This design comes from an exercise in tuning for small area on the open sky130 flow, not from production work. Where RTL was checked, it was by simulation tests only, not by an equivalence proof against the original. Some runs may be left out. An edit can pass the tests and still lose a function that they never use. Function not checked in runs 9 to 11: the RTL went through the layout flow alone.

### config.mk
export PLATFORM = sky130hd
export DESIGN_NAME = FFT_top
export DESIGN_NICKNAME = FFT_top
export VERILOG_FILES = /design/flow/design.v
export SDC_FILE = /design/flow/constraint.sdc
export NUM_CORES = 4
export LEC_CHECK = 0
export CAP_MARGIN = 20
export CORE_MARGIN = 2
export CORE_UTILIZATION = 40
export SLEW_MARGIN = 20
### constraint.sdc
create_clock -name core_clock -period 12.0 [get_ports {clk}]
set_input_delay 2.4000 -clock core_clock [delete_from_list [all_inputs] [get_ports {clk}]]
set_output_delay 2.4000 -clock core_clock [all_outputs]
set_load 0.01 [all_outputs]
### design.v
module rca #(parameter W = 16) (
  input  wire [W-1:0] a, b,
  input  wire         ci,
  output wire [W-1:0] s
);
  wire [W:0] c;
  assign c[0] = ci;
  genvar i;
  generate for (i = 0; i < W; i = i + 1) begin : g
    assign s[i]   = a[i] ^ b[i] ^ c[i];
    assign c[i+1] = (a[i] & b[i]) | (a[i] & c[i]) | (b[i] & c[i]);
  end endgenerate
endmodule
module mulw (
  input  wire [16:0] u,
  output wire [15:0] y
);
  wire [19:0] u20 = {{3{u[16]}}, u};
  wire [22:0] u23 = {{6{u[16]}}, u};
  wire [23:0] u24 = {{7{u[16]}}, u};
  wire [19:0] a;             
  wire [22:0] a23 = {{3{a[19]}}, a};
  wire [22:0] b;             
  wire [23:0] c;             
  wire [29:0] b30 = {{7{b[22]}}, b};
  wire [29:0] c30 = {{6{c[23]}}, c};
  wire [29:0] r;             
  assign a[1:0] = u[1:0];
  rca #(18) ra (.a(u20[19:2]), .b(u20[17:0]), .ci(1'b0), .s(a[19:2]));
  assign b[2:0] = a[2:0];
  rca #(20) rb (.a(a23[22:3]), .b(a23[19:0]), .ci(1'b0), .s(b[22:3]));
  assign c[5:0] = u[5:0];
  rca #(18) rc (.a(u24[23:6]), .b(u24[17:0]), .ci(1'b0), .s(c[23:6]));
  assign r[7:0] = c[7:0];
  rca #(22) rr (.a(b30[21:0]), .b(c30[29:8]), .ci(1'b0), .s(r[29:8]));
  assign y = r[29:14];
endmodule
module FFT_top (
input	wire 			clk,reset_n,
input	wire			start,
input	wire 	[15:0]	s_in,
output	wire 			s2p_en,
output	wire[15:0]		X_0_re,X_1_re,
						X_4_re,X_5_re,
						X_0_im,X_1_im,
						X_4_im,X_5_im,
						X_2_re,X_3_re,
						X_6_re,X_7_re,
						X_2_im,X_3_im,
						X_6_im,X_7_im
);
reg       toggle, en, primed;
reg [2:0] p;                  
always @(posedge clk, negedge reset_n) begin
  if (!reset_n) begin
    toggle <= 1'b0; en <= 1'b0; p <= 3'd0; primed <= 1'b0;
  end else begin
    if (start) toggle <= ~toggle;
    en <= toggle & ~start;
    if (en) p <= p + 3'd1;
    if (en && p == 3'd7) primed <= 1'b1;
  end
end
assign s2p_en = en;
wire p0 = (p == 3'd0), p1 = (p == 3'd1), p2 = (p == 3'd2), p3 = (p == 3'd3);
wire p4 = (p == 3'd4), p5 = (p == 3'd5), p6 = (p == 3'd6), p7 = (p == 3'd7);
reg [15:0] d1, d2;             
always @(posedge clk) if (en) begin d1 <= s_in; d2 <= d1; end
reg [15:0] X0a, X4a, ABa, A2p;
wire [15:0] xg = en ? d2 : 16'd0;
wire        sub4  = en & (p6 | p7 | p0 | p1);
wire        subab = en & (p4 | p5 | p0 | p1);
wire        init0 = en & p2;
wire        initab = en & (p2 | p6);
wire [15:0] x0s, x4s, abs_;
rca #(16) ax0 (.a(init0  ? 16'd0 : X0a), .b(xg),                 .ci(1'b0),  .s(x0s));
rca #(16) ax4 (.a(init0  ? 16'd0 : X4a), .b(xg ^ {16{sub4}}),    .ci(sub4),  .s(x4s));
rca #(16) aab (.a(initab ? 16'd0 : ABa), .b(xg ^ {16{subab}}),   .ci(subab), .s(abs_));
always @(posedge clk) begin
  X0a <= x0s; X4a <= x4s; ABa <= abs_;
  if (en && p6) A2p <= ABa;
end
wire [15:0] da = p7 ? d1 : d2;
wire [15:0] db = p7 ? s_in : d1;
wire [15:0] df;
rca #(16) adf (.a(da), .b(~db), .ci(1'b1), .s(df));
reg  [15:0] C, D;
reg  [16:0] E, F;
reg         m_p, nz_p, nzv_p;
wire [16:0] es = {E[15], E[15:0]};
wire [16:0] fs = {df[15], df};
wire [16:0] dif, sum;
rca #(17) aum (.a(es), .b(~fs), .ci(1'b1), .s(dif));    
rca #(17) aup (.a(es), .b(fs),  .ci(1'b0), .s(sum));    
wire        m_n = (df == 16'h8000);
wire [16:0] u1r = {dif[16] ^ m_n, dif[15:0]};           
wire [15:0] my;
mulw umul (.u(p0 ? F : E), .y(my));
always @(posedge clk) if (en) begin
  if (p2) C <= df;
  if (p4) D <= df;
  if (p6) E <= {1'b0, df};
  if (p7) begin
    E <= sum; F <= u1r;
    m_p <= m_n; nz_p <= |u1r[13:0]; nzv_p <= |sum[13:0];
  end
  if (p0) F[15:0] <= my;
  if (p1) E[15:0] <= my;
end
wire [15:0] P, Q, R, S;
rca #(16) aP (.a(C), .b(F[15:0]),  .ci(1'b0),   .s(P));     
rca #(16) aQ (.a(C), .b(~F[15:0]), .ci(1'b1),   .s(Q));     
rca #(16) aR (.a(D), .b(~E[15:0]), .ci(~nzv_p), .s(R));     
rca #(16) aS (.a(D), .b(E[15:0]),  .ci(nzv_p),  .s(S));     
reg [15:0] H0, H4, HA2, HB2, HP, HQ, HR, HS;
reg        Hm, Hnz;
always @(posedge clk, negedge reset_n) begin
  if (!reset_n) begin
    H0 <= 16'd0; H4 <= 16'd0; HA2 <= 16'd0; HB2 <= 16'd0;
    HP <= 16'd0; HQ <= 16'd0; HR <= 16'd0; HS <= 16'd0;
    Hm <= 1'b0; Hnz <= 1'b0;
  end else if (en && p2 && primed) begin
    H0 <= X0a; H4 <= X4a; HA2 <= A2p; HB2 <= ABa;
    HP <= P; HQ <= Q; HR <= R; HS <= S;
    Hm <= m_p; Hnz <= nz_p;
  end
end
wire [15:0] K  = Hm ? 16'hB504 : 16'd0;
wire [15:0] nK = Hm ? 16'h4AFC : 16'd0;       
wire [15:0] x7r, x3r, x1i, x5i, x2i;
rca #(16) o7r (.a(HP),  .b(K),   .ci(Hnz),  .s(x7r));   
rca #(16) o3r (.a(HQ),  .b(~K),  .ci(~Hnz), .s(x3r));   
rca #(16) o1i (.a(~HS), .b(nK),  .ci(1'b1), .s(x1i));   
rca #(16) o5i (.a(~HR), .b(K),   .ci(1'b1), .s(x5i));   
rca #(16) o2i (.a(~HB2), .b(16'd0), .ci(1'b1), .s(x2i));  
assign X_0_re = H0;   assign X_0_im = 16'd0;
assign X_4_re = H4;   assign X_4_im = 16'd0;
assign X_2_re = HA2;  assign X_2_im = x2i;
assign X_6_re = HA2;  assign X_6_im = HB2;
assign X_1_re = HP;   assign X_1_im = x1i;
assign X_5_re = HQ;   assign X_5_im = x5i;
assign X_3_re = x3r;  assign X_3_im = HR;
assign X_7_re = x7r;  assign X_7_im = HS;
endmodule
### run.sh
#!/bin/bash
# synth_recipe.tcl (not shown) runs the flow's synth.tcl, then flattens the netlist and writes it again
# the make line also repeats each setting of config.mk as NAME=value (left out here)
make -C /OpenROAD-flow-scripts/flow DESIGN_CONFIG=/design/flow/config.mk WORK_HOME=/design/flow/orfs CLKGATE_MAP_FILE= SYNTH_SCRIPT=/design/flow/synth_recipe.tcl finish
Fig. 1: run 1, placement density heat map
(1.5 px per um) 22 x 22 tiles, from dark purple (low) to yellow (high), 0 to 100% covered.
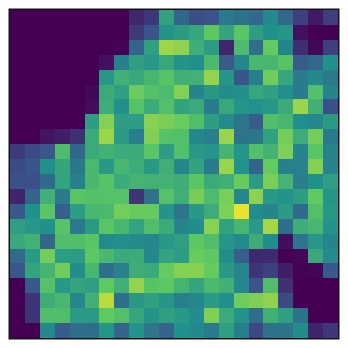
- tiles over 75% full: 9.9%
- emptiest ninth of the die: north-west
- mean over tiles: 45%
Core Region: 45500 um2
fin util: 0.492
initial core utilization: 0.405

Fig. 2: run 1, path with the least slack
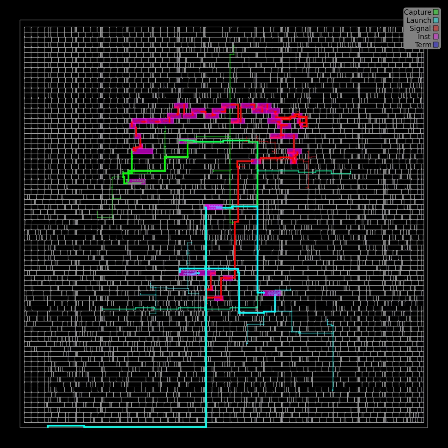
Finished Layout Cells: 2299
crit path time final: 11190 ps
Final Worst Setup Slack: 808 ps
Fin Setup TNS: 0 ps

Fig. 3: run 1, clock tree branches
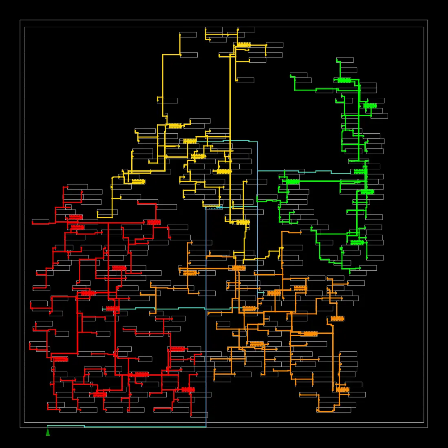
seq_cells: 299
CTS root buf: clkbuf_16
H-tree depth: 2
Sink Count: 299

==> summary.txt, run 1 <==
Status: finished clean
End of the critical path: F[15]
CP startpoint: p[0]
Fraction of area in multi-input gates: 0.410
FF-to-FF path depth: 35
Routed wire length: 43300 um
Fin crit share: 0.933
Die footprint: 47800 um2
Syn avg cell area: 12.7 um2
Row Count: 78
Crit path kind: reg2reg
Synth top area cells: fa_1, edfxtp_1, dfrtp_1, mux2_2, dfxtp_1
Routed Antenna Nets: 0
Number of distinct library cells after synthesis: 44
Commonest non-fill, non-tap cell in the layout: inv_1
Fin. Hold Viols: 0
Grt total ovfl: 0
Biggest registers after layout: E x17, F x17
CP bufs+invs: 1
Maximum fanout along the worst path: 8
Global route hottest layer: met2
M1 GR Usage: 0.270
HP Start: ABa[3]
Cell count after placement: 2237
GPL Wtd Cong: 0.878
Non-clk invs: 252
Met3 WL: 2310 um
Clock buf/inv share: 0.0515
Yosys Warn Count: 1
Hold depth: 0
R2R Setup Slk: 810 ps
CP Capture Type: flop
CLK BUF: 45
Area of the multi-input gates: 9170 um2
FILL cells: 4012
Post-Synthesis Cells: 1450
Tap Cells: 600
Count of flip-flops with a built-in enable after synthesis: 117
Largest stage delay on the critical path: 500 ps
HPWL after detailed placement: 34400 um
CP Data Arrival Time: 11470 ps
M1 WL: 19900 um
Height of the chip: 219 um
Max Cap Viol: 0
I/O pin total: 276
Dpl ws: 825 ps
Setup bufs post-CTS: 0
CTS Buffer Depth: 3
M2 GR Usage: 0.305
Clock skew: 29.0 ps
Cts-stage hold buffer count: 0
Post-synth top area share: 0.248
Simple-Gate Fraction of Synth Area: 0.0488
Reg-to-reg startpoint: p[0]
Levels on crit path: 35
Async SR Flop Fraction: 0.448
Global-route wire length before repair: 67700 um
Seq/total area: 0.350
Area growth from synthesis to layout: 21.3%
DR vias/cell: 4.68
# setup viols final: 0
Required time of the critical path: 12280 ps
Largest net degree at the start of global routing: 98
Clock Latency Late Sink: 560 ps
Final Max Slew Viols: 0
Area leader, netlist: fa_1
Mux cell area share after synthesis: 0.0975
Post-synthesis adder-cell area fraction: 0.291
Vias after detailed routing: 10.8k
Most frequent cell after synthesis: inv_1
XOR/XNOR Fraction of Synth Area: 0.0261
# diodes: 0
Multi-input gates: 831
Iter 0 DRT Violations: 731
Post-layout nets: 1981
DP Area: 21200 um2
Drt first pass iters: 5
Top FF cell, synth: dfrtp_1
Least-Margin Pin Slew: 886 ps
Most frequent cells in the layout: inv_1, clkdlybuf4s50_1, fa_1
Finished Cell Area: 22400 um2
CTS tree: done
Top sig layer: met4
Post-CTS sizing: 0
Commonest cells post-synth: inv_1, fa_1, dfrtp_1
CTS Buf Count: 34
Buffers excl. clock: 255
Top cell category: multi-input gates
Hold Crit Endpoint: A2p[3]
Routed length per instance: 18.9 um
Worst reg2reg path endpoint: F[15]
Crit path max-delay family: adder cells
Worst hold-check path type: reg2reg
Clock transition at the registers of the reported paths: 60 ps
Synth Area in Compound Gates: 0.0268
Die Span X: 219 um
Largest family of logic cells by synthesized area: adder cells
RSZ-0062 raised after global routing: no
Signal buffers share of area: 0.113
CP Launch Type: flop
Port bufs: 243
Drt drc: 0
Met2 WL: 20400 um
Seq. cell area: 7830 um2
CP most frequent cell: fa_1
Max Fclk: 0.0893 GHz
Syn Std Cell Area: 18400 um2
Share of layout cells above drive strength 1: 0.124
Critical-path top delay cell: mux2i_2
Hold_ws: 456 ps
Vias in the first global route: 11.3k
Seq cells post-synth: 299
Register area share after synthesis: 0.425
Initial antenna violation count: 0
## Run 2: what changed since run 1
--- a/config.mk
+++ b/config.mk
@@ -9,3 +9,5 @@
 export CORE_MARGIN = 2
-export CORE_UTILIZATION = 40
+export CORE_UTILIZATION = 70
+export CTS_BUF_LIST = sky130_fd_sc_hd__clkbuf_4
+export CTS_CLUSTER_SIZE = 30
 export SLEW_MARGIN = 20
==> summary.txt, run 2 <==
Status: finished clean
Tap Cells: 335 (-44%)
Seq_cells: 299 (unchanged)
Levels on crit path: 35 (unchanged)
Top FF cell, synth: dfrtp_1
M1 GR Usage: 0.445 (+0.176)
Area growth from synthesis to layout: 19.1%
CP Data Arrival Time: 11860 ps (+390 ps)
Non-clk invs: 252 (unchanged)
Synth top area cells: fa_1, edfxtp_1, dfrtp_1, mux2_2, dfxtp_1
Hold Crit Endpoint: d2[10]
Dpl ws: 640 ps (-186 ps)
CP Launch Type: flop
CLK BUF: 118 (+160%)
Global-route wire length before repair: 69600 um (+2.9%)
Height of the chip: 166 um (-24%)
Hold depth: 0 (unchanged)
CTS tree: done
R2R Setup Slk: 580 ps (-230 ps)
Crit path kind: reg2reg
Largest family of logic cells by synthesized area: adder cells
Signal buffers share of area: 0.115 (+0.00267)
FILL cells: 1390 (-65%)
Syn avg cell area: 12.7 um2 (unchanged)
Met2 WL: 21500 um (+5.6%)
Final Max Slew Viols: 0 (unchanged)
Most frequent cell after synthesis: inv_1
Core Region: 26000 um2 (-43%)
M2 GR Usage: 0.538 (+0.232)
Grt total ovfl: 0 (unchanged)
M1 WL: 16700 um (-16%)
Routed Antenna Nets: 0 (unchanged)
Number of distinct library cells after synthesis: 44 (unchanged)
Cts-stage hold buffer count: 0 (unchanged)
Simple-Gate Fraction of Synth Area: 0.0488 (unchanged)
Top sig layer: met4
Routed length per instance: 20.5 um (+8.9%)
Multi-input gates: 831 (unchanged)
DP Area: 20900 um2 (-1.6%)
Async SR Flop Fraction: 0.448 (unchanged)
Vias after detailed routing: 11.6k (+7.7%)
Required time of the critical path: 12440 ps (+160 ps)
Commonest non-fill, non-tap cell in the layout: inv_1
Post-Synthesis Cells: 1450 (unchanged)
Register area share after synthesis: 0.425 (unchanged)
Routed wire length: 43500 um (+0.35%)
End of the critical path: F[15]
Clock transition at the registers of the reported paths: 70 ps (about the same)
CP most frequent cell: fa_1
Die Span X: 166 um (-24%)
Buffers excl. clock: 254 (-0.39%)
Area of the multi-input gates: 9160 um2 (about the same)
Yosys Warn Count: 1 (unchanged)
Row Count: 59 (-24%)
Die footprint: 27700 um2 (-42%)
Sink Count: 299 (unchanged)
Seq. cell area: 7830 um2 (unchanged)
Drt first pass iters: 8 (+3)
Initial core utilization: 0.710 (+0.304)
Fin. Hold Viols: 0 (unchanged)
Finished Cell Area: 22000 um2 (-1.8%)
HPWL after detailed placement: 33700 um (-1.9%)
Commonest cells post-synth: inv_1, fa_1, dfrtp_1
DR vias/cell: 5.47 (+17%)
Iter 0 DRT Violations: 958 (+31%)
Maximum fanout along the worst path: 18 (+10)
Largest net degree at the start of global routing: 163 (+66%)
RSZ-0062 raised after global routing: no
Worst hold-check path type: reg2reg
Worst reg2reg path endpoint: F[15]
CP Capture Type: flop
FF-to-FF path depth: 35 (unchanged)
Area leader, netlist: fa_1
Post-synth top area share: 0.248 (unchanged)
Mux cell area share after synthesis: 0.0975 (unchanged)
Least-Margin Pin Slew: 947 ps (+61.6 ps)
Global route hottest layer: met2
Post-synthesis adder-cell area fraction: 0.291 (unchanged)
Most frequent cells in the layout: inv_1, clkdlybuf4s50_1, fa_1
Port bufs: 243 (unchanged)
GPL Wtd Cong: 0.981 (+12%)
CTS root buf: clkbuf_4
# setup viols final: 0 (unchanged)
Synth Area in Compound Gates: 0.0268 (unchanged)
Vias in the first global route: 12.6k (+12%)
XOR/XNOR Fraction of Synth Area: 0.0261 (unchanged)
Largest stage delay on the critical path: 520 ps (+20 ps)
Fin Setup TNS: 0 ps (unchanged)
Top cell category: multi-input gates
Share of layout cells above drive strength 1: 0.158 (+0.0348)
Fraction of area in multi-input gates: 0.417 (+0.00752)
GRT Total Usage: 0.333
Cell count after placement: 1970 (-12%)
Max Fclk: 0.0876 GHz (-2.0%)
Syn Std Cell Area: 18400 um2 (unchanged)
Max Cap Viol: 0 (unchanged)
Count of flip-flops with a built-in enable after synthesis: 117 (unchanged)
Initial antenna violation count: 2 (+2)
CTS Buffer Depth: 3 (unchanged)
Fin crit share: 0.952 (+0.0190)
Clock buf/inv share: 0.0480 (-0.00348)
Hold_ws: 473 ps (+16.8 ps)
I/O pin total: 276 (unchanged)
Post-layout nets: 2025 (+2.2%)
Biggest registers after layout: E x17, F x17
CP startpoint: p[0]
Seq cells post-synth: 299 (unchanged)
Critical-path top delay cell: mux2i_2
Fig. 4: run 2, clock wires, drivers and flops
(2 px per um)
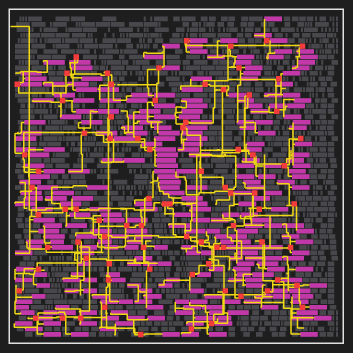
- cells driving clock nets: red (count 79)
- flip-flops: magenta (count 299)
- clock wires: yellow (length 4220 um)
- flops lie: widely spread
- routed clock nets: 80
clock skew: 51.3 ps
Clock Latency Late Sink: 750 ps

Fig. 5: run 2, path with the least slack
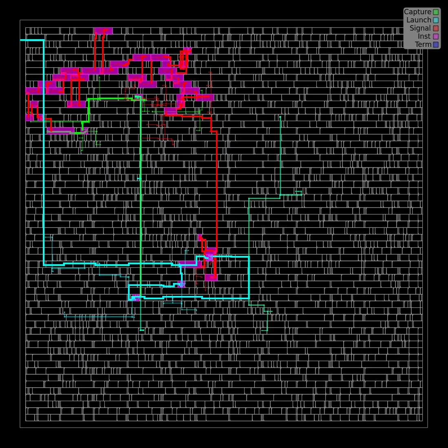
fin util: 0.845
Finished Layout Cells: 2119
crit path time final: 11420 ps
Final Worst Setup Slack: 579 ps

Fig. 6: run 2, clock tree branches
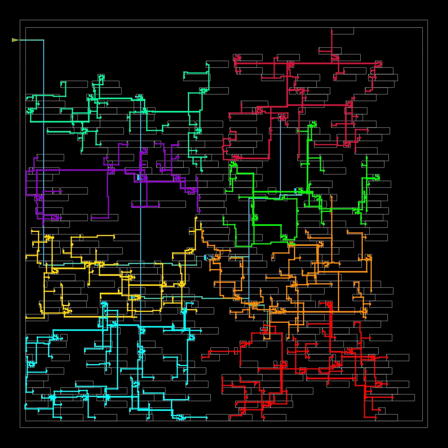
CTS Buf Count: 79
H-tree depth: 3

## Run 3: what changed since run 2
--- a/config.mk
+++ b/config.mk
@@ -10,3 +10,4 @@
 export CORE_UTILIZATION = 70
-export CTS_BUF_LIST = sky130_fd_sc_hd__clkbuf_4
+export CTS_BUF_LIST = sky130_fd_sc_hd__clkbuf_16
+export CTS_CLUSTER_DIAMETER = 100
 export CTS_CLUSTER_SIZE = 30
==> summary.txt, run 3 <==
Top FF cell, synth: dfrtp_1
Async SR Flop Fraction: 0.448 (unchanged)
Biggest registers after layout: E x17, F x17
# diodes: 0
XOR/XNOR Fraction of Synth Area: 0.0261 (unchanged)
Area of the multi-input gates: 9160 um2 (unchanged)
Hold_ws: 477 ps (+4.22 ps)
Max Fclk: 0.0873 GHz (-0.34%)
Max-slew headroom: 0.359
Buffers excl. clock: 254 (unchanged)
Met3 WL: 3440 um
Fraction of area in multi-input gates: 0.431 (+0.0139)
Maximum fanout along the worst path: 18 (unchanged)
Fin Setup TNS: 0 ps (unchanged)
Row Count: 59 (unchanged)
Crit path time final: 11460 ps (+39.1 ps)
Seq_cells: 299 (unchanged)
Area leader, netlist: fa_1
Count of flip-flops with a built-in enable after synthesis: 117 (unchanged)
Global-route wire length before repair: 67400 um (-3.2%)
Fin. Hold Viols: 0 (unchanged)
Post-synthesis adder-cell area fraction: 0.291 (unchanged)
CP Capture Type: flop
Mux cell area share after synthesis: 0.0975 (unchanged)
Status: finished clean
Number of distinct library cells after synthesis: 44 (unchanged)
Area growth from synthesis to layout: 15.3%
H-tree depth: 1 (-2)
Cts-stage hold buffer count: 0 (unchanged)
Least-Margin Pin Slew: 962 ps (+14.5 ps)
Seq cells post-synth: 299 (unchanged)
M2 GR Usage: 0.525 (-0.0128)
Final Worst Setup Slack: 540 ps (-39.1 ps)
Worst reg2reg path endpoint: F[15]
CP most frequent cell: fa_1
Seq. cell area: 7830 um2 (unchanged)
Dpl ws: 640 ps (unchanged)
Drt first pass iters: 6 (-2)
Post-Synthesis Cells: 1450 (unchanged)
Non-clk invs: 252 (unchanged)
Synth top area cells: fa_1, edfxtp_1, dfrtp_1, mux2_2, dfxtp_1
CTS root buf: clkbuf_16
CP startpoint: p[0]
Routed Antenna Nets: 0 (unchanged)
CP Launch Type: flop
Top sig layer: met4
Simple-Gate Fraction of Synth Area: 0.0488 (unchanged)
Met2 WL: 20600 um (-4.5%)
CLK BUF: 13 (-89%)
GRT Total Usage: 0.319 (-0.0139)
Largest stage delay on the critical path: 530 ps (about the same)
Levels on crit path: 35 (unchanged)
Routed wire length: 41900 um (-3.8%)
Crit path kind: reg2reg
Syn Std Cell Area: 18400 um2 (unchanged)
Initial core utilization: 0.710 (unchanged)
Tap Cells: 335 (unchanged)
Core Region: 26000 um2 (unchanged)
Clock transition at the registers of the reported paths: 120 ps (+50 ps)
Critical-path top delay cell: mux2i_2
Clock buf/inv share: 0.0167 (-0.0313)
Most frequent cell after synthesis: inv_1
CTS Buf Count: 13 (-84%)
Post-layout nets: 1959 (-3.3%)
Routed length per instance: 21.0 um (+2.4%)
Cell count after placement: 1970 (unchanged)
CTS Buffer Depth: 3 (unchanged)
Global route hottest layer: met2
Largest family of logic cells by synthesized area: adder cells
Synth Area in Compound Gates: 0.0268 (unchanged)
Fin util: 0.818 (-0.0273)
End of the critical path: F[15]
Final Max Slew Viols: 0 (unchanged)
Worst hold-check path type: reg2reg
DP Area: 20900 um2 (unchanged)
Die Span X: 166 um (unchanged)
Largest net degree at the start of global routing: 163 (unchanged)
Hold Crit Endpoint: d2[7]
Share of layout cells above drive strength 1: 0.101 (-0.0576)
FF-to-FF path depth: 35 (unchanged)
DR vias/cell: 5.58 (+2.0%)
Height of the chip: 166 um (unchanged)
Fin crit share: 0.955 (+0.00326)
Iter 0 DRT Violations: 984 (+2.7%)
Multi-input gates: 831 (unchanged)
Required time of the critical path: 12250 ps (-190 ps)
Vias after detailed routing: 11.1k (-4.1%)
R2R Setup Slk: 540 ps (-40 ps)
Register area share after synthesis: 0.425 (unchanged)
GPL Wtd Cong: 0.981 (unchanged)
CP bufs+invs: 1
Sink Count: 299 (unchanged)
Yosys Warn Count: 1 (unchanged)
Syn avg cell area: 12.7 um2 (unchanged)
CTS tree: done
Die footprint: 27700 um2 (unchanged)
CP Data Arrival Time: 11710 ps (-150 ps)
Most frequent cells in the layout: inv_1, clkdlybuf4s50_1, fa_1
# setup viols final: 0 (unchanged)
RSZ-0062 raised after global routing: no
FILL cells: 1500 (+7.9%)
Initial antenna violation count: 0 (-2)
Max Cap Viol: 0 (unchanged)
M1 GR Usage: 0.449 (+0.00320)
Commonest cells post-synth: inv_1, fa_1, dfrtp_1
Post-synth top area share: 0.248 (unchanged)
Hold depth: 0 (unchanged)
Vias in the first global route: 12.0k (-4.9%)
M1 WL: 16400 um (-1.6%)
HPWL after detailed placement: 33700 um (unchanged)
Top cell category: multi-input gates
Finished Cell Area: 21200 um2 (-3.2%)
Signal buffers share of area: 0.119 (+0.00386)
Grt total ovfl: 0 (unchanged)
Fig. 7: run 3, clock wires, drivers and flops
(2 px per um)
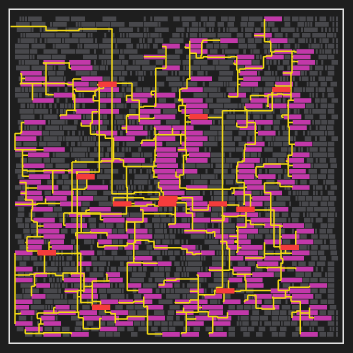
- flip-flops: magenta (count 299)
- cells driving clock nets: red (count 13)
- clock wires: yellow (length 3080 um)
- routed clock nets: 14
- flops lie: widely spread
Clock Latency Late Sink: 500 ps
clock skew: 21.4 ps

Fig. 8: run 3, logic cells by family
(3 px per um)
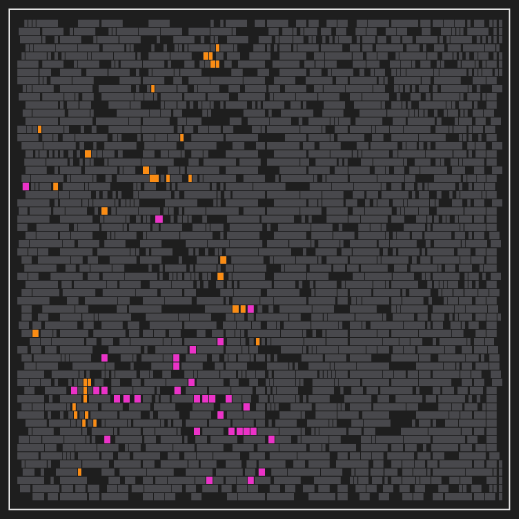
- AND and OR gates: magenta (cells 32)
- NOR gates: orange (cells 31)
commonest non-fill, non-tap cell in the layout: inv_1
Finished Layout Cells: 1992

Fig. 9: run 3, I/O nets highlighted
(2 px per um)
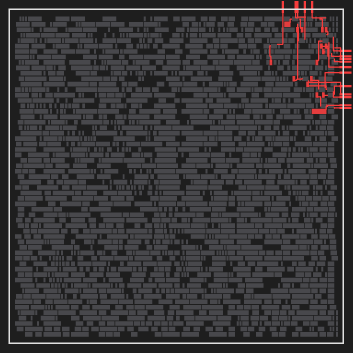
- X_3_re: red (direction output; edge 11 east, 5 north; end cells 16; buffers 16; wire 292 um)
I/O pin total: 276
port bufs: 243

## Run 4: what changed since run 3
==> flow/run.sh (new file) <==
#!/bin/bash
# Standard layout, except that the port buffers the standard flow's flow adds are the
# smallest buffer (buf_1) instead of the default choice.
set -euo pipefail
bash standard.sh "BUFFER_PORTS_ARGS=-buffer_cell sky130_fd_sc_hd__buf_1" finish > standard_flow.log 2>&1
==> standard.sh (new file) <==
#!/bin/bash
# synth_recipe.tcl (not shown) runs the flow's synth.tcl, then flattens the netlist and writes it again
# the make line also repeats each setting of config.mk as NAME=value (left out here)
make -C /OpenROAD-flow-scripts/flow DESIGN_CONFIG=/design/flow/config.mk WORK_HOME=/design/flow/orfs CLKGATE_MAP_FILE= SYNTH_SCRIPT=/design/flow/synth_recipe.tcl "${@:-finish}"
removed: run.sh
==> summary.txt, run 4 <==
Area growth from synthesis to layout: 7.36%
M1 GR Usage: 0.446 (-0.00279)
Grt total ovfl: 0 (unchanged)
Status: finished clean
Fin crit share: 0.929 (-0.0258)
R2R Setup Slk: 850 ps (+310 ps)
Row Count: 59 (unchanged)
Global route hottest layer: met2
Seq. cell area: 7830 um2 (unchanged)
Fraction of area in multi-input gates: 0.463 (+0.0317)
Met3 WL: 2840 um (-18%)
Largest family of logic cells by synthesized area: adder cells
M1 WL: 16900 um (+2.9%)
Tap Cells: 335 (unchanged)
Post-layout nets: 1959 (unchanged)
Clock skew: 39.3 ps (+17.9 ps)
Hold_ws: 457 ps (-20.0 ps)
HPWL after detailed placement: 32000 um (-5.1%)
Hold depth: 0 (unchanged)
Seq_cells: 299 (unchanged)
# setup viols final: 0 (unchanged)
Share of layout cells above drive strength 1: 0.102 (+0.00169)
FF-to-FF path depth: 35 (unchanged)
Hold Crit Endpoint: d2[0]
CP startpoint: p[0]
Finished Cell Area: 19800 um2 (-6.9%)
Syn Std Cell Area: 18400 um2 (unchanged)
Die Span X: 166 um (unchanged)
Fin Setup TNS: 0 ps (unchanged)
CP Data Arrival Time: 11400 ps (-310 ps)
Signal buffers share of area: 0.0503 (-0.0691)
Routed length per instance: 19.9 um (-5.1%)
Max Cap Viol: 0 (unchanged)
Buffers excl. clock: 253 (-0.39%)
Required time of the critical path: 12250 ps (about the same)
Drt drc: 0
DR vias/cell: 5.46 (-2.1%)
Vias in the first global route: 11.3k (-5.9%)
Post-Synthesis Cells: 1450 (unchanged)
Initial antenna violation count: 0 (unchanged)
Number of distinct library cells after synthesis: 44 (unchanged)
Iter 0 DRT Violations: 969 (-1.5%)
Global-route wire length before repair: 63200 um (-6.3%)
Worst reg2reg path endpoint: F[15]
Vias after detailed routing: 10.9k (-2.1%)
Worst hold-check path type: reg2reg
GPL Wtd Cong: 0.949 (-3.2%)
Maximum fanout along the worst path: 11 (-7)
Most frequent cells in the layout: inv_1, buf_1, fa_1
CP Capture Type: flop
Clock Latency Late Sink: 510 ps (about the same)
FILL cells: 1750 (+17%)
DP Area: 19300 um2 (-7.3%)
Synth top area cells: fa_1, edfxtp_1, dfrtp_1, mux2_2, dfxtp_1
XOR/XNOR Fraction of Synth Area: 0.0261 (unchanged)
Drt first pass iters: 5 (-1)
Area of the multi-input gates: 9160 um2 (unchanged)
Routed Antenna Nets: 0 (unchanged)
Die footprint: 27700 um2 (unchanged)
Non-clk invs: 252 (unchanged)
CTS root buf: clkbuf_16
CP most frequent cell: fa_1
Crit path kind: reg2reg
Fin. Hold Viols: 0 (unchanged)
Synth Area in Compound Gates: 0.0268 (unchanged)
Top sig layer: met4
Most frequent cell after synthesis: inv_1
Met2 WL: 19100 um (-7.2%)
Syn avg cell area: 12.7 um2 (unchanged)
Final Max Slew Viols: 0 (unchanged)
I/O pin total: 276 (unchanged)
# diodes: 0 (unchanged)
Clock transition at the registers of the reported paths: 120 ps (about the same)
Met3 Use GR: 0.0417
Register area share after synthesis: 0.425 (unchanged)
Setup bufs post-CTS: 0
Port bufs: 243 (unchanged)
Largest net degree at the start of global routing: 163 (unchanged)
Height of the chip: 166 um (unchanged)
CTS tree: done
Routed wire length: 39800 um (-5.0%)
Post-synthesis adder-cell area fraction: 0.291 (unchanged)
Levels on crit path: 35 (unchanged)
Dpl ws: 920 ps (+280 ps)
Async SR Flop Fraction: 0.448 (unchanged)
Cts-stage hold buffer count: 0 (unchanged)
Mux cell area share after synthesis: 0.0975 (unchanged)
Largest stage delay on the critical path: 520 ps (about the same)
CTS Buffer Depth: 3 (unchanged)
Seq/total area: 0.396
Sink Count: 299 (unchanged)
Crit path max-delay family: adder cells
Area leader, netlist: fa_1
RSZ-0062 raised after global routing: no
Seq cells post-synth: 299 (unchanged)
Critical-path top delay cell: mux2i_2
Multi-input gates: 831 (unchanged)
Clock buf/inv share: 0.0223 (+0.00553)
M2 GR Usage: 0.475 (-0.0503)
Max Fclk: 0.0897 GHz (+2.8%)
Count of flip-flops with a built-in enable after synthesis: 117 (unchanged)
Yosys Warn Count: 1 (unchanged)
Post-synth top area share: 0.248 (unchanged)
CLK BUF: 15 (+2)
Max-slew headroom: 0.273 (-0.0854)
Top cell category: multi-input gates
Least-Margin Pin Slew: 1090 ps (+128 ps)
Post-CTS sizing: 0
Biggest registers after layout: E x17, F x17
HP Start: d1[0]
Top FF cell, synth: dfrtp_1
Commonest cells post-synth: inv_1, fa_1, dfrtp_1
Cell count after placement: 1970 (unchanged)
Simple-Gate Fraction of Synth Area: 0.0488 (unchanged)
Reg-to-reg startpoint: p[0]
CP Launch Type: flop
Commonest non-fill, non-tap cell in the layout: inv_1
End of the critical path: F[15]
CP bufs+invs: 1 (unchanged)
GRT Total Usage: 0.298 (-0.0212)
Fig. 10: run 4, placement density heat map
(2 px per um) 17 x 17 tiles, from dark purple (low) to yellow (high), 0 to 100% covered.
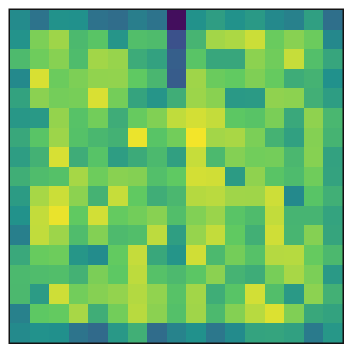
Core Region: 26000 um2
initial core utilization: 0.710
fin util: 0.762

Fig. 11: run 4, clock tree branches
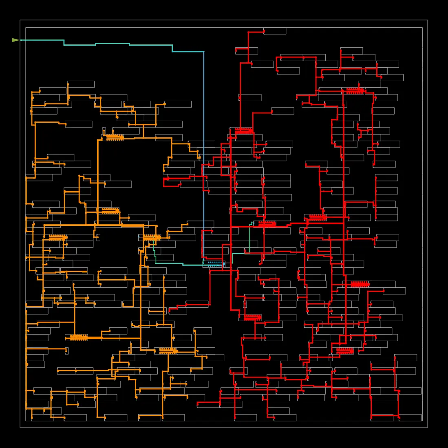
H-tree depth: 1
CTS Buf Count: 14

Fig. 12: run 4, path with the least slack
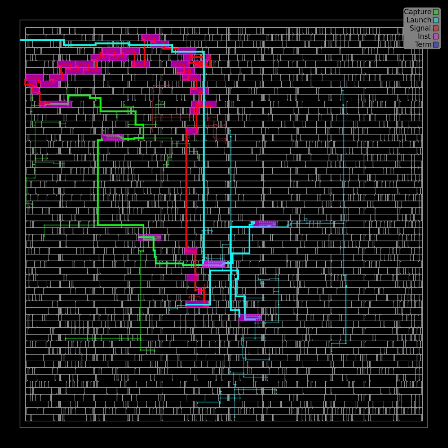
crit path time final: 11150 ps
Finished Layout Cells: 1994
Final Worst Setup Slack: 850 ps

## Run 5: what changed since run 4
--- a/design.v
+++ b/design.v
@@ -68,3 +68,4 @@
 always @(posedge clk) if (en) begin d1 <= s_in; d2 <= d1; end
-reg [15:0] X0a, X4a, ABa, A2p;
+reg [15:0] X0a, ABa, A2p;
+reg [15:1] X4a;
 wire [15:0] xg = en ? d2 : 16'd0;
@@ -76,6 +77,6 @@
 rca #(16) ax0 (.a(init0  ? 16'd0 : X0a), .b(xg),                 .ci(1'b0),  .s(x0s));
-rca #(16) ax4 (.a(init0  ? 16'd0 : X4a), .b(xg ^ {16{sub4}}),    .ci(sub4),  .s(x4s));
+rca #(16) ax4 (.a(init0  ? 16'd0 : {X4a[15:1], X0a[0]}), .b(xg ^ {16{sub4}}), .ci(sub4), .s(x4s));
 rca #(16) aab (.a(initab ? 16'd0 : ABa), .b(xg ^ {16{subab}}),   .ci(subab), .s(abs_));
 always @(posedge clk) begin
-  X0a <= x0s; X4a <= x4s; ABa <= abs_;
+  X0a <= x0s; X4a <= x4s[15:1]; ABa <= abs_;
   if (en && p6) A2p <= ABa;
@@ -114,3 +115,4 @@
 rca #(16) aS (.a(D), .b(E[15:0]),  .ci(nzv_p),  .s(S));     
-reg [15:0] H0, H4, HA2, HB2, HP, HQ, HR, HS;
+reg [15:0] H0, HP, HR;
+reg [15:1] H4, HA2, HB2, HQ, HS;
 reg        Hm, Hnz;
@@ -118,8 +120,8 @@
   if (!reset_n) begin
-    H0 <= 16'd0; H4 <= 16'd0; HA2 <= 16'd0; HB2 <= 16'd0;
-    HP <= 16'd0; HQ <= 16'd0; HR <= 16'd0; HS <= 16'd0;
+    H0 <= 16'd0; H4 <= 15'd0; HA2 <= 15'd0; HB2 <= 15'd0;
+    HP <= 16'd0; HQ <= 15'd0; HR <= 16'd0; HS <= 15'd0;
     Hm <= 1'b0; Hnz <= 1'b0;
   end else if (en && p2 && primed) begin
-    H0 <= X0a; H4 <= X4a; HA2 <= A2p; HB2 <= ABa;
-    HP <= P; HQ <= Q; HR <= R; HS <= S;
+    H0 <= X0a; H4 <= X4a; HA2 <= A2p[15:1]; HB2 <= ABa[15:1];
+    HP <= P; HQ <= Q[15:1]; HR <= R; HS <= S[15:1];
     Hm <= m_p; Hnz <= nz_p;
@@ -127,2 +129,8 @@
 end
+wire        b2lsb = H0[1] ^ H4[1];
+wire [15:0] fX4 = {H4, H0[0]};
+wire [15:0] fA2 = {HA2, b2lsb ^ H0[0]};
+wire [15:0] fB2 = {HB2, b2lsb};
+wire [15:0] fQ  = {HQ, HP[0]};
+wire [15:0] fS  = {HS, HR[0]};
 wire [15:0] K  = Hm ? 16'hB504 : 16'd0;
@@ -131,14 +139,14 @@
 rca #(16) o7r (.a(HP),  .b(K),   .ci(Hnz),  .s(x7r));   
-rca #(16) o3r (.a(HQ),  .b(~K),  .ci(~Hnz), .s(x3r));   
-rca #(16) o1i (.a(~HS), .b(nK),  .ci(1'b1), .s(x1i));   
+rca #(16) o3r (.a(fQ),  .b(~K),  .ci(~Hnz), .s(x3r));   
+rca #(16) o1i (.a(~fS), .b(nK),  .ci(1'b1), .s(x1i));   
 rca #(16) o5i (.a(~HR), .b(K),   .ci(1'b1), .s(x5i));   
-rca #(16) o2i (.a(~HB2), .b(16'd0), .ci(1'b1), .s(x2i));  
+rca #(16) o2i (.a(~fB2), .b(16'd0), .ci(1'b1), .s(x2i));  
 assign X_0_re = H0;   assign X_0_im = 16'd0;
-assign X_4_re = H4;   assign X_4_im = 16'd0;
-assign X_2_re = HA2;  assign X_2_im = x2i;
-assign X_6_re = HA2;  assign X_6_im = HB2;
+assign X_4_re = fX4;   assign X_4_im = 16'd0;
+assign X_2_re = fA2;  assign X_2_im = x2i;
+assign X_6_re = fA2;  assign X_6_im = fB2;
 assign X_1_re = HP;   assign X_1_im = x1i;
-assign X_5_re = HQ;   assign X_5_im = x5i;
+assign X_5_re = fQ;   assign X_5_im = x5i;
 assign X_3_re = x3r;  assign X_3_im = HR;
-assign X_7_re = x7r;  assign X_7_im = HS;
+assign X_7_re = x7r;  assign X_7_im = fS;
 endmodule
--- a/config.mk
+++ b/config.mk
@@ -12,3 +12,3 @@
 export CTS_CLUSTER_DIAMETER = 100
-export CTS_CLUSTER_SIZE = 30
+export CTS_CLUSTER_SIZE = 25
 export SLEW_MARGIN = 20
==> summary.txt, run 5 <==
Signal buffers share of area: 0.0528 (+0.00258)
Post-synth top area share: 0.247 (-0.000302)
Top cell category: multi-input gates
Reg-to-reg startpoint: p[0]
Fraction of area in multi-input gates: 0.468 (+0.00503)
Syn avg cell area: 12.4 um2 (-2.7%)
Seq cells post-synth: 294 (-1.7%)
CP most frequent cell: fa_1
Post-synthesis adder-cell area fraction: 0.289 (-0.00137)
Drt drc: 0 (unchanged)
Status: finished clean
CTS root buf: clkbuf_16
Synth top area cells: fa_1, edfxtp_1, dfrtp_1, inv_1, dfxtp_1
Largest net degree at the start of global routing: 160 (-1.8%)
DP Area: 19300 um2 (-0.17%)
Commonest cells post-synth: inv_1, fa_1, nand2_1
# setup viols final: 0 (unchanged)
Die footprint: 27700 um2 (+0.12%)
Clock transition at the registers of the reported paths: 110 ps (about the same)
Post-CTS sizing: 0 (unchanged)
Finished Cell Area: 19800 um2 (about the same)
Non-clk invs: 252 (unchanged)
HPWL after detailed placement: 30900 um (-3.3%)
Global-route wire length before repair: 63000 um (-0.26%)
Crit path max-delay family: adder cells
# diodes: 0 (unchanged)
Routed length per instance: 19.6 um (-1.7%)
DR vias/cell: 5.43 (-0.48%)
Seq/total area: 0.389 (-0.00640)
Grt total ovfl: 0 (unchanged)
Top FF cell, synth: dfrtp_1
Tap Cells: 335 (unchanged)
Buffers excl. clock: 255 (+0.79%)
Worst reg2reg path endpoint: F[15]
R2R Setup Slk: 570 ps (-280 ps)
Area leader, netlist: fa_1
Dpl ws: 558 ps (-362 ps)
Levels on crit path: 33 (-5.7%)
Setup bufs post-CTS: 0 (unchanged)
Maximum fanout along the worst path: 23 (+12)
Critical-path top delay cell: fa_1
CP Launch Type: flop
Cts-stage hold buffer count: 0 (unchanged)
Vias in the first global route: 11.2k (-0.54%)
FF-to-FF path depth: 33 (-5.7%)
Hold depth: 0 (unchanged)
Register area share after synthesis: 0.417 (-0.00730)
Yosys Warn Count: 1 (unchanged)
Biggest registers after layout: E x17, F x17
Iter 0 DRT Violations: 1027 (+6.0%)
XOR/XNOR Fraction of Synth Area: 0.0261 (-0.0000319)
Seq. cell area: 7700 um2 (-1.6%)
M2 GR Usage: 0.465 (-0.0100)
Initial antenna violation count: 0 (unchanged)
Commonest non-fill, non-tap cell in the layout: inv_1
Top sig layer: met4
CP Capture Type: flop
Crit path kind: reg2reg
Largest family of logic cells by synthesized area: adder cells
Vias after detailed routing: 11.0k (+1.5%)
Die Span X: 166 um (about the same)
Least-Margin Pin Slew: 893 ps (-197 ps)
CP Data Arrival Time: 11690 ps (+290 ps)
Area growth from synthesis to layout: 7.25%
Async SR Flop Fraction: 0.446 (-0.00258)
Final Max Slew Viols: 0 (unchanged)
FILL cells: 1769 (+1.1%)
Multi-input gates: 872 (+4.9%)
Met3 Use GR: 0.0469 (+0.00524)
Max Cap Viol: 0 (unchanged)
End of the critical path: F[15]
CTS Buffer Depth: 3 (unchanged)
Routed wire length: 39800 um (+0.21%)
Largest stage delay on the critical path: 470 ps (-50 ps)
Max Fclk: 0.0875 GHz (-2.5%)
Port bufs: 243 (unchanged)
Drt first pass iters: 5 (unchanged)
Hold_ws: 477 ps (+19.9 ps)
Area of the multi-input gates: 9260 um2 (+1.1%)
RSZ-0062 raised after global routing: no
Number of distinct library cells after synthesis: 49 (+11%)
M1 WL: 16800 um (-0.36%)
Row Count: 59 (unchanged)
CP bufs+invs: 3 (+2)
Fig. 13: run 5, clock wires, drivers and flops
(2 px per um)
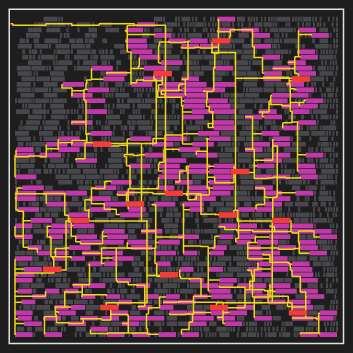
- clock wires: yellow (length 3270 um)
- flip-flops: magenta (count 294)
- cells driving clock nets: red (count 15)
- routed clock nets: 16
clock skew: 19.5 ps

Fig. 14: run 5, clock tree branches
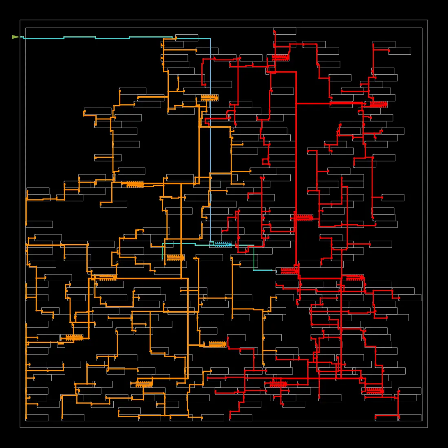
seq_cells: 294
Sink Count: 294

Fig. 15: run 5, path with the least slack
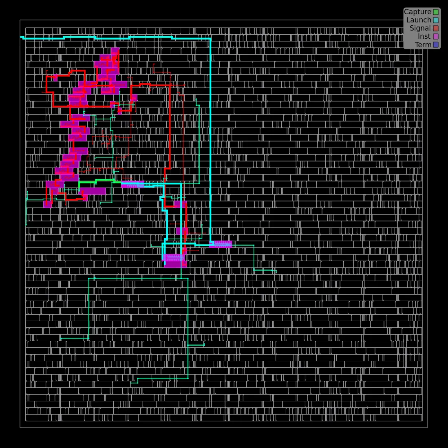
fin util: 0.762
Final Worst Setup Slack: 569 ps
crit path time final: 11430 ps
Finished Layout Cells: 2033

## Run 6: what changed since run 5
--- a/config.mk
+++ b/config.mk
@@ -7,2 +7,3 @@
 export LEC_CHECK = 0
+export ABC_AREA = 1
 export CAP_MARGIN = 20
==> summary.txt, run 6 <==
Status: finished clean
Cts-stage hold buffer count: 0 (unchanged)
Seq_cells: 294 (unchanged)
Least-Margin Pin Slew: 942 ps (+48.9 ps)
Share of layout cells above drive strength 1: 0.0543
Met3 Use GR: 0.0370 (-0.00999)
Maximum fanout along the worst path: 37 (+61%)
Final Worst Setup Slack: 792 ps (+223 ps)
Fin Setup TNS: 0 ps
Crit path kind: reg2reg
Top sig layer: met4
# diodes: 0 (unchanged)
Syn avg cell area: 11.2 um2 (-9.6%)
FF-to-FF path depth: 36 (+9.1%)
Row Count: 59 (unchanged)
Syn Std Cell Area: 18300 um2
Height of the chip: 166 um
Met3 WL: 3240 um
Hold depth: 0 (unchanged)
Routed length per instance: 18.5 um (-5.6%)
CP Capture Type: flop
Sink Count: 294 (unchanged)
Grt total ovfl: 0 (unchanged)
XOR/XNOR Fraction of Synth Area: 0.0181 (-0.00795)
Signal buffers share of area: 0.0525 (-0.000364)
I/O pin total: 276
Drt drc: 0 (unchanged)
CTS Buffer Depth: 3 (unchanged)
Crit path time final: 11210 ps (-223 ps)
Worst reg2reg path endpoint: E[15]
Non-clk invs: 335 (+33%)
Final Max Slew Viols: 0 (unchanged)
Async SR Flop Fraction: 0.446 (unchanged)
Cell count after placement: 2149
Register area share after synthesis: 0.421 (+0.00417)
Count of flip-flops with a built-in enable after synthesis: 116
Most frequent cell after synthesis: inv_1
GRT Total Usage: 0.302
CP most frequent cell: fa_1
FILL cells: 1808 (+2.2%)
Seq/total area: 0.393 (+0.00390)
Vias after detailed routing: 11.7k (+6.1%)
Setup bufs post-CTS: 0 (unchanged)
Post-layout nets: 2141
Yosys Warn Count: 1 (unchanged)
Largest net degree at the start of global routing: 109 (-32%)
Seq cells post-synth: 294 (unchanged)
Fin crit share: 0.934
Number of distinct library cells after synthesis: 42 (-14%)
Fin util: 0.759 (-0.00325)
RSZ-0062 raised after global routing: no
DP Area: 19200 um2 (-0.83%)
Top cell category: multi-input gates
CP startpoint: p[1]
Dpl ws: 645 ps (+86.5 ps)
DR vias/cell: 5.38 (-0.93%)
Die Span X: 166 um (-0.49%)
Routed Antenna Nets: 0
Area leader, netlist: fa_1
Global-route wire length before repair: 61100 um (-3.0%)
Initial antenna violation count: 0 (unchanged)
Tap Cells: 335 (unchanged)
Levels on crit path: 36 (+9.1%)
Max Fclk: 0.0892 GHz (+2.0%)
Post-CTS sizing: 0 (unchanged)
End of the critical path: E[15]
Die footprint: 27400 um2 (-0.97%)
Hold_ws: 457 ps (-20.2 ps)
Area growth from synthesis to layout: 7.24% (about the same)
M2 GR Usage: 0.478 (+0.0137)
Iter 0 DRT Violations: 1211 (+18%)
R2R Setup Slk: 790 ps (+220 ps)
Biggest registers after layout: E x17, F x17
CP bufs+invs: 5 (+2)
Largest family of logic cells by synthesized area: adder cells
# setup viols final: 0 (unchanged)
Post-synthesis adder-cell area fraction: 0.292 (+0.00227)
Top FF cell, synth: dfrtp_1
CTS root buf: clkbuf_16
Critical-path top delay cell: dfrtp_1
Drt first pass iters: 5 (unchanged)
CP Launch Type: flop
Simple-Gate Fraction of Synth Area: 0.0667
Area of the multi-input gates: 8760 um2 (-5.4%)
Finished Cell Area: 19600 um2 (-0.99%)
Multi-input gates: 929 (+6.5%)
Synth Area in Compound Gates: 0.0590
Port bufs: 243 (unchanged)
Global route hottest layer: met2
HPWL after detailed placement: 32100 um (+3.7%)
Buffers excl. clock: 258 (+1.2%)
M1 GR Usage: 0.457
M1 WL: 17000 um (+1.1%)
Post-synth top area share: 0.250 (+0.00247)
Routed wire length: 40300 um (+1.1%)
Synth top area cells: fa_1, edfxtp_1, dfrtp_1, inv_1, dfxtp_1
Crit path max-delay family: adder cells
Initial core utilization: 0.707
Commonest non-fill, non-tap cell in the layout: inv_1
CP Data Arrival Time: 11560 ps (-130 ps)
H-tree depth: 1
Reg-to-reg startpoint: p[1]
Clock transition at the registers of the reported paths: 110 ps (about the same)
Max Cap Viol: 0 (unchanged)
Vias in the first global route: 11.2k (+0.045%)
GPL Wtd Cong: 0.898
Seq. cell area: 7700 um2 (unchanged)
Largest stage delay on the critical path: 550 ps (+80 ps)
Commonest cells post-synth: inv_1, fa_1, nand2_1
Fig. 16: run 6, logic cells by family
(3 px per um)
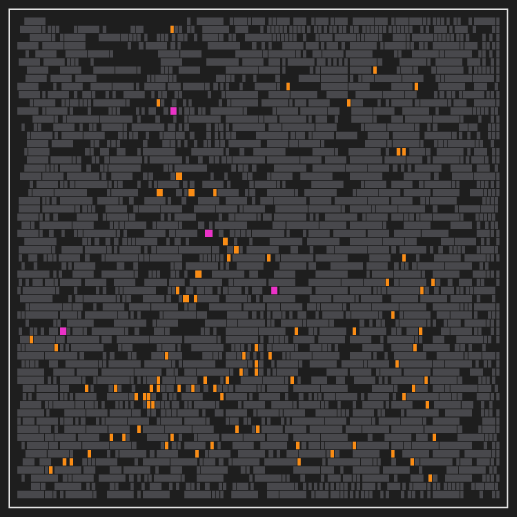
- NOR gates: orange (cells 81)
- AND and OR gates: magenta (cells 4)
Finished Layout Cells: 2177
fraction of area in multi-input gates: 0.447

Fig. 17: run 6, clock wires, drivers and flops
(2 px per um)
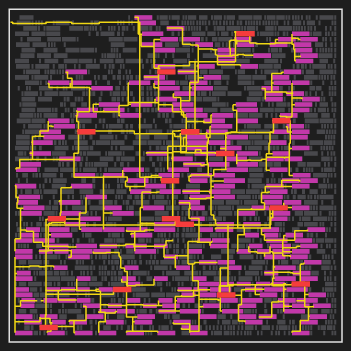
- clock wires: yellow (length 3150 um)
- cells driving clock nets: red (count 15)
- flip-flops: magenta (count 294)
- flops lie: widely spread
- routed clock nets: 16
Clock Latency Late Sink: 510 ps
clock skew: 21.2 ps

Fig. 18: run 6, clock tree branches
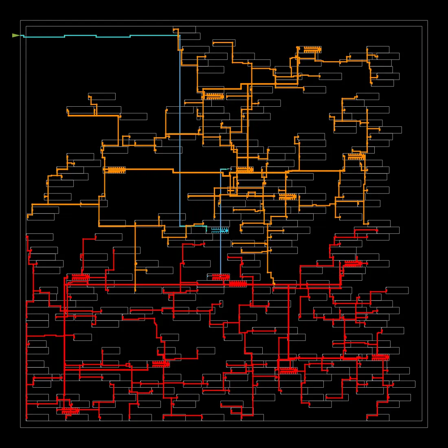
CTS Buf Count: 15

## Run 7: what changed since run 6
==> run.sh (new file) <==
#!/bin/bash
# synth_recipe.tcl (not shown) runs the flow's synth.tcl, then flattens the netlist and writes it again
# the make line also repeats each setting of config.mk as NAME=value (left out here)
make -C /OpenROAD-flow-scripts/flow DESIGN_CONFIG=/design/flow/config.mk WORK_HOME=/design/flow/orfs CLKGATE_MAP_FILE= SYNTH_SCRIPT=/design/flow/synth_recipe.tcl finish
removed: flow/run.sh
removed: standard.sh
==> summary.txt, run 7 <==
End of the critical path: F[15]
Biggest registers after layout: E x17, F x17
Seq_cells: 294 (unchanged)
Multi-input gates: 929 (unchanged)
Buffers excl. clock: 258 (unchanged)
Largest family of logic cells by synthesized area: adder cells
Most frequent cell after synthesis: inv_1
CP Data Arrival Time: 11820 ps (+260 ps)
Largest net degree at the start of global routing: 116 (+6.4%)
Top sig layer: met4
Least-Margin Pin Slew: 852 ps (-90.3 ps)
CTS Buf Count: 15 (unchanged)
Vias in the first global route: 12.4k (+10%)
Commonest cells post-synth: inv_1, fa_1, nand2_1
Finished Layout Cells: 2177 (unchanged)
Met3 WL: 3360 um (+3.8%)
CP Launch Type: flop
Max Fclk: 0.0872 GHz (-2.3%)
Tap Cells: 335 (unchanged)
Synth top area cells: fa_1, edfxtp_1, dfrtp_1, inv_1, dfxtp_1
DR vias/cell: 5.53 (+2.7%)
Final Max Slew Viols: 0 (unchanged)
FF-to-FF path depth: 35 (-2.8%)
Synth Area in Compound Gates: 0.0590 (unchanged)
Count of flip-flops with a built-in enable after synthesis: 116 (unchanged)
# setup viols final: 0 (unchanged)
CTS Buffer Depth: 3 (unchanged)
Area of the multi-input gates: 8760 um2 (about the same)
Seq cells post-synth: 294 (unchanged)
R2R Setup Slk: 530 ps (-260 ps)
Levels on crit path: 35 (-2.8%)
Height of the chip: 166 um (unchanged)
FILL cells: 1526 (-16%)
CP most frequent cell: fa_1
Fin crit share: 0.956 (+0.0217)
Commonest non-fill, non-tap cell in the layout: inv_1
DP Area: 20700 um2 (+7.9%)
Fin Setup TNS: 0 ps (unchanged)
Maximum fanout along the worst path: 51 (+38%)
Async SR Flop Fraction: 0.446 (unchanged)
Top FF cell, synth: dfrtp_1
Share of layout cells above drive strength 1: 0.0548 (+0.000543)
Clock transition at the registers of the reported paths: 110 ps (about the same)
Status: finished clean
CP bufs+invs: 4 (-1)
Routed wire length: 43500 um (+8.0%)
Drt drc: 0 (unchanged)
Non-clk invs: 335 (unchanged)
Largest stage delay on the critical path: 580 ps (+30 ps)
Dpl ws: 353 ps (-292 ps)
Met3 Use GR: 0.0547 (+0.0177)
Top cell category: multi-input gates
Seq. cell area: 7700 um2 (unchanged)
Max Cap Viol: 0 (unchanged)
Row Count: 59 (unchanged)
Sink Count: 294 (unchanged)
Global-route wire length before repair: 66900 um (+9.4%)
Setup bufs post-CTS: 0 (unchanged)
Post-CTS sizing: 0 (unchanged)
Yosys Warn Count: 1 (unchanged)
Post-synth top area share: 0.250 (unchanged)
Drt first pass iters: 5 (unchanged)
CP Capture Type: flop
Simple-Gate Fraction of Synth Area: 0.0667 (unchanged)
Area growth from synthesis to layout: 15.6%
Final Worst Setup Slack: 531 ps (-261 ps)
Grt total ovfl: 0 (unchanged)
GPL Wtd Cong: 0.909 (+1.2%)
Cell count after placement: 2149 (unchanged)
Global route hottest layer: met2
Post-synthesis adder-cell area fraction: 0.292 (unchanged)
CTS root buf: clkbuf_16
Die Span X: 166 um (unchanged)
M1 WL: 16700 um (-1.6%)
Initial antenna violation count: 0 (unchanged)
Worst reg2reg path endpoint: F[15]
Syn avg cell area: 11.2 um2 (unchanged)
Crit path time final: 11470 ps (+261 ps)
Reg-to-reg startpoint: p[1]
Register area share after synthesis: 0.421 (unchanged)
Iter 0 DRT Violations: 1265 (+4.5%)
Seq/total area: 0.365 (-0.0284)
Clock Latency Late Sink: 510 ps (about the same)
GRT Total Usage: 0.331 (+0.0297)
XOR/XNOR Fraction of Synth Area: 0.0181 (unchanged)
Syn Std Cell Area: 18300 um2 (unchanged)
Hold depth: 0 (unchanged)
Post-layout nets: 2141 (unchanged)
Fig. 19: run 7, I/O nets highlighted
(2 px per um)
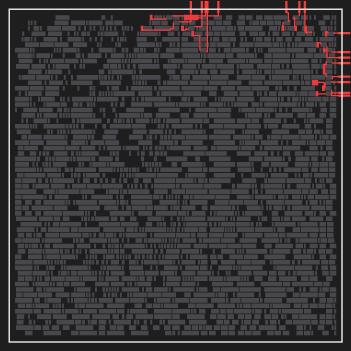
- X_3_re: red (direction output; edge 8 north, 8 east; end cells 16; buffers 16; wire 216 um)

Fig. 20: run 7, placement density heat map
(2 px per um) 17 x 17 tiles, from dark purple (low) to yellow (high), 0 to 100% covered.
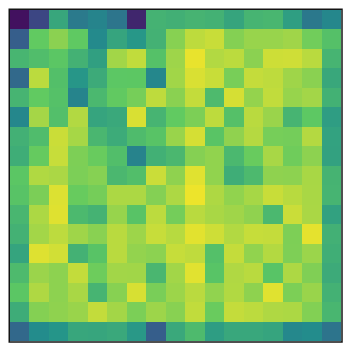
- tiles over 75% full: 60%
- emptiest ninth of the die: north-west
- fullest tile: 98%
- mean over tiles: 76%
initial core utilization: 0.707
fin util: 0.818
Core Region: 25800 um2

Fig. 21: run 7, clock wires, drivers and flops
(2 px per um)
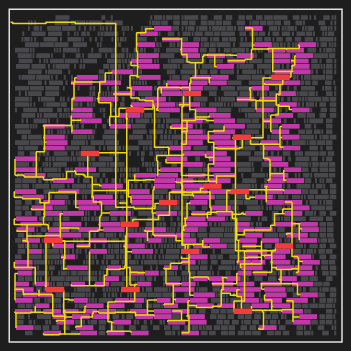
- cells driving clock nets: red (count 15)
- flip-flops: magenta (count 294)
- clock wires: yellow (length 3140 um)
- routed clock nets: 16
clock skew: 30.3 ps

## Run 8: what changed since run 7
==> flow/run.sh (new file) <==
#!/bin/bash
# Standard layout, except that the port buffers the standard flow's flow adds are the
# smallest buffer (buf_1) instead of the default choice, and one tie cell
# drives the constant outputs.
set -euo pipefail
bash standard.sh "BUFFER_PORTS_ARGS=-buffer_cell sky130_fd_sc_hd__buf_1" SKIP_REPAIR_TIE_FANOUT=1 finish > standard_flow.log 2>&1
==> standard.sh (new file) <==
#!/bin/bash
# synth_recipe.tcl (not shown) runs the flow's synth.tcl, then flattens the netlist and writes it again
# the make line also repeats each setting of config.mk as NAME=value (left out here)
make -C /OpenROAD-flow-scripts/flow DESIGN_CONFIG=/design/flow/config.mk WORK_HOME=/design/flow/orfs CLKGATE_MAP_FILE= SYNTH_SCRIPT=/design/flow/synth_recipe.tcl "${@:-finish}"
removed: run.sh
==> summary.txt, run 8 <==
Status: finished clean
Async SR Flop Fraction: 0.446 (unchanged)
Simple-Gate Fraction of Synth Area: 0.0667 (unchanged)
CTS Buffer Depth: 3 (unchanged)
Dpl ws: 737 ps (+384 ps)
Grt total ovfl: 0 (unchanged)
Cell count after placement: 2120 (-1.3%)
CP Launch Type: flop
Non-clk invs: 335 (unchanged)
Crit path time final: 11310 ps (-162 ps)
Seq cells post-synth: 294 (unchanged)
Most frequent cell after synthesis: inv_1
Register area share after synthesis: 0.421 (unchanged)
Syn Std Cell Area: 18300 um2 (unchanged)
Max Cap Viol: 0 (unchanged)
Yosys Warn Count: 1 (unchanged)
Setup bufs post-CTS: 0 (unchanged)
Clock transition at the registers of the reported paths: 110 ps (about the same)
GRT Total Usage: 0.309 (-0.0219)
Row Count: 59 (unchanged)
CP bufs+invs: 5 (+1)
Largest family of logic cells by synthesized area: adder cells
Seq_cells: 294 (unchanged)
Synth top area cells: fa_1, edfxtp_1, dfrtp_1, inv_1, dfxtp_1
Sink Count: 294 (unchanged)
Top sig layer: met5
End of the critical path: E[15]
Synth Area in Compound Gates: 0.0590 (unchanged)
GPL Wtd Cong: 0.895 (-1.5%)
M1 WL: 17400 um (+3.9%)
# setup viols final: 0 (unchanged)
R2R Setup Slk: 690 ps (+160 ps)
CP Capture Type: flop
CP most frequent cell: fa_1
Buffers excl. clock: 258 (unchanged)
FF-to-FF path depth: 35 (unchanged)
Fin Setup TNS: 0 ps (unchanged)
Post-CTS sizing: 0 (unchanged)
Multi-input gates: 898 (-3.3%)
Initial core utilization: 0.707 (unchanged)
Seq. cell area: 7700 um2 (unchanged)
Least-Margin Pin Slew: 1010 ps (+155 ps)
Commonest non-fill, non-tap cell in the layout: inv_1
Hold depth: 2 (+2)
FILL cells: 1817 (+19%)
Clock Latency Late Sink: 510 ps (about the same)
Final Worst Setup Slack: 694 ps (+162 ps)
Tap Cells: 335 (unchanged)
CP Data Arrival Time: 11670 ps (-150 ps)
Largest stage delay on the critical path: 500 ps (-80 ps)
Height of the chip: 166 um (unchanged)
Vias in the first global route: 11.3k (-8.4%)
Drt first pass iters: 6 (+1)
Largest net degree at the start of global routing: 112 (-3.4%)
Post-synthesis adder-cell area fraction: 0.292 (unchanged)
CTS Buf Count: 15 (unchanged)
Clock skew: 18.9 ps (-11.5 ps)
Initial antenna violation count: 0 (unchanged)
Fig. 22: run 8, logic cells by family
(3 px per um)
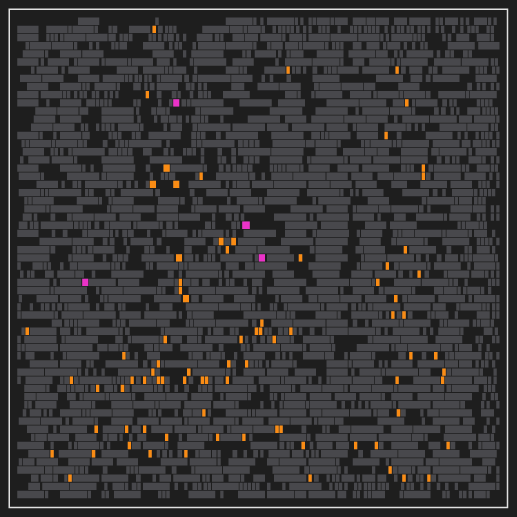
- NOR gates: orange (cells 81)
- AND and OR gates: magenta (cells 4)
Finished Layout Cells: 2146
fraction of area in multi-input gates: 0.443

Fig. 23: run 8, clock tree branches
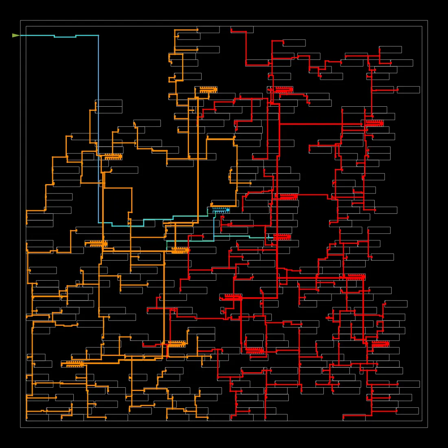

Fig. 24: run 8, I/O nets highlighted
(2 px per um)
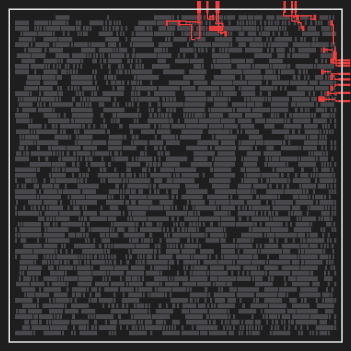

## Run 9: what changed since run 8
--- a/design.v
+++ b/design.v
@@ -88,5 +88,5 @@
 reg  [15:0] C, D;
-reg  [16:0] E, F;
+reg  [16:0] R1, R2;           
 reg         m_p, nz_p, nzv_p;
-wire [16:0] es = {E[15], E[15:0]};
+wire [16:0] es = {R2[15], R2[15:0]};
 wire [16:0] fs = {df[15], df};
@@ -98,3 +98,3 @@
 wire [15:0] my;
-mulw umul (.u(p0 ? F : E), .y(my));
+mulw umul (.u(R1), .y(my));
 always @(posedge clk) if (en) begin
@@ -102,15 +102,15 @@
   if (p4) D <= df;
-  if (p6) E <= {1'b0, df};
+  if (p6) R2 <= {1'b0, df};
   if (p7) begin
-    E <= sum; F <= u1r;
+    R1 <= u1r; R2 <= sum;
     m_p <= m_n; nz_p <= |u1r[13:0]; nzv_p <= |sum[13:0];
   end
-  if (p0) F[15:0] <= my;
-  if (p1) E[15:0] <= my;
+  if (p0) begin R1 <= R2; R2[15:0] <= my; end
+  if (p1) R1[15:0] <= my;
 end
 wire [15:0] P, Q, R, S;
-rca #(16) aP (.a(C), .b(F[15:0]),  .ci(1'b0),   .s(P));     
-rca #(16) aQ (.a(C), .b(~F[15:0]), .ci(1'b1),   .s(Q));     
-rca #(16) aR (.a(D), .b(~E[15:0]), .ci(~nzv_p), .s(R));     
-rca #(16) aS (.a(D), .b(E[15:0]),  .ci(nzv_p),  .s(S));     
+rca #(16) aP (.a(C), .b(R2[15:0]),  .ci(1'b0),   .s(P));     
+rca #(16) aQ (.a(C), .b(~R2[15:0]), .ci(1'b1),   .s(Q));     
+rca #(16) aR (.a(D), .b(~R1[15:0]), .ci(~nzv_p), .s(R));     
+rca #(16) aS (.a(D), .b(R1[15:0]),  .ci(nzv_p),  .s(S));     
 reg [15:0] H0, HP, HR;
==> summary.txt, run 9 <==
Status: finished clean
FF-to-FF path depth: 27 (-23%)
Met2 WL: 19000 um
H-tree depth: 1
Dpl ws: 1460 ps (+726 ps)
Clock skew: 18.6 ps (-0.222 ps)
Clock Latency Late Sink: 510 ps (about the same)
Commonest non-fill, non-tap cell in the layout: inv_1
Fin crit share: 0.877
DR vias/cell: 5.36
M2 GR Usage: 0.484
Most frequent cell after synthesis: inv_1
Largest stage delay on the critical path: 560 ps (+60 ps)
Hold_ws: 459 ps
CP Capture Type: flop
R2R Setup Slk: 1480 ps (+790 ps)
Multi-input gates: 879 (-2.1%)
Core Region: 25800 um2
M1 WL: 16600 um (-4.3%)
CP bufs+invs: 2 (-3)
Tap Cells: 335 (unchanged)
Synth Area in Compound Gates: 0.0580 (-0.00102)
Seq. cell area: 7700 um2 (unchanged)
CTS Buf Count: 15 (unchanged)
Post-synthesis adder-cell area fraction: 0.296 (+0.00431)
Simple-Gate Fraction of Synth Area: 0.0595 (-0.00717)
CP Data Arrival Time: 10760 ps (-910 ps)
Buffers excl. clock: 254 (-1.6%)
Grt total ovfl: 0 (unchanged)
Critical-path top delay cell: fa_1
Row Count: 59 (unchanged)
Top sig layer: met4
Vias in the first global route: 11.3k (+0.15%)
HPWL after detailed placement: 31800 um
Maximum fanout along the worst path: 5
Drt first pass iters: 5 (-1)
Height of the chip: 165 um (-0.12%)
Async SR Flop Fraction: 0.446 (unchanged)
Fin Setup TNS: 0 ps (unchanged)
Clock buf/inv share: 0.0219
GPL Wtd Cong: 0.953 (+6.5%)
CTS Buffer Depth: 3 (unchanged)
Met3 Use GR: 0.0597
Worst reg2reg path endpoint: R1[15]
Syn avg cell area: 11.3 um2
Global-route wire length before repair: 61300 um
Least-Margin Pin Slew: 986 ps (-20.3 ps)
Register area share after synthesis: 0.423 (+0.00107)
# setup viols final: 0 (unchanged)
FILL cells: 1840 (+1.3%)
Routed length per instance: 18.8 um
Seq cells post-synth: 294 (unchanged)
Reg-to-reg startpoint: R1[2]
Syn Std Cell Area: 18200 um2 (-0.25%)
Max Cap Viol: 0 (unchanged)
Non-clk invs: 330 (-1.5%)
Hold depth: 0 (-2)
Clock transition at the registers of the reported paths: 110 ps (about the same)
Largest net degree at the start of global routing: 134 (+20%)
Yosys Warn Count: 1 (unchanged)
Cell count after placement: 2092 (-1.3%)
Synth top area cells: fa_1, edfxtp_1, dfrtp_1, inv_1, dfxtp_1
Seq_cells: 294 (unchanged)
Most frequent cells in the layout: inv_1, buf_1, fa_1
Initial core utilization: 0.706 (-0.00179)
Hold Crit Endpoint: d2[8]
Routed wire length: 39800 um
Initial antenna violation count: 0 (unchanged)
GRT Total Usage: 0.304 (-0.00503)
CP most frequent cell: fa_1
Largest family of logic cells by synthesized area: adder cells
Setup bufs post-CTS: 0 (unchanged)
RSZ-0062 raised after global routing: no
CP Launch Type: flop
Post-CTS sizing: 0 (unchanged)
Sink Count: 294 (unchanged)
Biggest registers after layout: R1 x17, R2 x17
CTS tree: done
End of the critical path: R1[15]
Fig. 25: run 9, logic cells by family
(3 px per um)
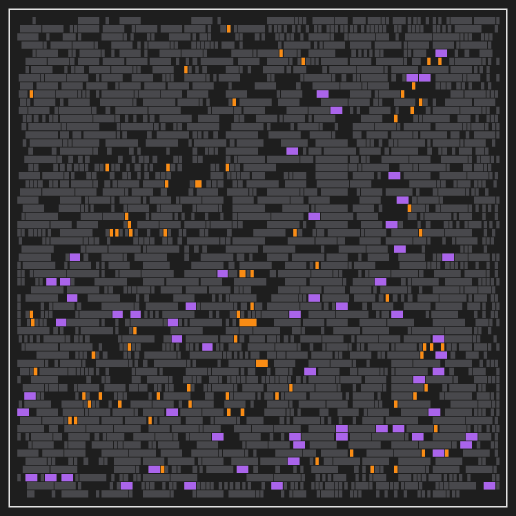
- NOR gates: orange (cells 72; where widely spread)
- multiplexers: purple (cells 59; where widely spread)
fraction of area in multi-input gates: 0.445
Finished Layout Cells: 2118

Fig. 26: run 9, path with the least slack
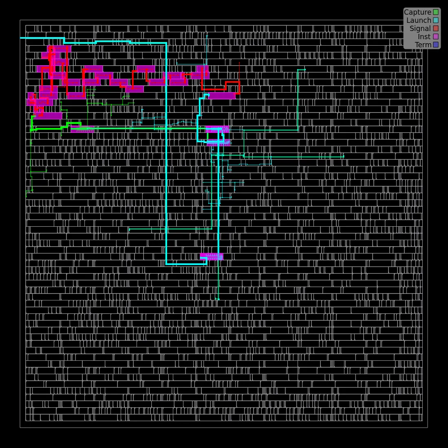
fin util: 0.752
crit path time final: 10520 ps
Final Worst Setup Slack: 1480 ps

Fig. 27: run 9, I/O nets highlighted
(2 px per um)
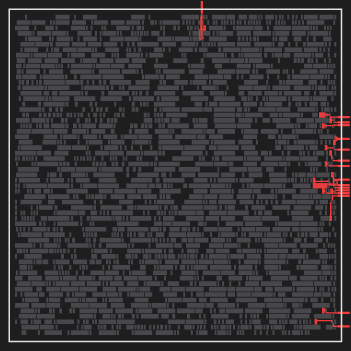
- X_3_re: red (direction output; edge 15 east, 1 north; end cells 16; buffers 16; wire 152 um)

## Run 10: what changed since run 9
--- a/config.mk
+++ b/config.mk
@@ -10,3 +10,3 @@
 export CORE_MARGIN = 2
-export CORE_UTILIZATION = 70
+export CORE_UTILIZATION = 80
 export CTS_BUF_LIST = sky130_fd_sc_hd__clkbuf_16
==> summary.txt, run 10 <==
Fin util: 0.861 (+0.109)
Post-CTS sizing: 0 (unchanged)
Status: finished clean
Most frequent cells in the layout: inv_1, buf_1, fa_1
Setup bufs post-CTS: 0 (unchanged)
Crit path max-delay family: adder cells
M2 GR Usage: 0.660 (+0.176)
Die Span X: 155 um
Vias after detailed routing: 12.5k
Yosys Warn Count: 1 (unchanged)
Die footprint: 24000 um2
Clock Latency Late Sink: 530 ps (+20 ps)
Share of layout cells above drive strength 1: 0.0505
Synth Area in Compound Gates: 0.0580 (unchanged)
Levels on crit path: 27
Commonest cells post-synth: inv_1, fa_1, nand2_1
Multi-input gates: 879 (unchanged)
Final Max Slew Viols: 0
I/O pin total: 276
Seq cells post-synth: 294 (unchanged)
Most frequent cell after synthesis: inv_1
Hold_ws: 471 ps (+12.1 ps)
Critical-path top delay cell: fa_1
Top FF cell, synth: dfrtp_1
Largest stage delay on the critical path: 590 ps (+30 ps)
Dpl ws: 1270 ps (-189 ps)
Hold depth: 1 (+1)
Biggest registers after layout: R1 x17, R2 x17
Buffers excl. clock: 253 (-0.39%)
Crit path time final: 10800 ps (+278 ps)
Cts-stage hold buffer count: 0
Global-route wire length before repair: 71800 um (+17%)
Post-Synthesis Cells: 1607
GRT Total Usage: 0.400 (+0.0958)
# setup viols final: 0 (unchanged)
Top sig layer: met4
Routed wire length: 47500 um (+19%)
Final Worst Setup Slack: 1200 ps (-278 ps)
Reg-to-reg startpoint: R1[2]
CTS Buf Count: 15 (unchanged)
Vias in the first global route: 13.1k (+16%)
Max Cap Viol: 0 (unchanged)
Maximum fanout along the worst path: 5 (unchanged)
Commonest non-fill, non-tap cell in the layout: inv_1
Register area share after synthesis: 0.423 (unchanged)
Tap Cells: 285 (-15%)
DR vias/cell: 6.06 (+13%)
Number of distinct library cells after synthesis: 38
CLK BUF: 15
Crit path kind: reg2reg
Fin Setup TNS: 0 ps (unchanged)
Post-layout nets: 2085
Worst reg2reg path endpoint: R1[15]
Row Count: 55 (-6.8%)
Largest net degree at the start of global routing: 108 (-19%)
Global route hottest layer: met2
Finished Cell Area: 19400 um2
Seq. cell area: 7700 um2 (unchanged)
CP startpoint: R1[2]
Top cell category: multi-input gates
Routed Antenna Nets: 0
Clock buf/inv share: 0.0220 (+0.0000751)
Clock transition at the registers of the reported paths: 110 ps (about the same)
DP Area: 18900 um2
Post-synth top area share: 0.253
Clock skew: 48.3 ps (+29.7 ps)
Seq_cells: 294 (unchanged)
CTS root buf: clkbuf_16
Largest family of logic cells by synthesized area: adder cells
M1 WL: 17200 um (+3.6%)
Met2 WL: 23400 um (+23%)
XOR/XNOR Fraction of Synth Area: 0.0244
CP Data Arrival Time: 11050 ps (+290 ps)
Syn avg cell area: 11.3 um2 (unchanged)
Drt first pass iters: 6 (+1)
CP bufs+invs: 2 (unchanged)
Fin. Hold Viols: 0
Max Fclk: 0.0926 GHz
Least-Margin Pin Slew: 1030 ps (+46.4 ps)
Cell count after placement: 2041 (-2.4%)
# diodes: 0
FF-to-FF path depth: 27 (unchanged)
Hold Crit Endpoint: HA2[15]
CP most frequent cell: fa_1
Max-slew headroom: 0.311
Simple-Gate Fraction of Synth Area: 0.0595 (unchanged)
Met3 WL: 4580 um
HP Start: A2p[15]
Routed length per instance: 23.0 um (+22%)
FILL cells: 1081 (-41%)
Area leader, netlist: fa_1
H-tree depth: 1 (unchanged)
Iter 0 DRT Violations: 1281
Met3 Use GR: 0.0889 (+0.0292)
HPWL after detailed placement: 35200 um (+11%)
R2R Setup Slk: 1200 ps (-280 ps)
GPL Wtd Cong: 0.968 (+1.6%)
CP Capture Type: flop
Sink Count: 294 (unchanged)
CTS tree: done
Mux cell area share after synthesis: 0.0356
M1 GR Usage: 0.526
Count of flip-flops with a built-in enable after synthesis: 116
Fraction of area in multi-input gates: 0.447 (+0.00152)
Area of the multi-input gates: 8650 um2
End of the critical path: R1[15]
RSZ-0062 raised after global routing: no
Seq/total area: 0.398
Syn Std Cell Area: 18200 um2 (unchanged)
Async SR Flop Fraction: 0.446 (unchanged)
Signal buffers share of area: 0.0513
Grt total ovfl: 0 (unchanged)
Initial antenna violation count: 0 (unchanged)
Finished Layout Cells: 2067 (-2.4%)
Port bufs: 243
Worst hold-check path type: reg2reg
Fin crit share: 0.900 (+0.0232)
CP Launch Type: flop
Synth top area cells: fa_1, edfxtp_1, dfrtp_1, inv_1, dfxtp_1
Required time of the critical path: 12250 ps
Area growth from synthesis to layout: 6.27%
Drt drc: 0
Non-clk invs: 330 (unchanged)
Post-synthesis adder-cell area fraction: 0.296 (unchanged)
Height of the chip: 155 um (-6.3%)
CTS Buffer Depth: 3 (unchanged)
Fig. 28: run 10, placement density heat map
(2 px per um) 15 x 15 tiles, from dark purple (low) to yellow (high), 0 to 100% covered.
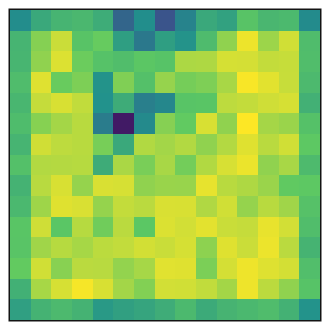
initial core utilization: 0.810
Core Region: 22500 um2

Fig. 29: run 10, clock tree branches
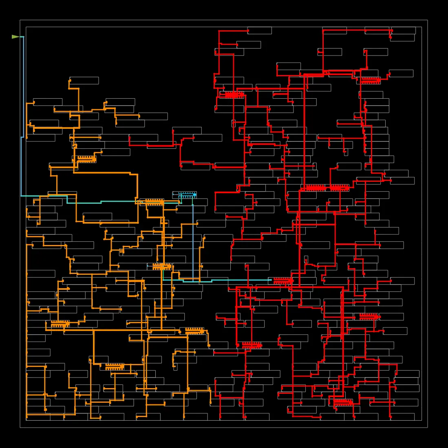

Fig. 30: run 10, I/O nets highlighted
(2 px per um)
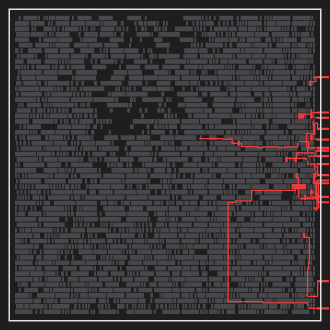

## Run 11: what changed since run 10
--- a/design.v
+++ b/design.v
@@ -99,2 +99,6 @@
 mulw umul (.u(R1), .y(my));
+wire [15:0] pa = p0 ? C : D;
+wire [15:0] XS, YS;
+rca #(16) aX (.a(pa), .b(my),  .ci(~p0 & nzv_p), .s(XS));    
+rca #(16) aY (.a(pa), .b(~my), .ci(p0 | ~nzv_p), .s(YS));    
 always @(posedge clk) if (en) begin
@@ -107,10 +111,6 @@
   end
-  if (p0) begin R1 <= R2; R2[15:0] <= my; end
-  if (p1) R1[15:0] <= my;
+  if (p0) begin R1 <= R2; R2[15:0] <= XS; C <= YS; end
+  if (p1) begin R1[15:0] <= XS; D <= YS; end
 end
-wire [15:0] P, Q, R, S;
-rca #(16) aP (.a(C), .b(R2[15:0]),  .ci(1'b0),   .s(P));     
-rca #(16) aQ (.a(C), .b(~R2[15:0]), .ci(1'b1),   .s(Q));     
-rca #(16) aR (.a(D), .b(~R1[15:0]), .ci(~nzv_p), .s(R));     
-rca #(16) aS (.a(D), .b(R1[15:0]),  .ci(nzv_p),  .s(S));     
+wire [15:0] P = R2[15:0], Q = C, R = D, S = R1[15:0];
 reg [15:0] H0, HP, HR;
--- a/config.mk
+++ b/config.mk
@@ -10,3 +10,3 @@
 export CORE_MARGIN = 2
-export CORE_UTILIZATION = 80
+export CORE_UTILIZATION = 70
 export CTS_BUF_LIST = sky130_fd_sc_hd__clkbuf_16
==> summary.txt, run 11 <==
Initial antenna violation count: 0 (unchanged)
Commonest cells post-synth: inv_1, nand2_1, fa_1
Async SR Flop Fraction: 0.446 (unchanged)
Clock transition at the registers of the reported paths: 100 ps (about the same)
Post-CTS sizing: 0 (unchanged)
GPL Wtd Cong: 0.927 (-4.2%)
Commonest non-fill, non-tap cell in the layout: inv_1
Synth top area cells: fa_1, edfxtp_1, dfrtp_1, inv_1, nand2_1
Number of distinct library cells after synthesis: 41 (+7.9%)
Global route hottest layer: met2
Register area share after synthesis: 0.423 (about the same)
Final Max Slew Viols: 0 (unchanged)
CLK BUF: 15 (unchanged)
Seq_cells: 294 (unchanged)
Max-slew headroom: 0.297 (-0.0135)
I/O pin total: 276 (unchanged)
Area growth from synthesis to layout: 6.45%
Reg-to-reg startpoint: R1[1]
Maximum fanout along the worst path: 6 (+1)
Finished Cell Area: 19400 um2 (about the same)
H-tree depth: 1 (unchanged)
Hold_ws: 470 ps (-1.02 ps)
Top sig layer: met4
Syn avg cell area: 10.5 um2 (-7.6%)
Post-layout nets: 2172 (+4.2%)
FF-to-FF path depth: 35 (+30%)
Vias after detailed routing: 12.1k (-3.8%)
Least-Margin Pin Slew: 1050 ps (+18.5 ps)
Worst reg2reg path endpoint: D[15]
Synth Area in Compound Gates: 0.0730 (+0.0150)
Met3 Use GR: 0.0400 (-0.0489)
CTS Buffer Depth: 3 (unchanged)
CP Capture Type: flop
Post-synth top area share: 0.220 (-0.0328)
Routed wire length: 40600 um (-15%)
Cell count after placement: 2207 (+8.1%)
Signal buffers share of area: 0.0517 (+0.000402)
Row Count: 59 (+7.3%)
HPWL after detailed placement: 31500 um (-11%)
Die footprint: 27300 um2 (+14%)
Buffers excl. clock: 252 (-0.40%)
Biggest registers after layout: R1 x17, R2 x17
Seq cells post-synth: 294 (unchanged)
Post-Synthesis Cells: 1737 (+8.1%)
Fin crit share: 0.906 (+0.00595)
Height of the chip: 165 um (+6.7%)
Cts-stage hold buffer count: 0 (unchanged)
CP startpoint: R1[1]
Global-route wire length before repair: 62800 um (-12%)
Largest stage delay on the critical path: 540 ps (-50 ps)
Syn Std Cell Area: 18200 um2 (about the same)
Largest net degree at the start of global routing: 218 (+100%)
CP bufs+invs: 3 (+1)
FILL cells: 1920 (+78%)
Drt drc: 0 (unchanged)
Hold Crit Endpoint: d2[13]
Status: finished clean
Iter 0 DRT Violations: 880 (-31%)
Setup bufs post-CTS: 0 (unchanged)
Grt total ovfl: 0 (unchanged)
CP Data Arrival Time: 11250 ps (+200 ps)
Area of the multi-input gates: 8520 um2 (-1.5%)
End of the critical path: D[15]
Max Cap Viol: 0 (unchanged)
CTS root buf: clkbuf_16
M1 GR Usage: 0.405 (-0.121)
M2 GR Usage: 0.516 (-0.144)
Post-synthesis adder-cell area fraction: 0.263 (-0.0327)
Simple-Gate Fraction of Synth Area: 0.0835 (+0.0240)
Count of flip-flops with a built-in enable after synthesis: 116 (unchanged)
DR vias/cell: 5.39 (-11%)
Drt first pass iters: 5 (-1)
Seq/total area: 0.397 (about the same)
Clock skew: 16.0 ps (-32.3 ps)
Area leader, netlist: fa_1
Crit path kind: reg2reg
Clock Latency Late Sink: 520 ps (about the same)
CTS Buf Count: 15 (unchanged)
Multi-input gates: 978 (+11%)
Required time of the critical path: 12380 ps (+130 ps)
CP most frequent cell: fa_1
Most frequent cell after synthesis: inv_1
Non-clk invs: 349 (+5.8%)
Crit path time final: 10870 ps (+71.4 ps)
Port bufs: 243 (unchanged)
Fin Setup TNS: 0 ps (unchanged)
Vias in the first global route: 11.8k (-10%)
DP Area: 18900 um2 (about the same)
HP Start: d1[13]
CP Launch Type: flop
GRT Total Usage: 0.306 (-0.0943)
R2R Setup Slk: 1130 ps (-70 ps)
Yosys Warn Count: 1 (unchanged)
Seq. cell area: 7700 um2 (unchanged)
Routed length per instance: 18.2 um (-21%)
Top FF cell, synth: dfrtp_1
Hold depth: 0 (-1)
Levels on crit path: 35 (+30%)
Fig. 31: run 11, clock tree branches
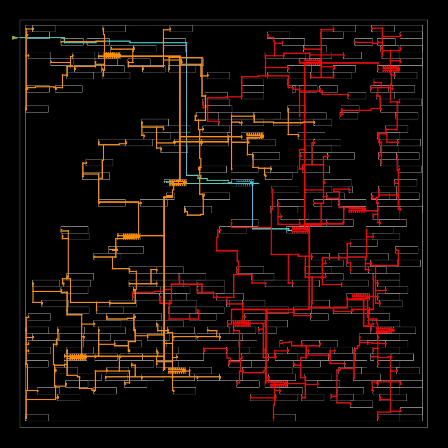

Fig. 32: run 11, placement density heat map
(2 px per um) 17 x 17 tiles, from dark purple (low) to yellow (high), 0 to 100% covered.
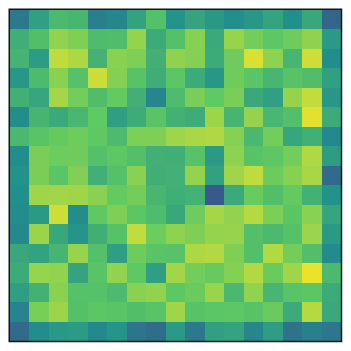
- tiles over 75% full: 38%
- mean over tiles: 69%
- fullest tile: 97%
Core Region: 25800 um2
fin util: 0.751
initial core utilization: 0.705

Fig. 33: run 11, logic cells by family
(3 px per um)
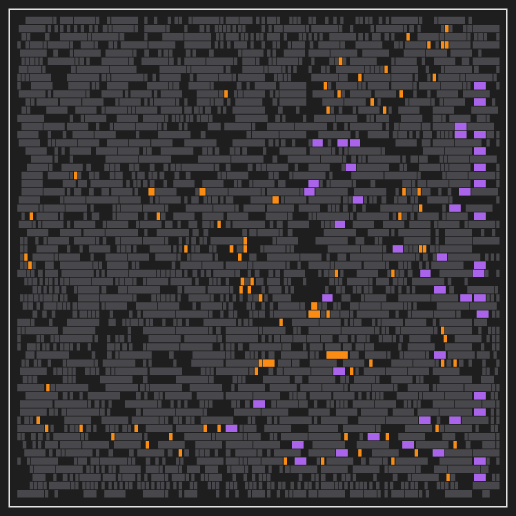
- NOR gates: orange (cells 78; where widely spread)
- multiplexers: purple (cells 45)
Finished Layout Cells: 2235
fraction of area in multi-input gates: 0.440

## Run 12: what changed since run 11
--- a/design.v
+++ b/design.v
@@ -83,6 +83,4 @@
 end
-wire [15:0] da = p7 ? d1 : d2;
-wire [15:0] db = p7 ? s_in : d1;
 wire [15:0] df;
-rca #(16) adf (.a(da), .b(~db), .ci(1'b1), .s(df));
+rca #(16) adf (.a(d2), .b(~d1), .ci(1'b1), .s(df));
 reg  [15:0] C, D;
@@ -99,6 +97,6 @@
 mulw umul (.u(R1), .y(my));
-wire [15:0] pa = p0 ? C : D;
+wire [15:0] pa = p1 ? C : D;
 wire [15:0] XS, YS;
-rca #(16) aX (.a(pa), .b(my),  .ci(~p0 & nzv_p), .s(XS));    
-rca #(16) aY (.a(pa), .b(~my), .ci(p0 | ~nzv_p), .s(YS));    
+rca #(16) aX (.a(pa), .b(my),  .ci(~p1 & nzv_p), .s(XS));    
+rca #(16) aY (.a(pa), .b(~my), .ci(p1 | ~nzv_p), .s(YS));    
 always @(posedge clk) if (en) begin
@@ -107,3 +105,3 @@
   if (p6) R2 <= {1'b0, df};
-  if (p7) begin
+  if (p0) begin
     R1 <= u1r; R2 <= sum;
@@ -111,6 +109,5 @@
   end
-  if (p0) begin R1 <= R2; R2[15:0] <= XS; C <= YS; end
-  if (p1) begin R1[15:0] <= XS; D <= YS; end
+  if (p1) begin R1 <= R2; R2[15:0] <= XS; C <= YS; end
 end
-wire [15:0] P = R2[15:0], Q = C, R = D, S = R1[15:0];
+wire [15:0] P = R2[15:0], Q = C, R = YS, S = XS;
 reg [15:0] H0, HP, HR;
==> summary.txt, run 12 <==
Finished Cell Area: 18700 um2 (-3.5%)
Crit path kind: reg2reg
CTS Buf Count: 15 (unchanged)
Largest family of logic cells by synthesized area: adder cells
Post-synthesis adder-cell area fraction: 0.272 (+0.00851)
Max Fclk: 0.0962 GHz
DP Area: 18300 um2 (-3.5%)
Largest stage delay on the critical path: 500 ps (-40 ps)
XOR/XNOR Fraction of Synth Area: 0.0229
Count of flip-flops with a built-in enable after synthesis: 116 (unchanged)
Iter 0 DRT Violations: 938 (+6.6%)
CP startpoint: R1[1]
Clock buf/inv share: 0.0227
Worst hold-check path type: reg2reg
I/O pin total: 276 (unchanged)
Initial antenna violation count: 1 (+1)
# diodes: 0
Synth top area cells: fa_1, edfxtp_1, dfrtp_1, nand2_1, inv_1
Top FF cell, synth: dfrtp_1
Multi-input gates: 938 (-4.1%)
RSZ-0062 raised after global routing: no
Die footprint: 26400 um2 (-3.4%)
HP Start: A2p[14]
End of the critical path: C[15]
Tap Cells: 324
Hold_ws: 453 ps (-16.5 ps)
Global-route wire length before repair: 63400 um (+0.89%)
M1 WL: 16100 um
CTS Buffer Depth: 3 (unchanged)
Commonest cells post-synth: nand2_1, inv_1, fa_1
Vias in the first global route: 11.8k (+0.24%)
Area growth from synthesis to layout: 6.47% (about the same)
Die Span X: 162 um
CP bufs+invs: 3 (unchanged)
Biggest registers after layout: R1 x17, R2 x17
Seq_cells: 294 (unchanged)
Non-clk invs: 317 (-9.2%)
CLK BUF: 15 (unchanged)
Routed Antenna Nets: 0
Clock transition at the registers of the reported paths: 100 ps (about the same)
Drt first pass iters: 5 (unchanged)
CTS tree: done
HPWL after detailed placement: 30300 um (-3.8%)
CP Data Arrival Time: 10770 ps (-480 ps)
Reg-to-reg startpoint: R1[1]
Met3 Use GR: 0.0644 (+0.0245)
CTS root buf: clkbuf_16
Sink Count: 294
Top cell category: multi-input gates
Cell count after placement: 2127 (-3.6%)
Register area share after synthesis: 0.438 (+0.0155)
Async SR Flop Fraction: 0.446 (unchanged)
Global route hottest layer: met2
GPL Wtd Cong: 0.911 (-1.8%)
Required time of the critical path: 12380 ps (about the same)
Status: finished clean
Buffers excl. clock: 255 (+1.2%)
M2 GR Usage: 0.516 (+0.000528)
Initial core utilization: 0.718 (+0.0133)
GRT Total Usage: 0.315 (+0.00946)
Maximum fanout along the worst path: 6 (unchanged)
Simple-Gate Fraction of Synth Area: 0.101 (+0.0174)
Fin. Hold Viols: 0
Mux cell area share after synthesis: 0
Routed length per instance: 18.4 um (+0.92%)
Area leader, netlist: fa_1
Number of distinct library cells after synthesis: 33 (-20%)
M1 GR Usage: 0.436 (+0.0309)
DR vias/cell: 5.35 (-0.84%)
Setup bufs post-CTS: 0 (unchanged)
Crit path max-delay family: adder cells
FF-to-FF path depth: 35 (unchanged)
CP Launch Type: flop
Port bufs: 243 (unchanged)
Grt total ovfl: 0 (unchanged)
Most frequent cells in the layout: nand2_1, inv_1, buf_1
Finished Layout Cells: 2154 (-3.6%)
Least-Margin Pin Slew: 1160 ps (+109 ps)
Post-Synthesis Cells: 1656 (-4.7%)
# setup viols final: 0
Met2 WL: 18900 um
Worst reg2reg path endpoint: C[15]
Post-layout nets: 2102 (-3.2%)
Dpl ws: 1610 ps
Largest net degree at the start of global routing: 90 (-59%)
Routed wire length: 39500 um (-2.7%)
Synth Area in Compound Gates: 0.0571 (-0.0159)
Hold depth: 2 (+2)
Yosys Warn Count: 1 (unchanged)
R2R Setup Slk: 1600 ps (+480 ps)
Post-synth top area share: 0.227 (+0.00692)
Syn Std Cell Area: 17600 um2 (-3.5%)
Syn avg cell area: 10.6 um2 (+1.2%)
Max-slew headroom: 0.224 (-0.0732)
CP Capture Type: flop
Post-CTS sizing: 0 (unchanged)
Final Max Slew Viols: 0 (unchanged)
Max Cap Viol: 0 (unchanged)
Hold Crit Endpoint: HA2[14]
Seq. cell area: 7700 um2 (unchanged)
Cts-stage hold buffer count: 0 (unchanged)
FILL cells: 1746 (-9.1%)
Fin Setup TNS: 0 ps (unchanged)
Levels on crit path: 35 (unchanged)
Top sig layer: met5
Area of the multi-input gates: 7970 um2 (-6.5%)
Vias after detailed routing: 11.5k (-4.4%)
Most frequent cell after synthesis: nand2_1
Met3 WL: 3340 um
Seq/total area: 0.412 (+0.0145)
Critical-path top delay cell: edfxtp_1
Drt drc: 0 (unchanged)
CP most frequent cell: fa_1
Signal buffers share of area: 0.0542 (+0.00242)
Clock Latency Late Sink: 520 ps (about the same)
Height of the chip: 162 um (-1.7%)
Row Count: 57 (-3.4%)
Seq cells post-synth: 294 (unchanged)
Share of layout cells above drive strength 1: 0.0328
Fin crit share: 0.866 (-0.0396)
H-tree depth: 1 (unchanged)
Core Region: 24500 um2 (-5.3%)
Fig. 34: run 12, path with the least slack
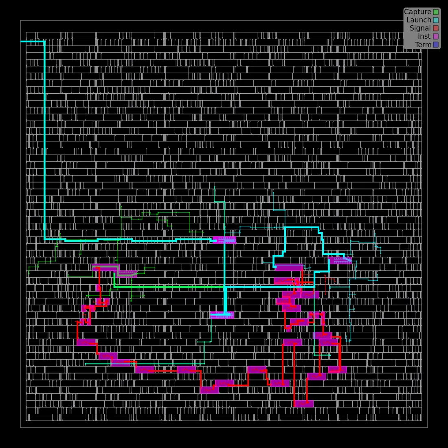
Final Worst Setup Slack: 1600 ps
crit path time final: 10400 ps
fin util: 0.765

Fig. 35: run 12, logic cells by family
(3 px per um)
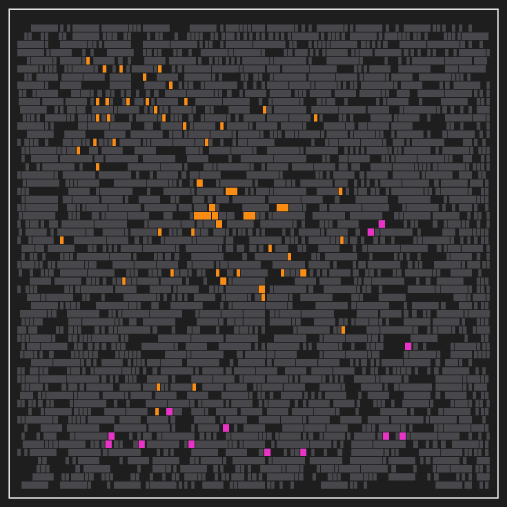
- NOR gates: orange (cells 52)
- AND and OR gates: magenta (cells 13)
commonest non-fill, non-tap cell in the layout: nand2_1
fraction of area in multi-input gates: 0.426

Fig. 36: run 12, clock wires, drivers and flops
(2 px per um)
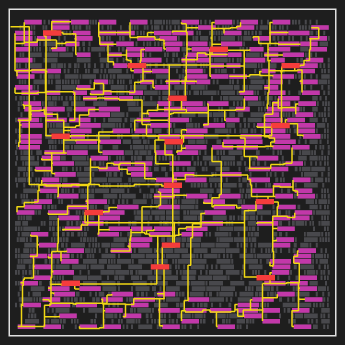
- cells driving clock nets: red (count 15)
- flip-flops: magenta (count 294)
- clock wires: yellow (length 3280 um)
- routed clock nets: 16
clock skew: 21.9 ps

## Run 13: what changed since run 12
--- a/design.v
+++ b/design.v
@@ -88,15 +88,11 @@
 reg         m_p, nz_p, nzv_p;
-wire [16:0] es = {R2[15], R2[15:0]};
-wire [16:0] fs = {df[15], df};
-wire [16:0] dif, sum;
-rca #(17) aum (.a(es), .b(~fs), .ci(1'b1), .s(dif));    
-rca #(17) aup (.a(es), .b(fs),  .ci(1'b0), .s(sum));    
-wire        m_n = (df == 16'h8000);
-wire [16:0] u1r = {dif[16] ^ m_n, dif[15:0]};           
 wire [15:0] my;
 mulw umul (.u(R1), .y(my));
-wire [15:0] pa = p1 ? C : D;
-wire [15:0] XS, YS;
-rca #(16) aX (.a(pa), .b(my),  .ci(~p1 & nzv_p), .s(XS));    
-rca #(16) aY (.a(pa), .b(~my), .ci(p1 | ~nzv_p), .s(YS));    
+wire [15:0] pa = p0 ? R2[15:0] : (p1 ? C : D);
+wire [15:0] pb = p0 ? df : my;
+wire [16:0] XS, YS;
+rca #(17) aX (.a({pa[15], pa}), .b({pb[15], pb}),   .ci(p2 & nzv_p),    .s(XS));
+rca #(17) aY (.a({pa[15], pa}), .b(~{pb[15], pb}),  .ci(~p2 | ~nzv_p),  .s(YS));
+wire        m_n = (df == 16'h8000);
+wire [16:0] u1r = {YS[16] ^ m_n, YS[15:0]};             
 always @(posedge clk) if (en) begin
@@ -106,8 +102,8 @@
   if (p0) begin
-    R1 <= u1r; R2 <= sum;
-    m_p <= m_n; nz_p <= |u1r[13:0]; nzv_p <= |sum[13:0];
+    R1 <= u1r; R2 <= XS;
+    m_p <= m_n; nz_p <= |u1r[13:0]; nzv_p <= |XS[13:0];
   end
-  if (p1) begin R1 <= R2; R2[15:0] <= XS; C <= YS; end
+  if (p1) begin R1 <= R2; R2[15:0] <= XS[15:0]; C <= YS[15:0]; end
 end
-wire [15:0] P = R2[15:0], Q = C, R = YS, S = XS;
+wire [15:0] P = R2[15:0], Q = C, R = YS[15:0], S = XS[15:0];
 reg [15:0] H0, HP, HR;
==> summary.txt, run 13 <==
CP most frequent cell: fa_1
Clock transition at the registers of the reported paths: 110 ps (about the same)
GPL Wtd Cong: 0.947 (+4.0%)
Die footprint: 25700 um2 (-2.5%)
Number of distinct library cells after synthesis: 45 (+36%)
Status: finished clean
Routed Antenna Nets: 0 (unchanged)
Required time of the critical path: 12260 ps (-120 ps)
CTS tree: done
DR vias/cell: 5.39 (+0.69%)
Tap Cells: 324 (unchanged)
Top FF cell, synth: dfrtp_1
Cell count after placement: 2129 (+0.094%)
Seq_cells: 294 (unchanged)
Area growth from synthesis to layout: 6.92%
Clock Latency Late Sink: 510 ps (about the same)
XOR/XNOR Fraction of Synth Area: 0.0275 (+0.00455)
Seq cells post-synth: 294 (unchanged)
Final Worst Setup Slack: 1310 ps (-296 ps)
Hold depth: 0 (-2)
CP bufs+invs: 4 (+1)
Dpl ws: 1310 ps (-299 ps)
Commonest non-fill, non-tap cell in the layout: nand2_1
Routed length per instance: 18.9 um (+2.8%)
GRT Total Usage: 0.326 (+0.0106)
I/O pin total: 276 (unchanged)
Height of the chip: 160 um (-1.3%)
Row Count: 57 (unchanged)
Post-synthesis adder-cell area fraction: 0.243 (-0.0289)
Sink Count: 294 (unchanged)
Fin crit share: 0.891 (+0.0247)
CTS Buffer Depth: 3 (unchanged)
FF-to-FF path depth: 34 (-2.9%)
Crit path time final: 10690 ps (+296 ps)
Register area share after synthesis: 0.450 (+0.0116)
Count of flip-flops with a built-in enable after synthesis: 116 (unchanged)
CTS root buf: clkbuf_16
Crit path kind: reg2reg
M2 GR Usage: 0.546 (+0.0300)
Buffers excl. clock: 257 (+0.78%)
Global route hottest layer: met2
Area of the multi-input gates: 7610 um2 (-4.5%)
Commonest cells post-synth: nand2_1, inv_1, fa_1
Grt total ovfl: 0 (unchanged)
Drt first pass iters: 5 (unchanged)
Async SR Flop Fraction: 0.446 (unchanged)
Iter 0 DRT Violations: 922 (-1.7%)
Fin Setup TNS: 0 ps (unchanged)
Fin util: 0.757 (-0.00769)
FILL cells: 1752 (+0.34%)
Largest family of logic cells by synthesized area: adder cells
Met2 WL: 20100 um (+6.4%)
Max-slew headroom: 0.353 (+0.129)
Vias in the first global route: 11.7k (-1.5%)
M1 GR Usage: 0.444 (+0.00754)
Top sig layer: met4
Most frequent cells in the layout: nand2_1, inv_1, buf_1
Vias after detailed routing: 11.6k (+0.69%)
Biggest registers after layout: R1 x17, R2 x17
Non-clk invs: 304 (-4.1%)
Initial core utilization: 0.708 (-0.0102)
Top cell category: flip-flops and latches
# diodes: 0 (unchanged)
Most frequent cell after synthesis: nand2_1
Post-CTS sizing: 0 (unchanged)
Worst hold-check path type: reg2reg
Finished Cell Area: 18300 um2 (-2.2%)
CP Capture Type: flop
Crit path max-delay family: adder cells
Post-Synthesis Cells: 1657 (+0.060%)
H-tree depth: 1 (unchanged)
Fig. 37: run 13, clock tree branches
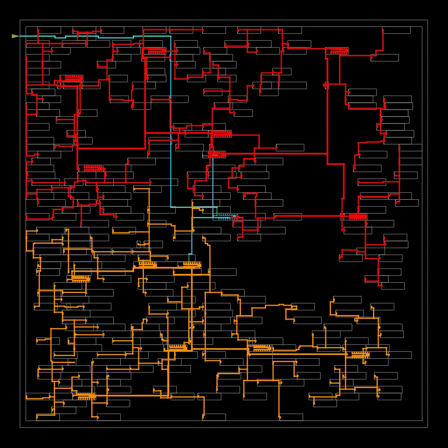

Fig. 38: run 13, I/O nets highlighted
(2 px per um)
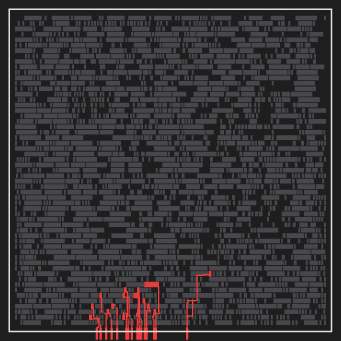

Fig. 39: run 13, logic cells by family
(3 px per um)
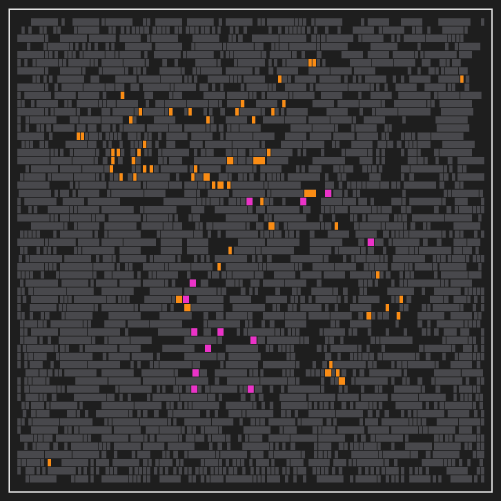
Finished Layout Cells: 2154
fraction of area in multi-input gates: 0.416

## Run 14: what changed since run 13
--- a/design.v
+++ b/design.v
@@ -111,2 +111,11 @@
 reg        Hm, Hnz;
+reg        ld, kp;
+always @(posedge clk, negedge reset_n) begin
+  if (!reset_n) begin
+    ld <= 1'b0; kp <= 1'b0;
+  end else begin
+    ld <= en & p1 & primed;
+    kp <= ~(en & p1 & primed);
+  end
+end
 always @(posedge clk, negedge reset_n) begin
@@ -116,6 +125,13 @@
     Hm <= 1'b0; Hnz <= 1'b0;
-  end else if (en && p2 && primed) begin
-    H0 <= X0a; H4 <= X4a; HA2 <= A2p[15:1]; HB2 <= ABa[15:1];
-    HP <= P; HQ <= Q[15:1]; HR <= R; HS <= S[15:1];
-    Hm <= m_p; Hnz <= nz_p;
+  end else begin
+    H0  <= (X0a        & {16{ld}}) | (H0  & {16{kp}});
+    H4  <= (X4a        & {15{ld}}) | (H4  & {15{kp}});
+    HA2 <= (A2p[15:1]  & {15{ld}}) | (HA2 & {15{kp}});
+    HB2 <= (ABa[15:1]  & {15{ld}}) | (HB2 & {15{kp}});
+    HP  <= (P          & {16{ld}}) | (HP  & {16{kp}});
+    HQ  <= (Q[15:1]    & {15{ld}}) | (HQ  & {15{kp}});
+    HR  <= (R          & {16{ld}}) | (HR  & {16{kp}});
+    HS  <= (S[15:1]    & {15{ld}}) | (HS  & {15{kp}});
+    Hm  <= (m_p & ld) | (Hm  & kp);
+    Hnz <= (nz_p & ld) | (Hnz & kp);
   end
==> summary.txt, run 14 <==
# setup viols final: 0
Multi-input gates: 790
Fraction of area in multi-input gates: 0.402 (-0.0135)
Fin. Hold Viols: 0
Worst reg2reg path endpoint: R1[16]
I/O pin total: 276 (unchanged)
Fin util: 0.770 (+0.0131)
Syn Std Cell Area: 17000 um2
Iter 0 DRT Violations: 1038 (+13%)
Non-clk invs: 328 (+7.9%)
Clock Latency Late Sink: 510 ps (about the same)
Most frequent cell after synthesis: inv_1
Syn avg cell area: 11.1 um2
Worst hold-check path type: reg2reg
Row Count: 56 (-1.8%)
Commonest non-fill, non-tap cell in the layout: inv_1
FILL cells: 1637 (-6.6%)
Number of distinct library cells after synthesis: 38 (-16%)
Initial core utilization: 0.719 (+0.0108)
Mux cell area share after synthesis: 0.00590
Final Worst Setup Slack: 541 ps (-768 ps)
Clock transition at the registers of the reported paths: 100 ps (about the same)
M2 GR Usage: 0.468 (-0.0781)
CLK BUF: 15
Max-slew headroom: 0.372 (+0.0192)
Routed length per instance: 19.9 um (+5.8%)
Setup bufs post-CTS: 0
CTS tree: done
Met3 WL: 3790 um
Top cell category: flip-flops and latches
Crit path time final: 11460 ps (+768 ps)
Drt first pass iters: 5 (unchanged)
CP bufs+invs: 4 (unchanged)
Finished Layout Cells: 2015 (-6.5%)
Top FF cell, synth: dfrtp_1
Area of the multi-input gates: 7320 um2 (-3.9%)
Post-Synthesis Cells: 1525 (-8.0%)
Die footprint: 25500 um2 (-0.82%)
Fin crit share: 0.955 (+0.0640)
Crit path max-delay family: adder cells
H-tree depth: 1 (unchanged)
Hold Crit Endpoint: d2[12]
Finished Cell Area: 18200 um2 (-0.64%)
Post-CTS sizing: 0 (unchanged)
Register area share after synthesis: 0.457 (+0.00676)
HP Start: d1[12]
Global-route wire length before repair: 63900 um
FF-to-FF path depth: 32 (-5.9%)
XOR/XNOR Fraction of Synth Area: 0.0251 (-0.00235)
# diodes: 0 (unchanged)
Seq cells post-synth: 296 (+0.68%)
CTS root buf: clkbuf_16
Reg-to-reg startpoint: R1[2]
CP most frequent cell: fa_1
Dpl ws: 361 ps (-948 ps)
Tap Cells: 319 (-1.5%)
Buffers excl. clock: 256 (-0.39%)
Seq. cell area: 7760 um2
Cts-stage hold buffer count: 0
CP startpoint: R1[2]
Seq/total area: 0.426
Height of the chip: 160 um (-0.41%)
Least-Margin Pin Slew: 940 ps
Vias in the first global route: 11.3k (-3.1%)
DR vias/cell: 5.61 (+4.1%)
Global route hottest layer: met1
Crit path kind: reg2reg
Hold depth: 0 (unchanged)
Critical-path top delay cell: fa_1
Initial antenna violation count: 0
Most frequent cells in the layout: inv_1, buf_1, nand2_1
Cell count after placement: 1987 (-6.7%)
Post-synthesis adder-cell area fraction: 0.249 (+0.00648)
RSZ-0062 raised after global routing: no
Top sig layer: met4
Routed Antenna Nets: 0 (unchanged)
Count of flip-flops with a built-in enable after synthesis: 116 (unchanged)
Biggest registers after layout: R1 x17, R2 x17
Area growth from synthesis to layout: 7.13%
CP Launch Type: flop
Largest family of logic cells by synthesized area: adder cells
Required time of the critical path: 12270 ps (about the same)
Vias after detailed routing: 11.3k (-2.6%)
Commonest cells post-synth: inv_1, nand2_1, fa_1
GPL Wtd Cong: 0.935 (-1.3%)
M1 GR Usage: 0.533 (+0.0895)
Final Max Slew Viols: 0
Maximum fanout along the worst path: 3
Async SR Flop Fraction: 0.449 (+0.00375)
Met2 WL: 17700 um (-12%)
Grt total ovfl: 0 (unchanged)
CTS Buffer Depth: 3 (unchanged)
CP Capture Type: flop
Fin Setup TNS: 0 ps (unchanged)
GRT Total Usage: 0.326 (+0.000656)
Status: finished clean
Fig. 40: run 14, clock wires, drivers and flops
(2 px per um)
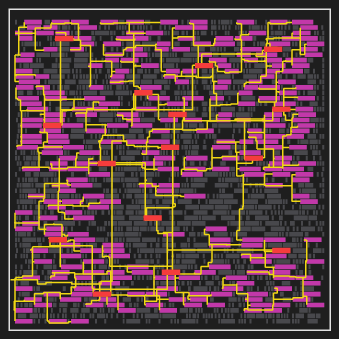
clock skew: 16.5 ps

Fig. 41: run 14, clock tree branches
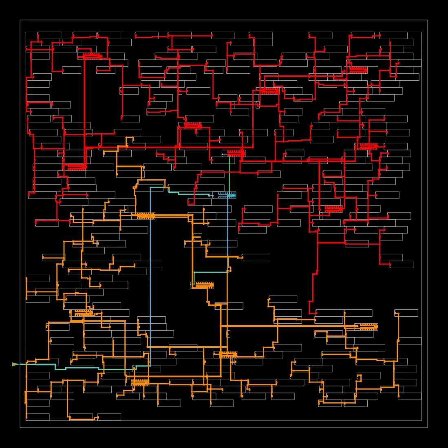
seq_cells: 296
Sink Count: 296

Fig. 42: run 14, I/O nets highlighted
(2 px per um)
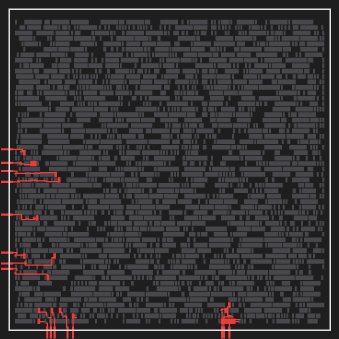
- X_3_re: red (direction output; edge 8 south, 8 west; end cells 16; buffers 16; wire 242 um)

## Run 15: what changed since run 14
--- a/config.mk
+++ b/config.mk
@@ -7,3 +7,2 @@
 export LEC_CHECK = 0
-export ABC_AREA = 1
 export CAP_MARGIN = 20
==> summary.txt, run 15 <==
XOR/XNOR Fraction of Synth Area: 0.0203 (-0.00488)
Worst reg2reg path endpoint: R2[15]
CP startpoint: R1[0]
CLK BUF: 16 (+1)
Commonest cells post-synth: inv_1, nand2_1, fa_1
Area growth from synthesis to layout: 7.37%
Height of the chip: 159 um (-0.32%)
Area of the multi-input gates: 7660 um2 (+4.7%)
Post-synth top area share: 0.208
CP most frequent cell: fa_1
Maximum fanout along the worst path: 5 (+2)
Met3 Use GR: 0.0667
Yosys Warn Count: 1
Buffers excl. clock: 256 (unchanged)
Synth Area in Compound Gates: 0.0958
Non-clk invs: 212 (-35%)
Largest stage delay on the critical path: 510 ps
Core Region: 23500 um2
CP Data Arrival Time: 11680 ps
R2R Setup Slk: 550 ps
Post-synthesis adder-cell area fraction: 0.251 (+0.00163)
Global route hottest layer: met2
Crit path max-delay family: adder cells
Global-route wire length before repair: 62000 um (-3.1%)
RSZ-0062 raised after global routing: no
# setup viols final: 0 (unchanged)
CTS Buffer Depth: 3 (unchanged)
Die footprint: 25400 um2 (-0.63%)
CTS root buf: clkbuf_16
Fin crit share: 0.954 (about the same)
Row Count: 56 (unchanged)
Fin. Hold Viols: 0 (unchanged)
H-tree depth: 1 (unchanged)
Syn Std Cell Area: 16900 um2 (-0.65%)
Simple-Gate Fraction of Synth Area: 0.0779
Crit path kind: reg2reg
# diodes: 0 (unchanged)
DP Area: 17600 um2
GRT Total Usage: 0.319 (-0.00711)
Synth top area cells: fa_1, edfxtp_1, dfrtp_1, a22o_1, dfxtp_1
Seq_cells: 296 (unchanged)
Vias after detailed routing: 11.0k (-2.7%)
Hold Crit Endpoint: d2[12]
Max Fclk: 0.0873 GHz
Drt first pass iters: 5 (unchanged)
Number of distinct library cells after synthesis: 45 (+18%)
Signal buffers share of area: 0.0560
Area leader, netlist: fa_1
Port bufs: 243
Top sig layer: met4
Reg-to-reg startpoint: R1[0]
Post-Synthesis Cells: 1443 (-5.4%)
Register area share after synthesis: 0.460 (+0.00298)
Most frequent cell after synthesis: inv_1
Iter 0 DRT Violations: 1037 (-0.096%)
DR vias/cell: 5.71 (+1.8%)
Async SR Flop Fraction: 0.449 (unchanged)
Setup bufs post-CTS: 0 (unchanged)
Die Span X: 159 um
Hold_ws: 456 ps
CTS tree: done
End of the critical path: R2[15]
Critical-path top delay cell: fa_1
Clock Latency Late Sink: 520 ps (about the same)
Initial antenna violation count: 0 (unchanged)
Routed wire length: 39800 um
M2 GR Usage: 0.491 (+0.0224)
Share of layout cells above drive strength 1: 0.0280
Dpl ws: 562 ps (+200 ps)
Vias in the first global route: 10.8k (-4.7%)
M1 GR Usage: 0.476 (-0.0567)
CP bufs+invs: 6 (+2)
Seq/total area: 0.429 (+0.00213)
Routed Antenna Nets: 0 (unchanged)
M1 WL: 16800 um
Worst hold-check path type: reg2reg
Clock skew: 20.0 ps (+3.54 ps)
Max-slew headroom: 0.291 (-0.0815)
Grt total ovfl: 0 (unchanged)
Required time of the critical path: 12230 ps (-40 ps)
GPL Wtd Cong: 0.920 (-1.6%)
I/O pin total: 276 (unchanged)
Largest net degree at the start of global routing: 73
Clock buf/inv share: 0.0266
HP Start: d1[12]
Cts-stage hold buffer count: 0 (unchanged)
FF-to-FF path depth: 37 (+16%)
CP Launch Type: flop
Finished Cell Area: 18100 um2 (-0.43%)
Post-CTS sizing: 0 (unchanged)
Count of flip-flops with a built-in enable after synthesis: 116 (unchanged)
Clock transition at the registers of the reported paths: 90 ps (about the same)
Initial core utilization: 0.716 (-0.00254)
HPWL after detailed placement: 30400 um
Routed length per instance: 20.7 um (+3.8%)
Hold depth: 0 (unchanged)
Sink Count: 296 (unchanged)
Mux cell area share after synthesis: 0.00853 (+0.00263)
Met2 WL: 18200 um (+2.9%)
Final Max Slew Viols: 0 (unchanged)
Met3 WL: 3770 um (-0.48%)
Levels on crit path: 37
Multi-input gates: 814 (+3.0%)
Least-Margin Pin Slew: 1060 ps (+124 ps)
Fin Setup TNS: 0 ps (unchanged)
Most frequent cells in the layout: buf_1, inv_1, nand2_1
Tap Cells: 319 (unchanged)
Status: finished clean
Top cell category: flip-flops and latches
Seq. cell area: 7760 um2 (about the same)
Max Cap Viol: 0
Cell count after placement: 1897 (-4.5%)
Largest family of logic cells by synthesized area: adder cells
Drt drc: 0
CP Capture Type: flop
Post-layout nets: 1848
Syn avg cell area: 11.7 um2 (+5.0%)
Seq cells post-synth: 296 (unchanged)
Biggest registers after layout: R1 x17, R2 x17
FILL cells: 1610 (-1.6%)
Top FF cell, synth: dfrtp_1
Fig. 43: run 15, clock tree branches
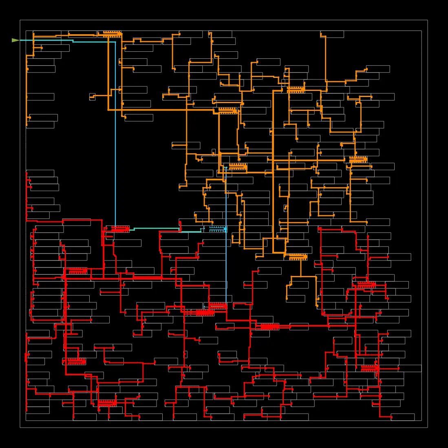
CTS Buf Count: 16

Fig. 44: run 15, logic cells by family
(3 px per um)
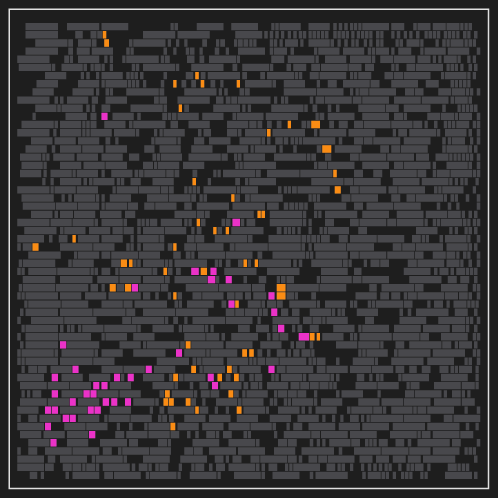
- NOR gates: orange (cells 53)
- AND and OR gates: magenta (cells 40)
fraction of area in multi-input gates: 0.423
commonest non-fill, non-tap cell in the layout: buf_1
Finished Layout Cells: 1925

Fig. 45: run 15, path with the least slack
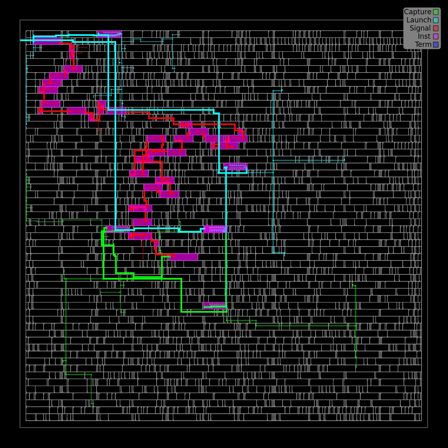
fin util: 0.769
Final Worst Setup Slack: 550 ps
crit path time final: 11450 ps


## Gallery

Placement density heat map.
image #1
(2 px per um) 16 x 16 tiles, from dark purple (low) to yellow (high), 0 to 100% covered.
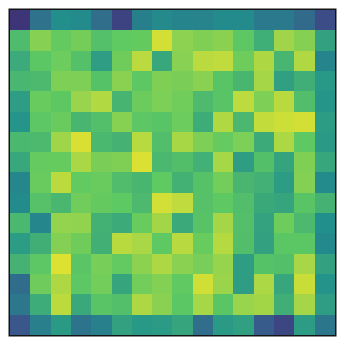
image #2
(2 px per um) 16 x 16 tiles, from dark purple (low) to yellow (high), 0 to 100% covered.
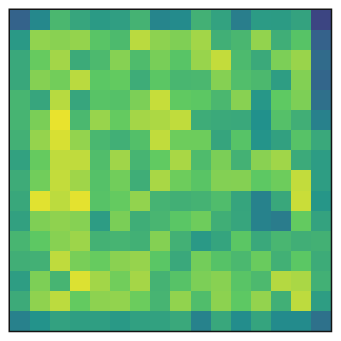
image #3
(2 px per um) 16 x 16 tiles, from dark purple (low) to yellow (high), 0 to 100% covered.
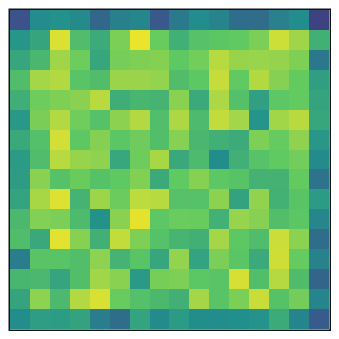
image #4
(2 px per um) 17 x 17 tiles, from dark purple (low) to yellow (high), 0 to 100% covered.
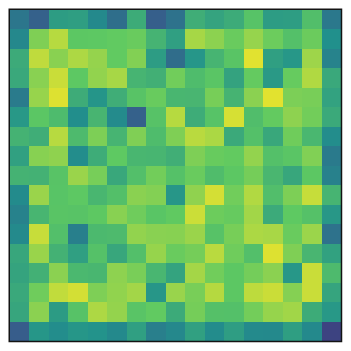
image #5
(2 px per um) 17 x 17 tiles, from dark purple (low) to yellow (high), 0 to 100% covered.
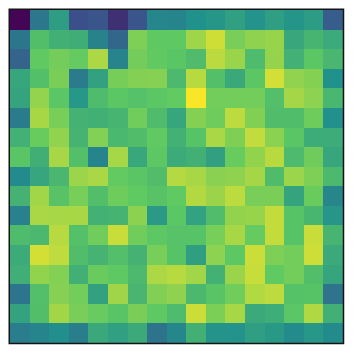
image #6
(2 px per um) 17 x 17 tiles, from dark purple (low) to yellow (high), 0 to 100% covered.
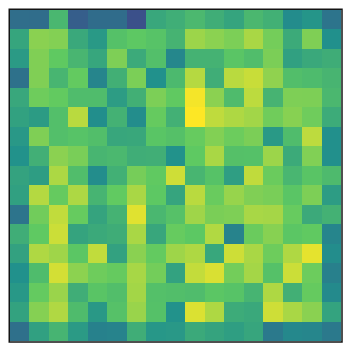
image #1 -> run 12
image #3 -> run 14
image #4 -> run 9
image #5 -> run 5
image #6 -> run 8
image #2 -> run 13

Key to image #2:
- fullest tile: 97%
- mean over tiles: 70%
- tiles over 75% full: 40%


==> screenshots <==
Clock tree branches.
shot_01.png
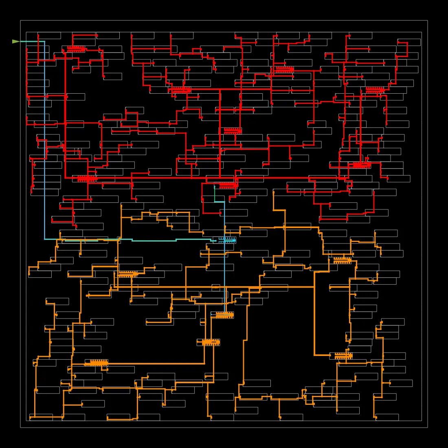
shot_02.png
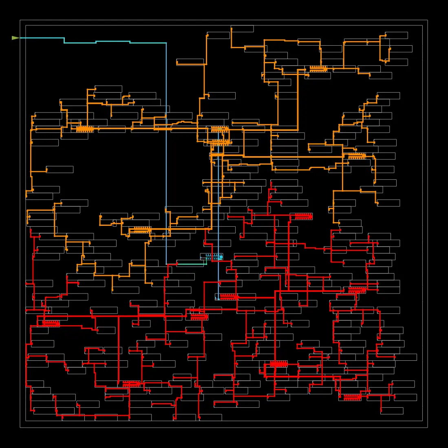
shot_03.png
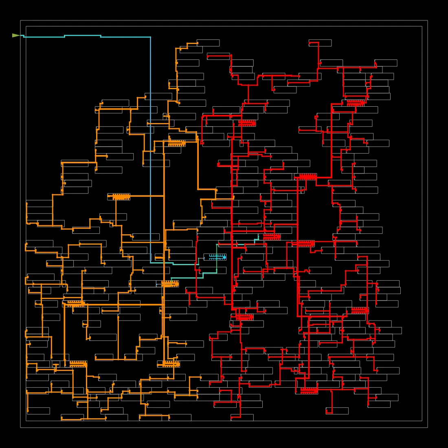
shot_04.png
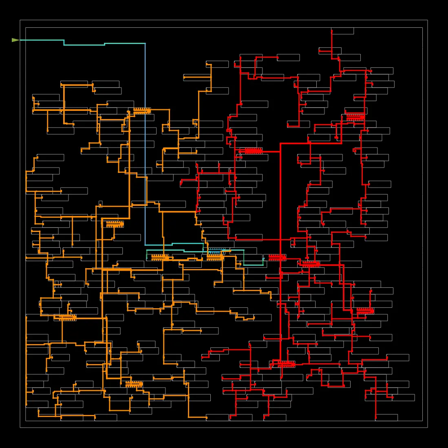
shot_02.png: run 9
shot_04.png: run 3
shot_03.png: run 7
shot_01.png: run 12

-- port drivers added, routing unchanged --
No port has a modelled driver above. Below, the same layouts with a new extraction and two added sets of constraints. Step 1, drivers: a clkbuf_16 drives clk and a buf_2 each remaining input, both assumed. Step 2 times the ports against the registers' clock, not the clock port: input delays grow and output delays shrink by t, the midpoint of the rising clock arrivals with the driver on. Three values: ideal, step 1, step 2; two values: the first two.
run | shift t [ns] | setup slack, ns | worst hold slack (ns) | worst setup path at the end | latest minus earliest clock arrival (ns)
run 1 | 0.599 | 0.808 / 0.808 / 0.808 | 0.456 / 0.456 / 0.456 | register to register | 0.029 / 0.030
run 2 | 0.763 | 0.579 / 0.579 / 0.579 | 0.473 / 0.473 / 0.473 | register to register | 0.064 / 0.064
run 3 | 0.540 | 0.540 / 0.540 / 0.540 | 0.477 / 0.477 / 0.477 | register to register | 0.022 / 0.021
run 4 | 0.542 | 0.850 / 0.850 / 0.850 | 0.457 / 0.457 / 0.457 | register to register | 0.039 / 0.039
run 5 | 0.546 | 0.569 / 0.569 / 0.569 | 0.477 / 0.477 / 0.477 | register to register | 0.019 / 0.019
run 6 | 0.554 | 0.792 / 0.792 / 0.792 | 0.457 / 0.457 / 0.457 | register to register | 0.022 / 0.022
run 7 | 0.551 | 0.531 / 0.531 / 0.531 | 0.466 / 0.466 / 0.466 | register to register | 0.031 / 0.031
run 8 | 0.558 | 0.694 / 0.694 / 0.694 | 0.469 / 0.469 / 0.469 | register to register | 0.020 / 0.020
run 9 | 0.558 | 1.479 / 1.479 / 1.479 | 0.459 / 0.459 / 0.459 | register to register | 0.019 / 0.018
run 10 | 0.549 | 1.201 / 1.201 / 1.201 | 0.471 / 0.471 / 0.471 | register to register | 0.048 / 0.048
run 11 | 0.558 | 1.130 / 1.130 / 1.130 | 0.470 / 0.470 / 0.470 | register to register | 0.017 / 0.017
run 12 | 0.561 | 1.605 / 1.605 / 1.605 | 0.453 / 0.453 / 0.453 | register to register | 0.022 / 0.022
run 13 | 0.546 | 1.309 / 1.309 / 1.309 | 0.455 / 0.455 / 0.455 | register to register | 0.022 / 0.023
run 14 | 0.557 | 0.541 / 0.541 / 0.541 | 0.465 / 0.465 / 0.465 | register to register | 0.017 / 0.017
run 15 | 0.555 | 0.550 / 0.550 / 0.550 | 0.456 / 0.456 / 0.456 | register to register | 0.023 / 0.023
After both steps every run listed still meets setup and hold.
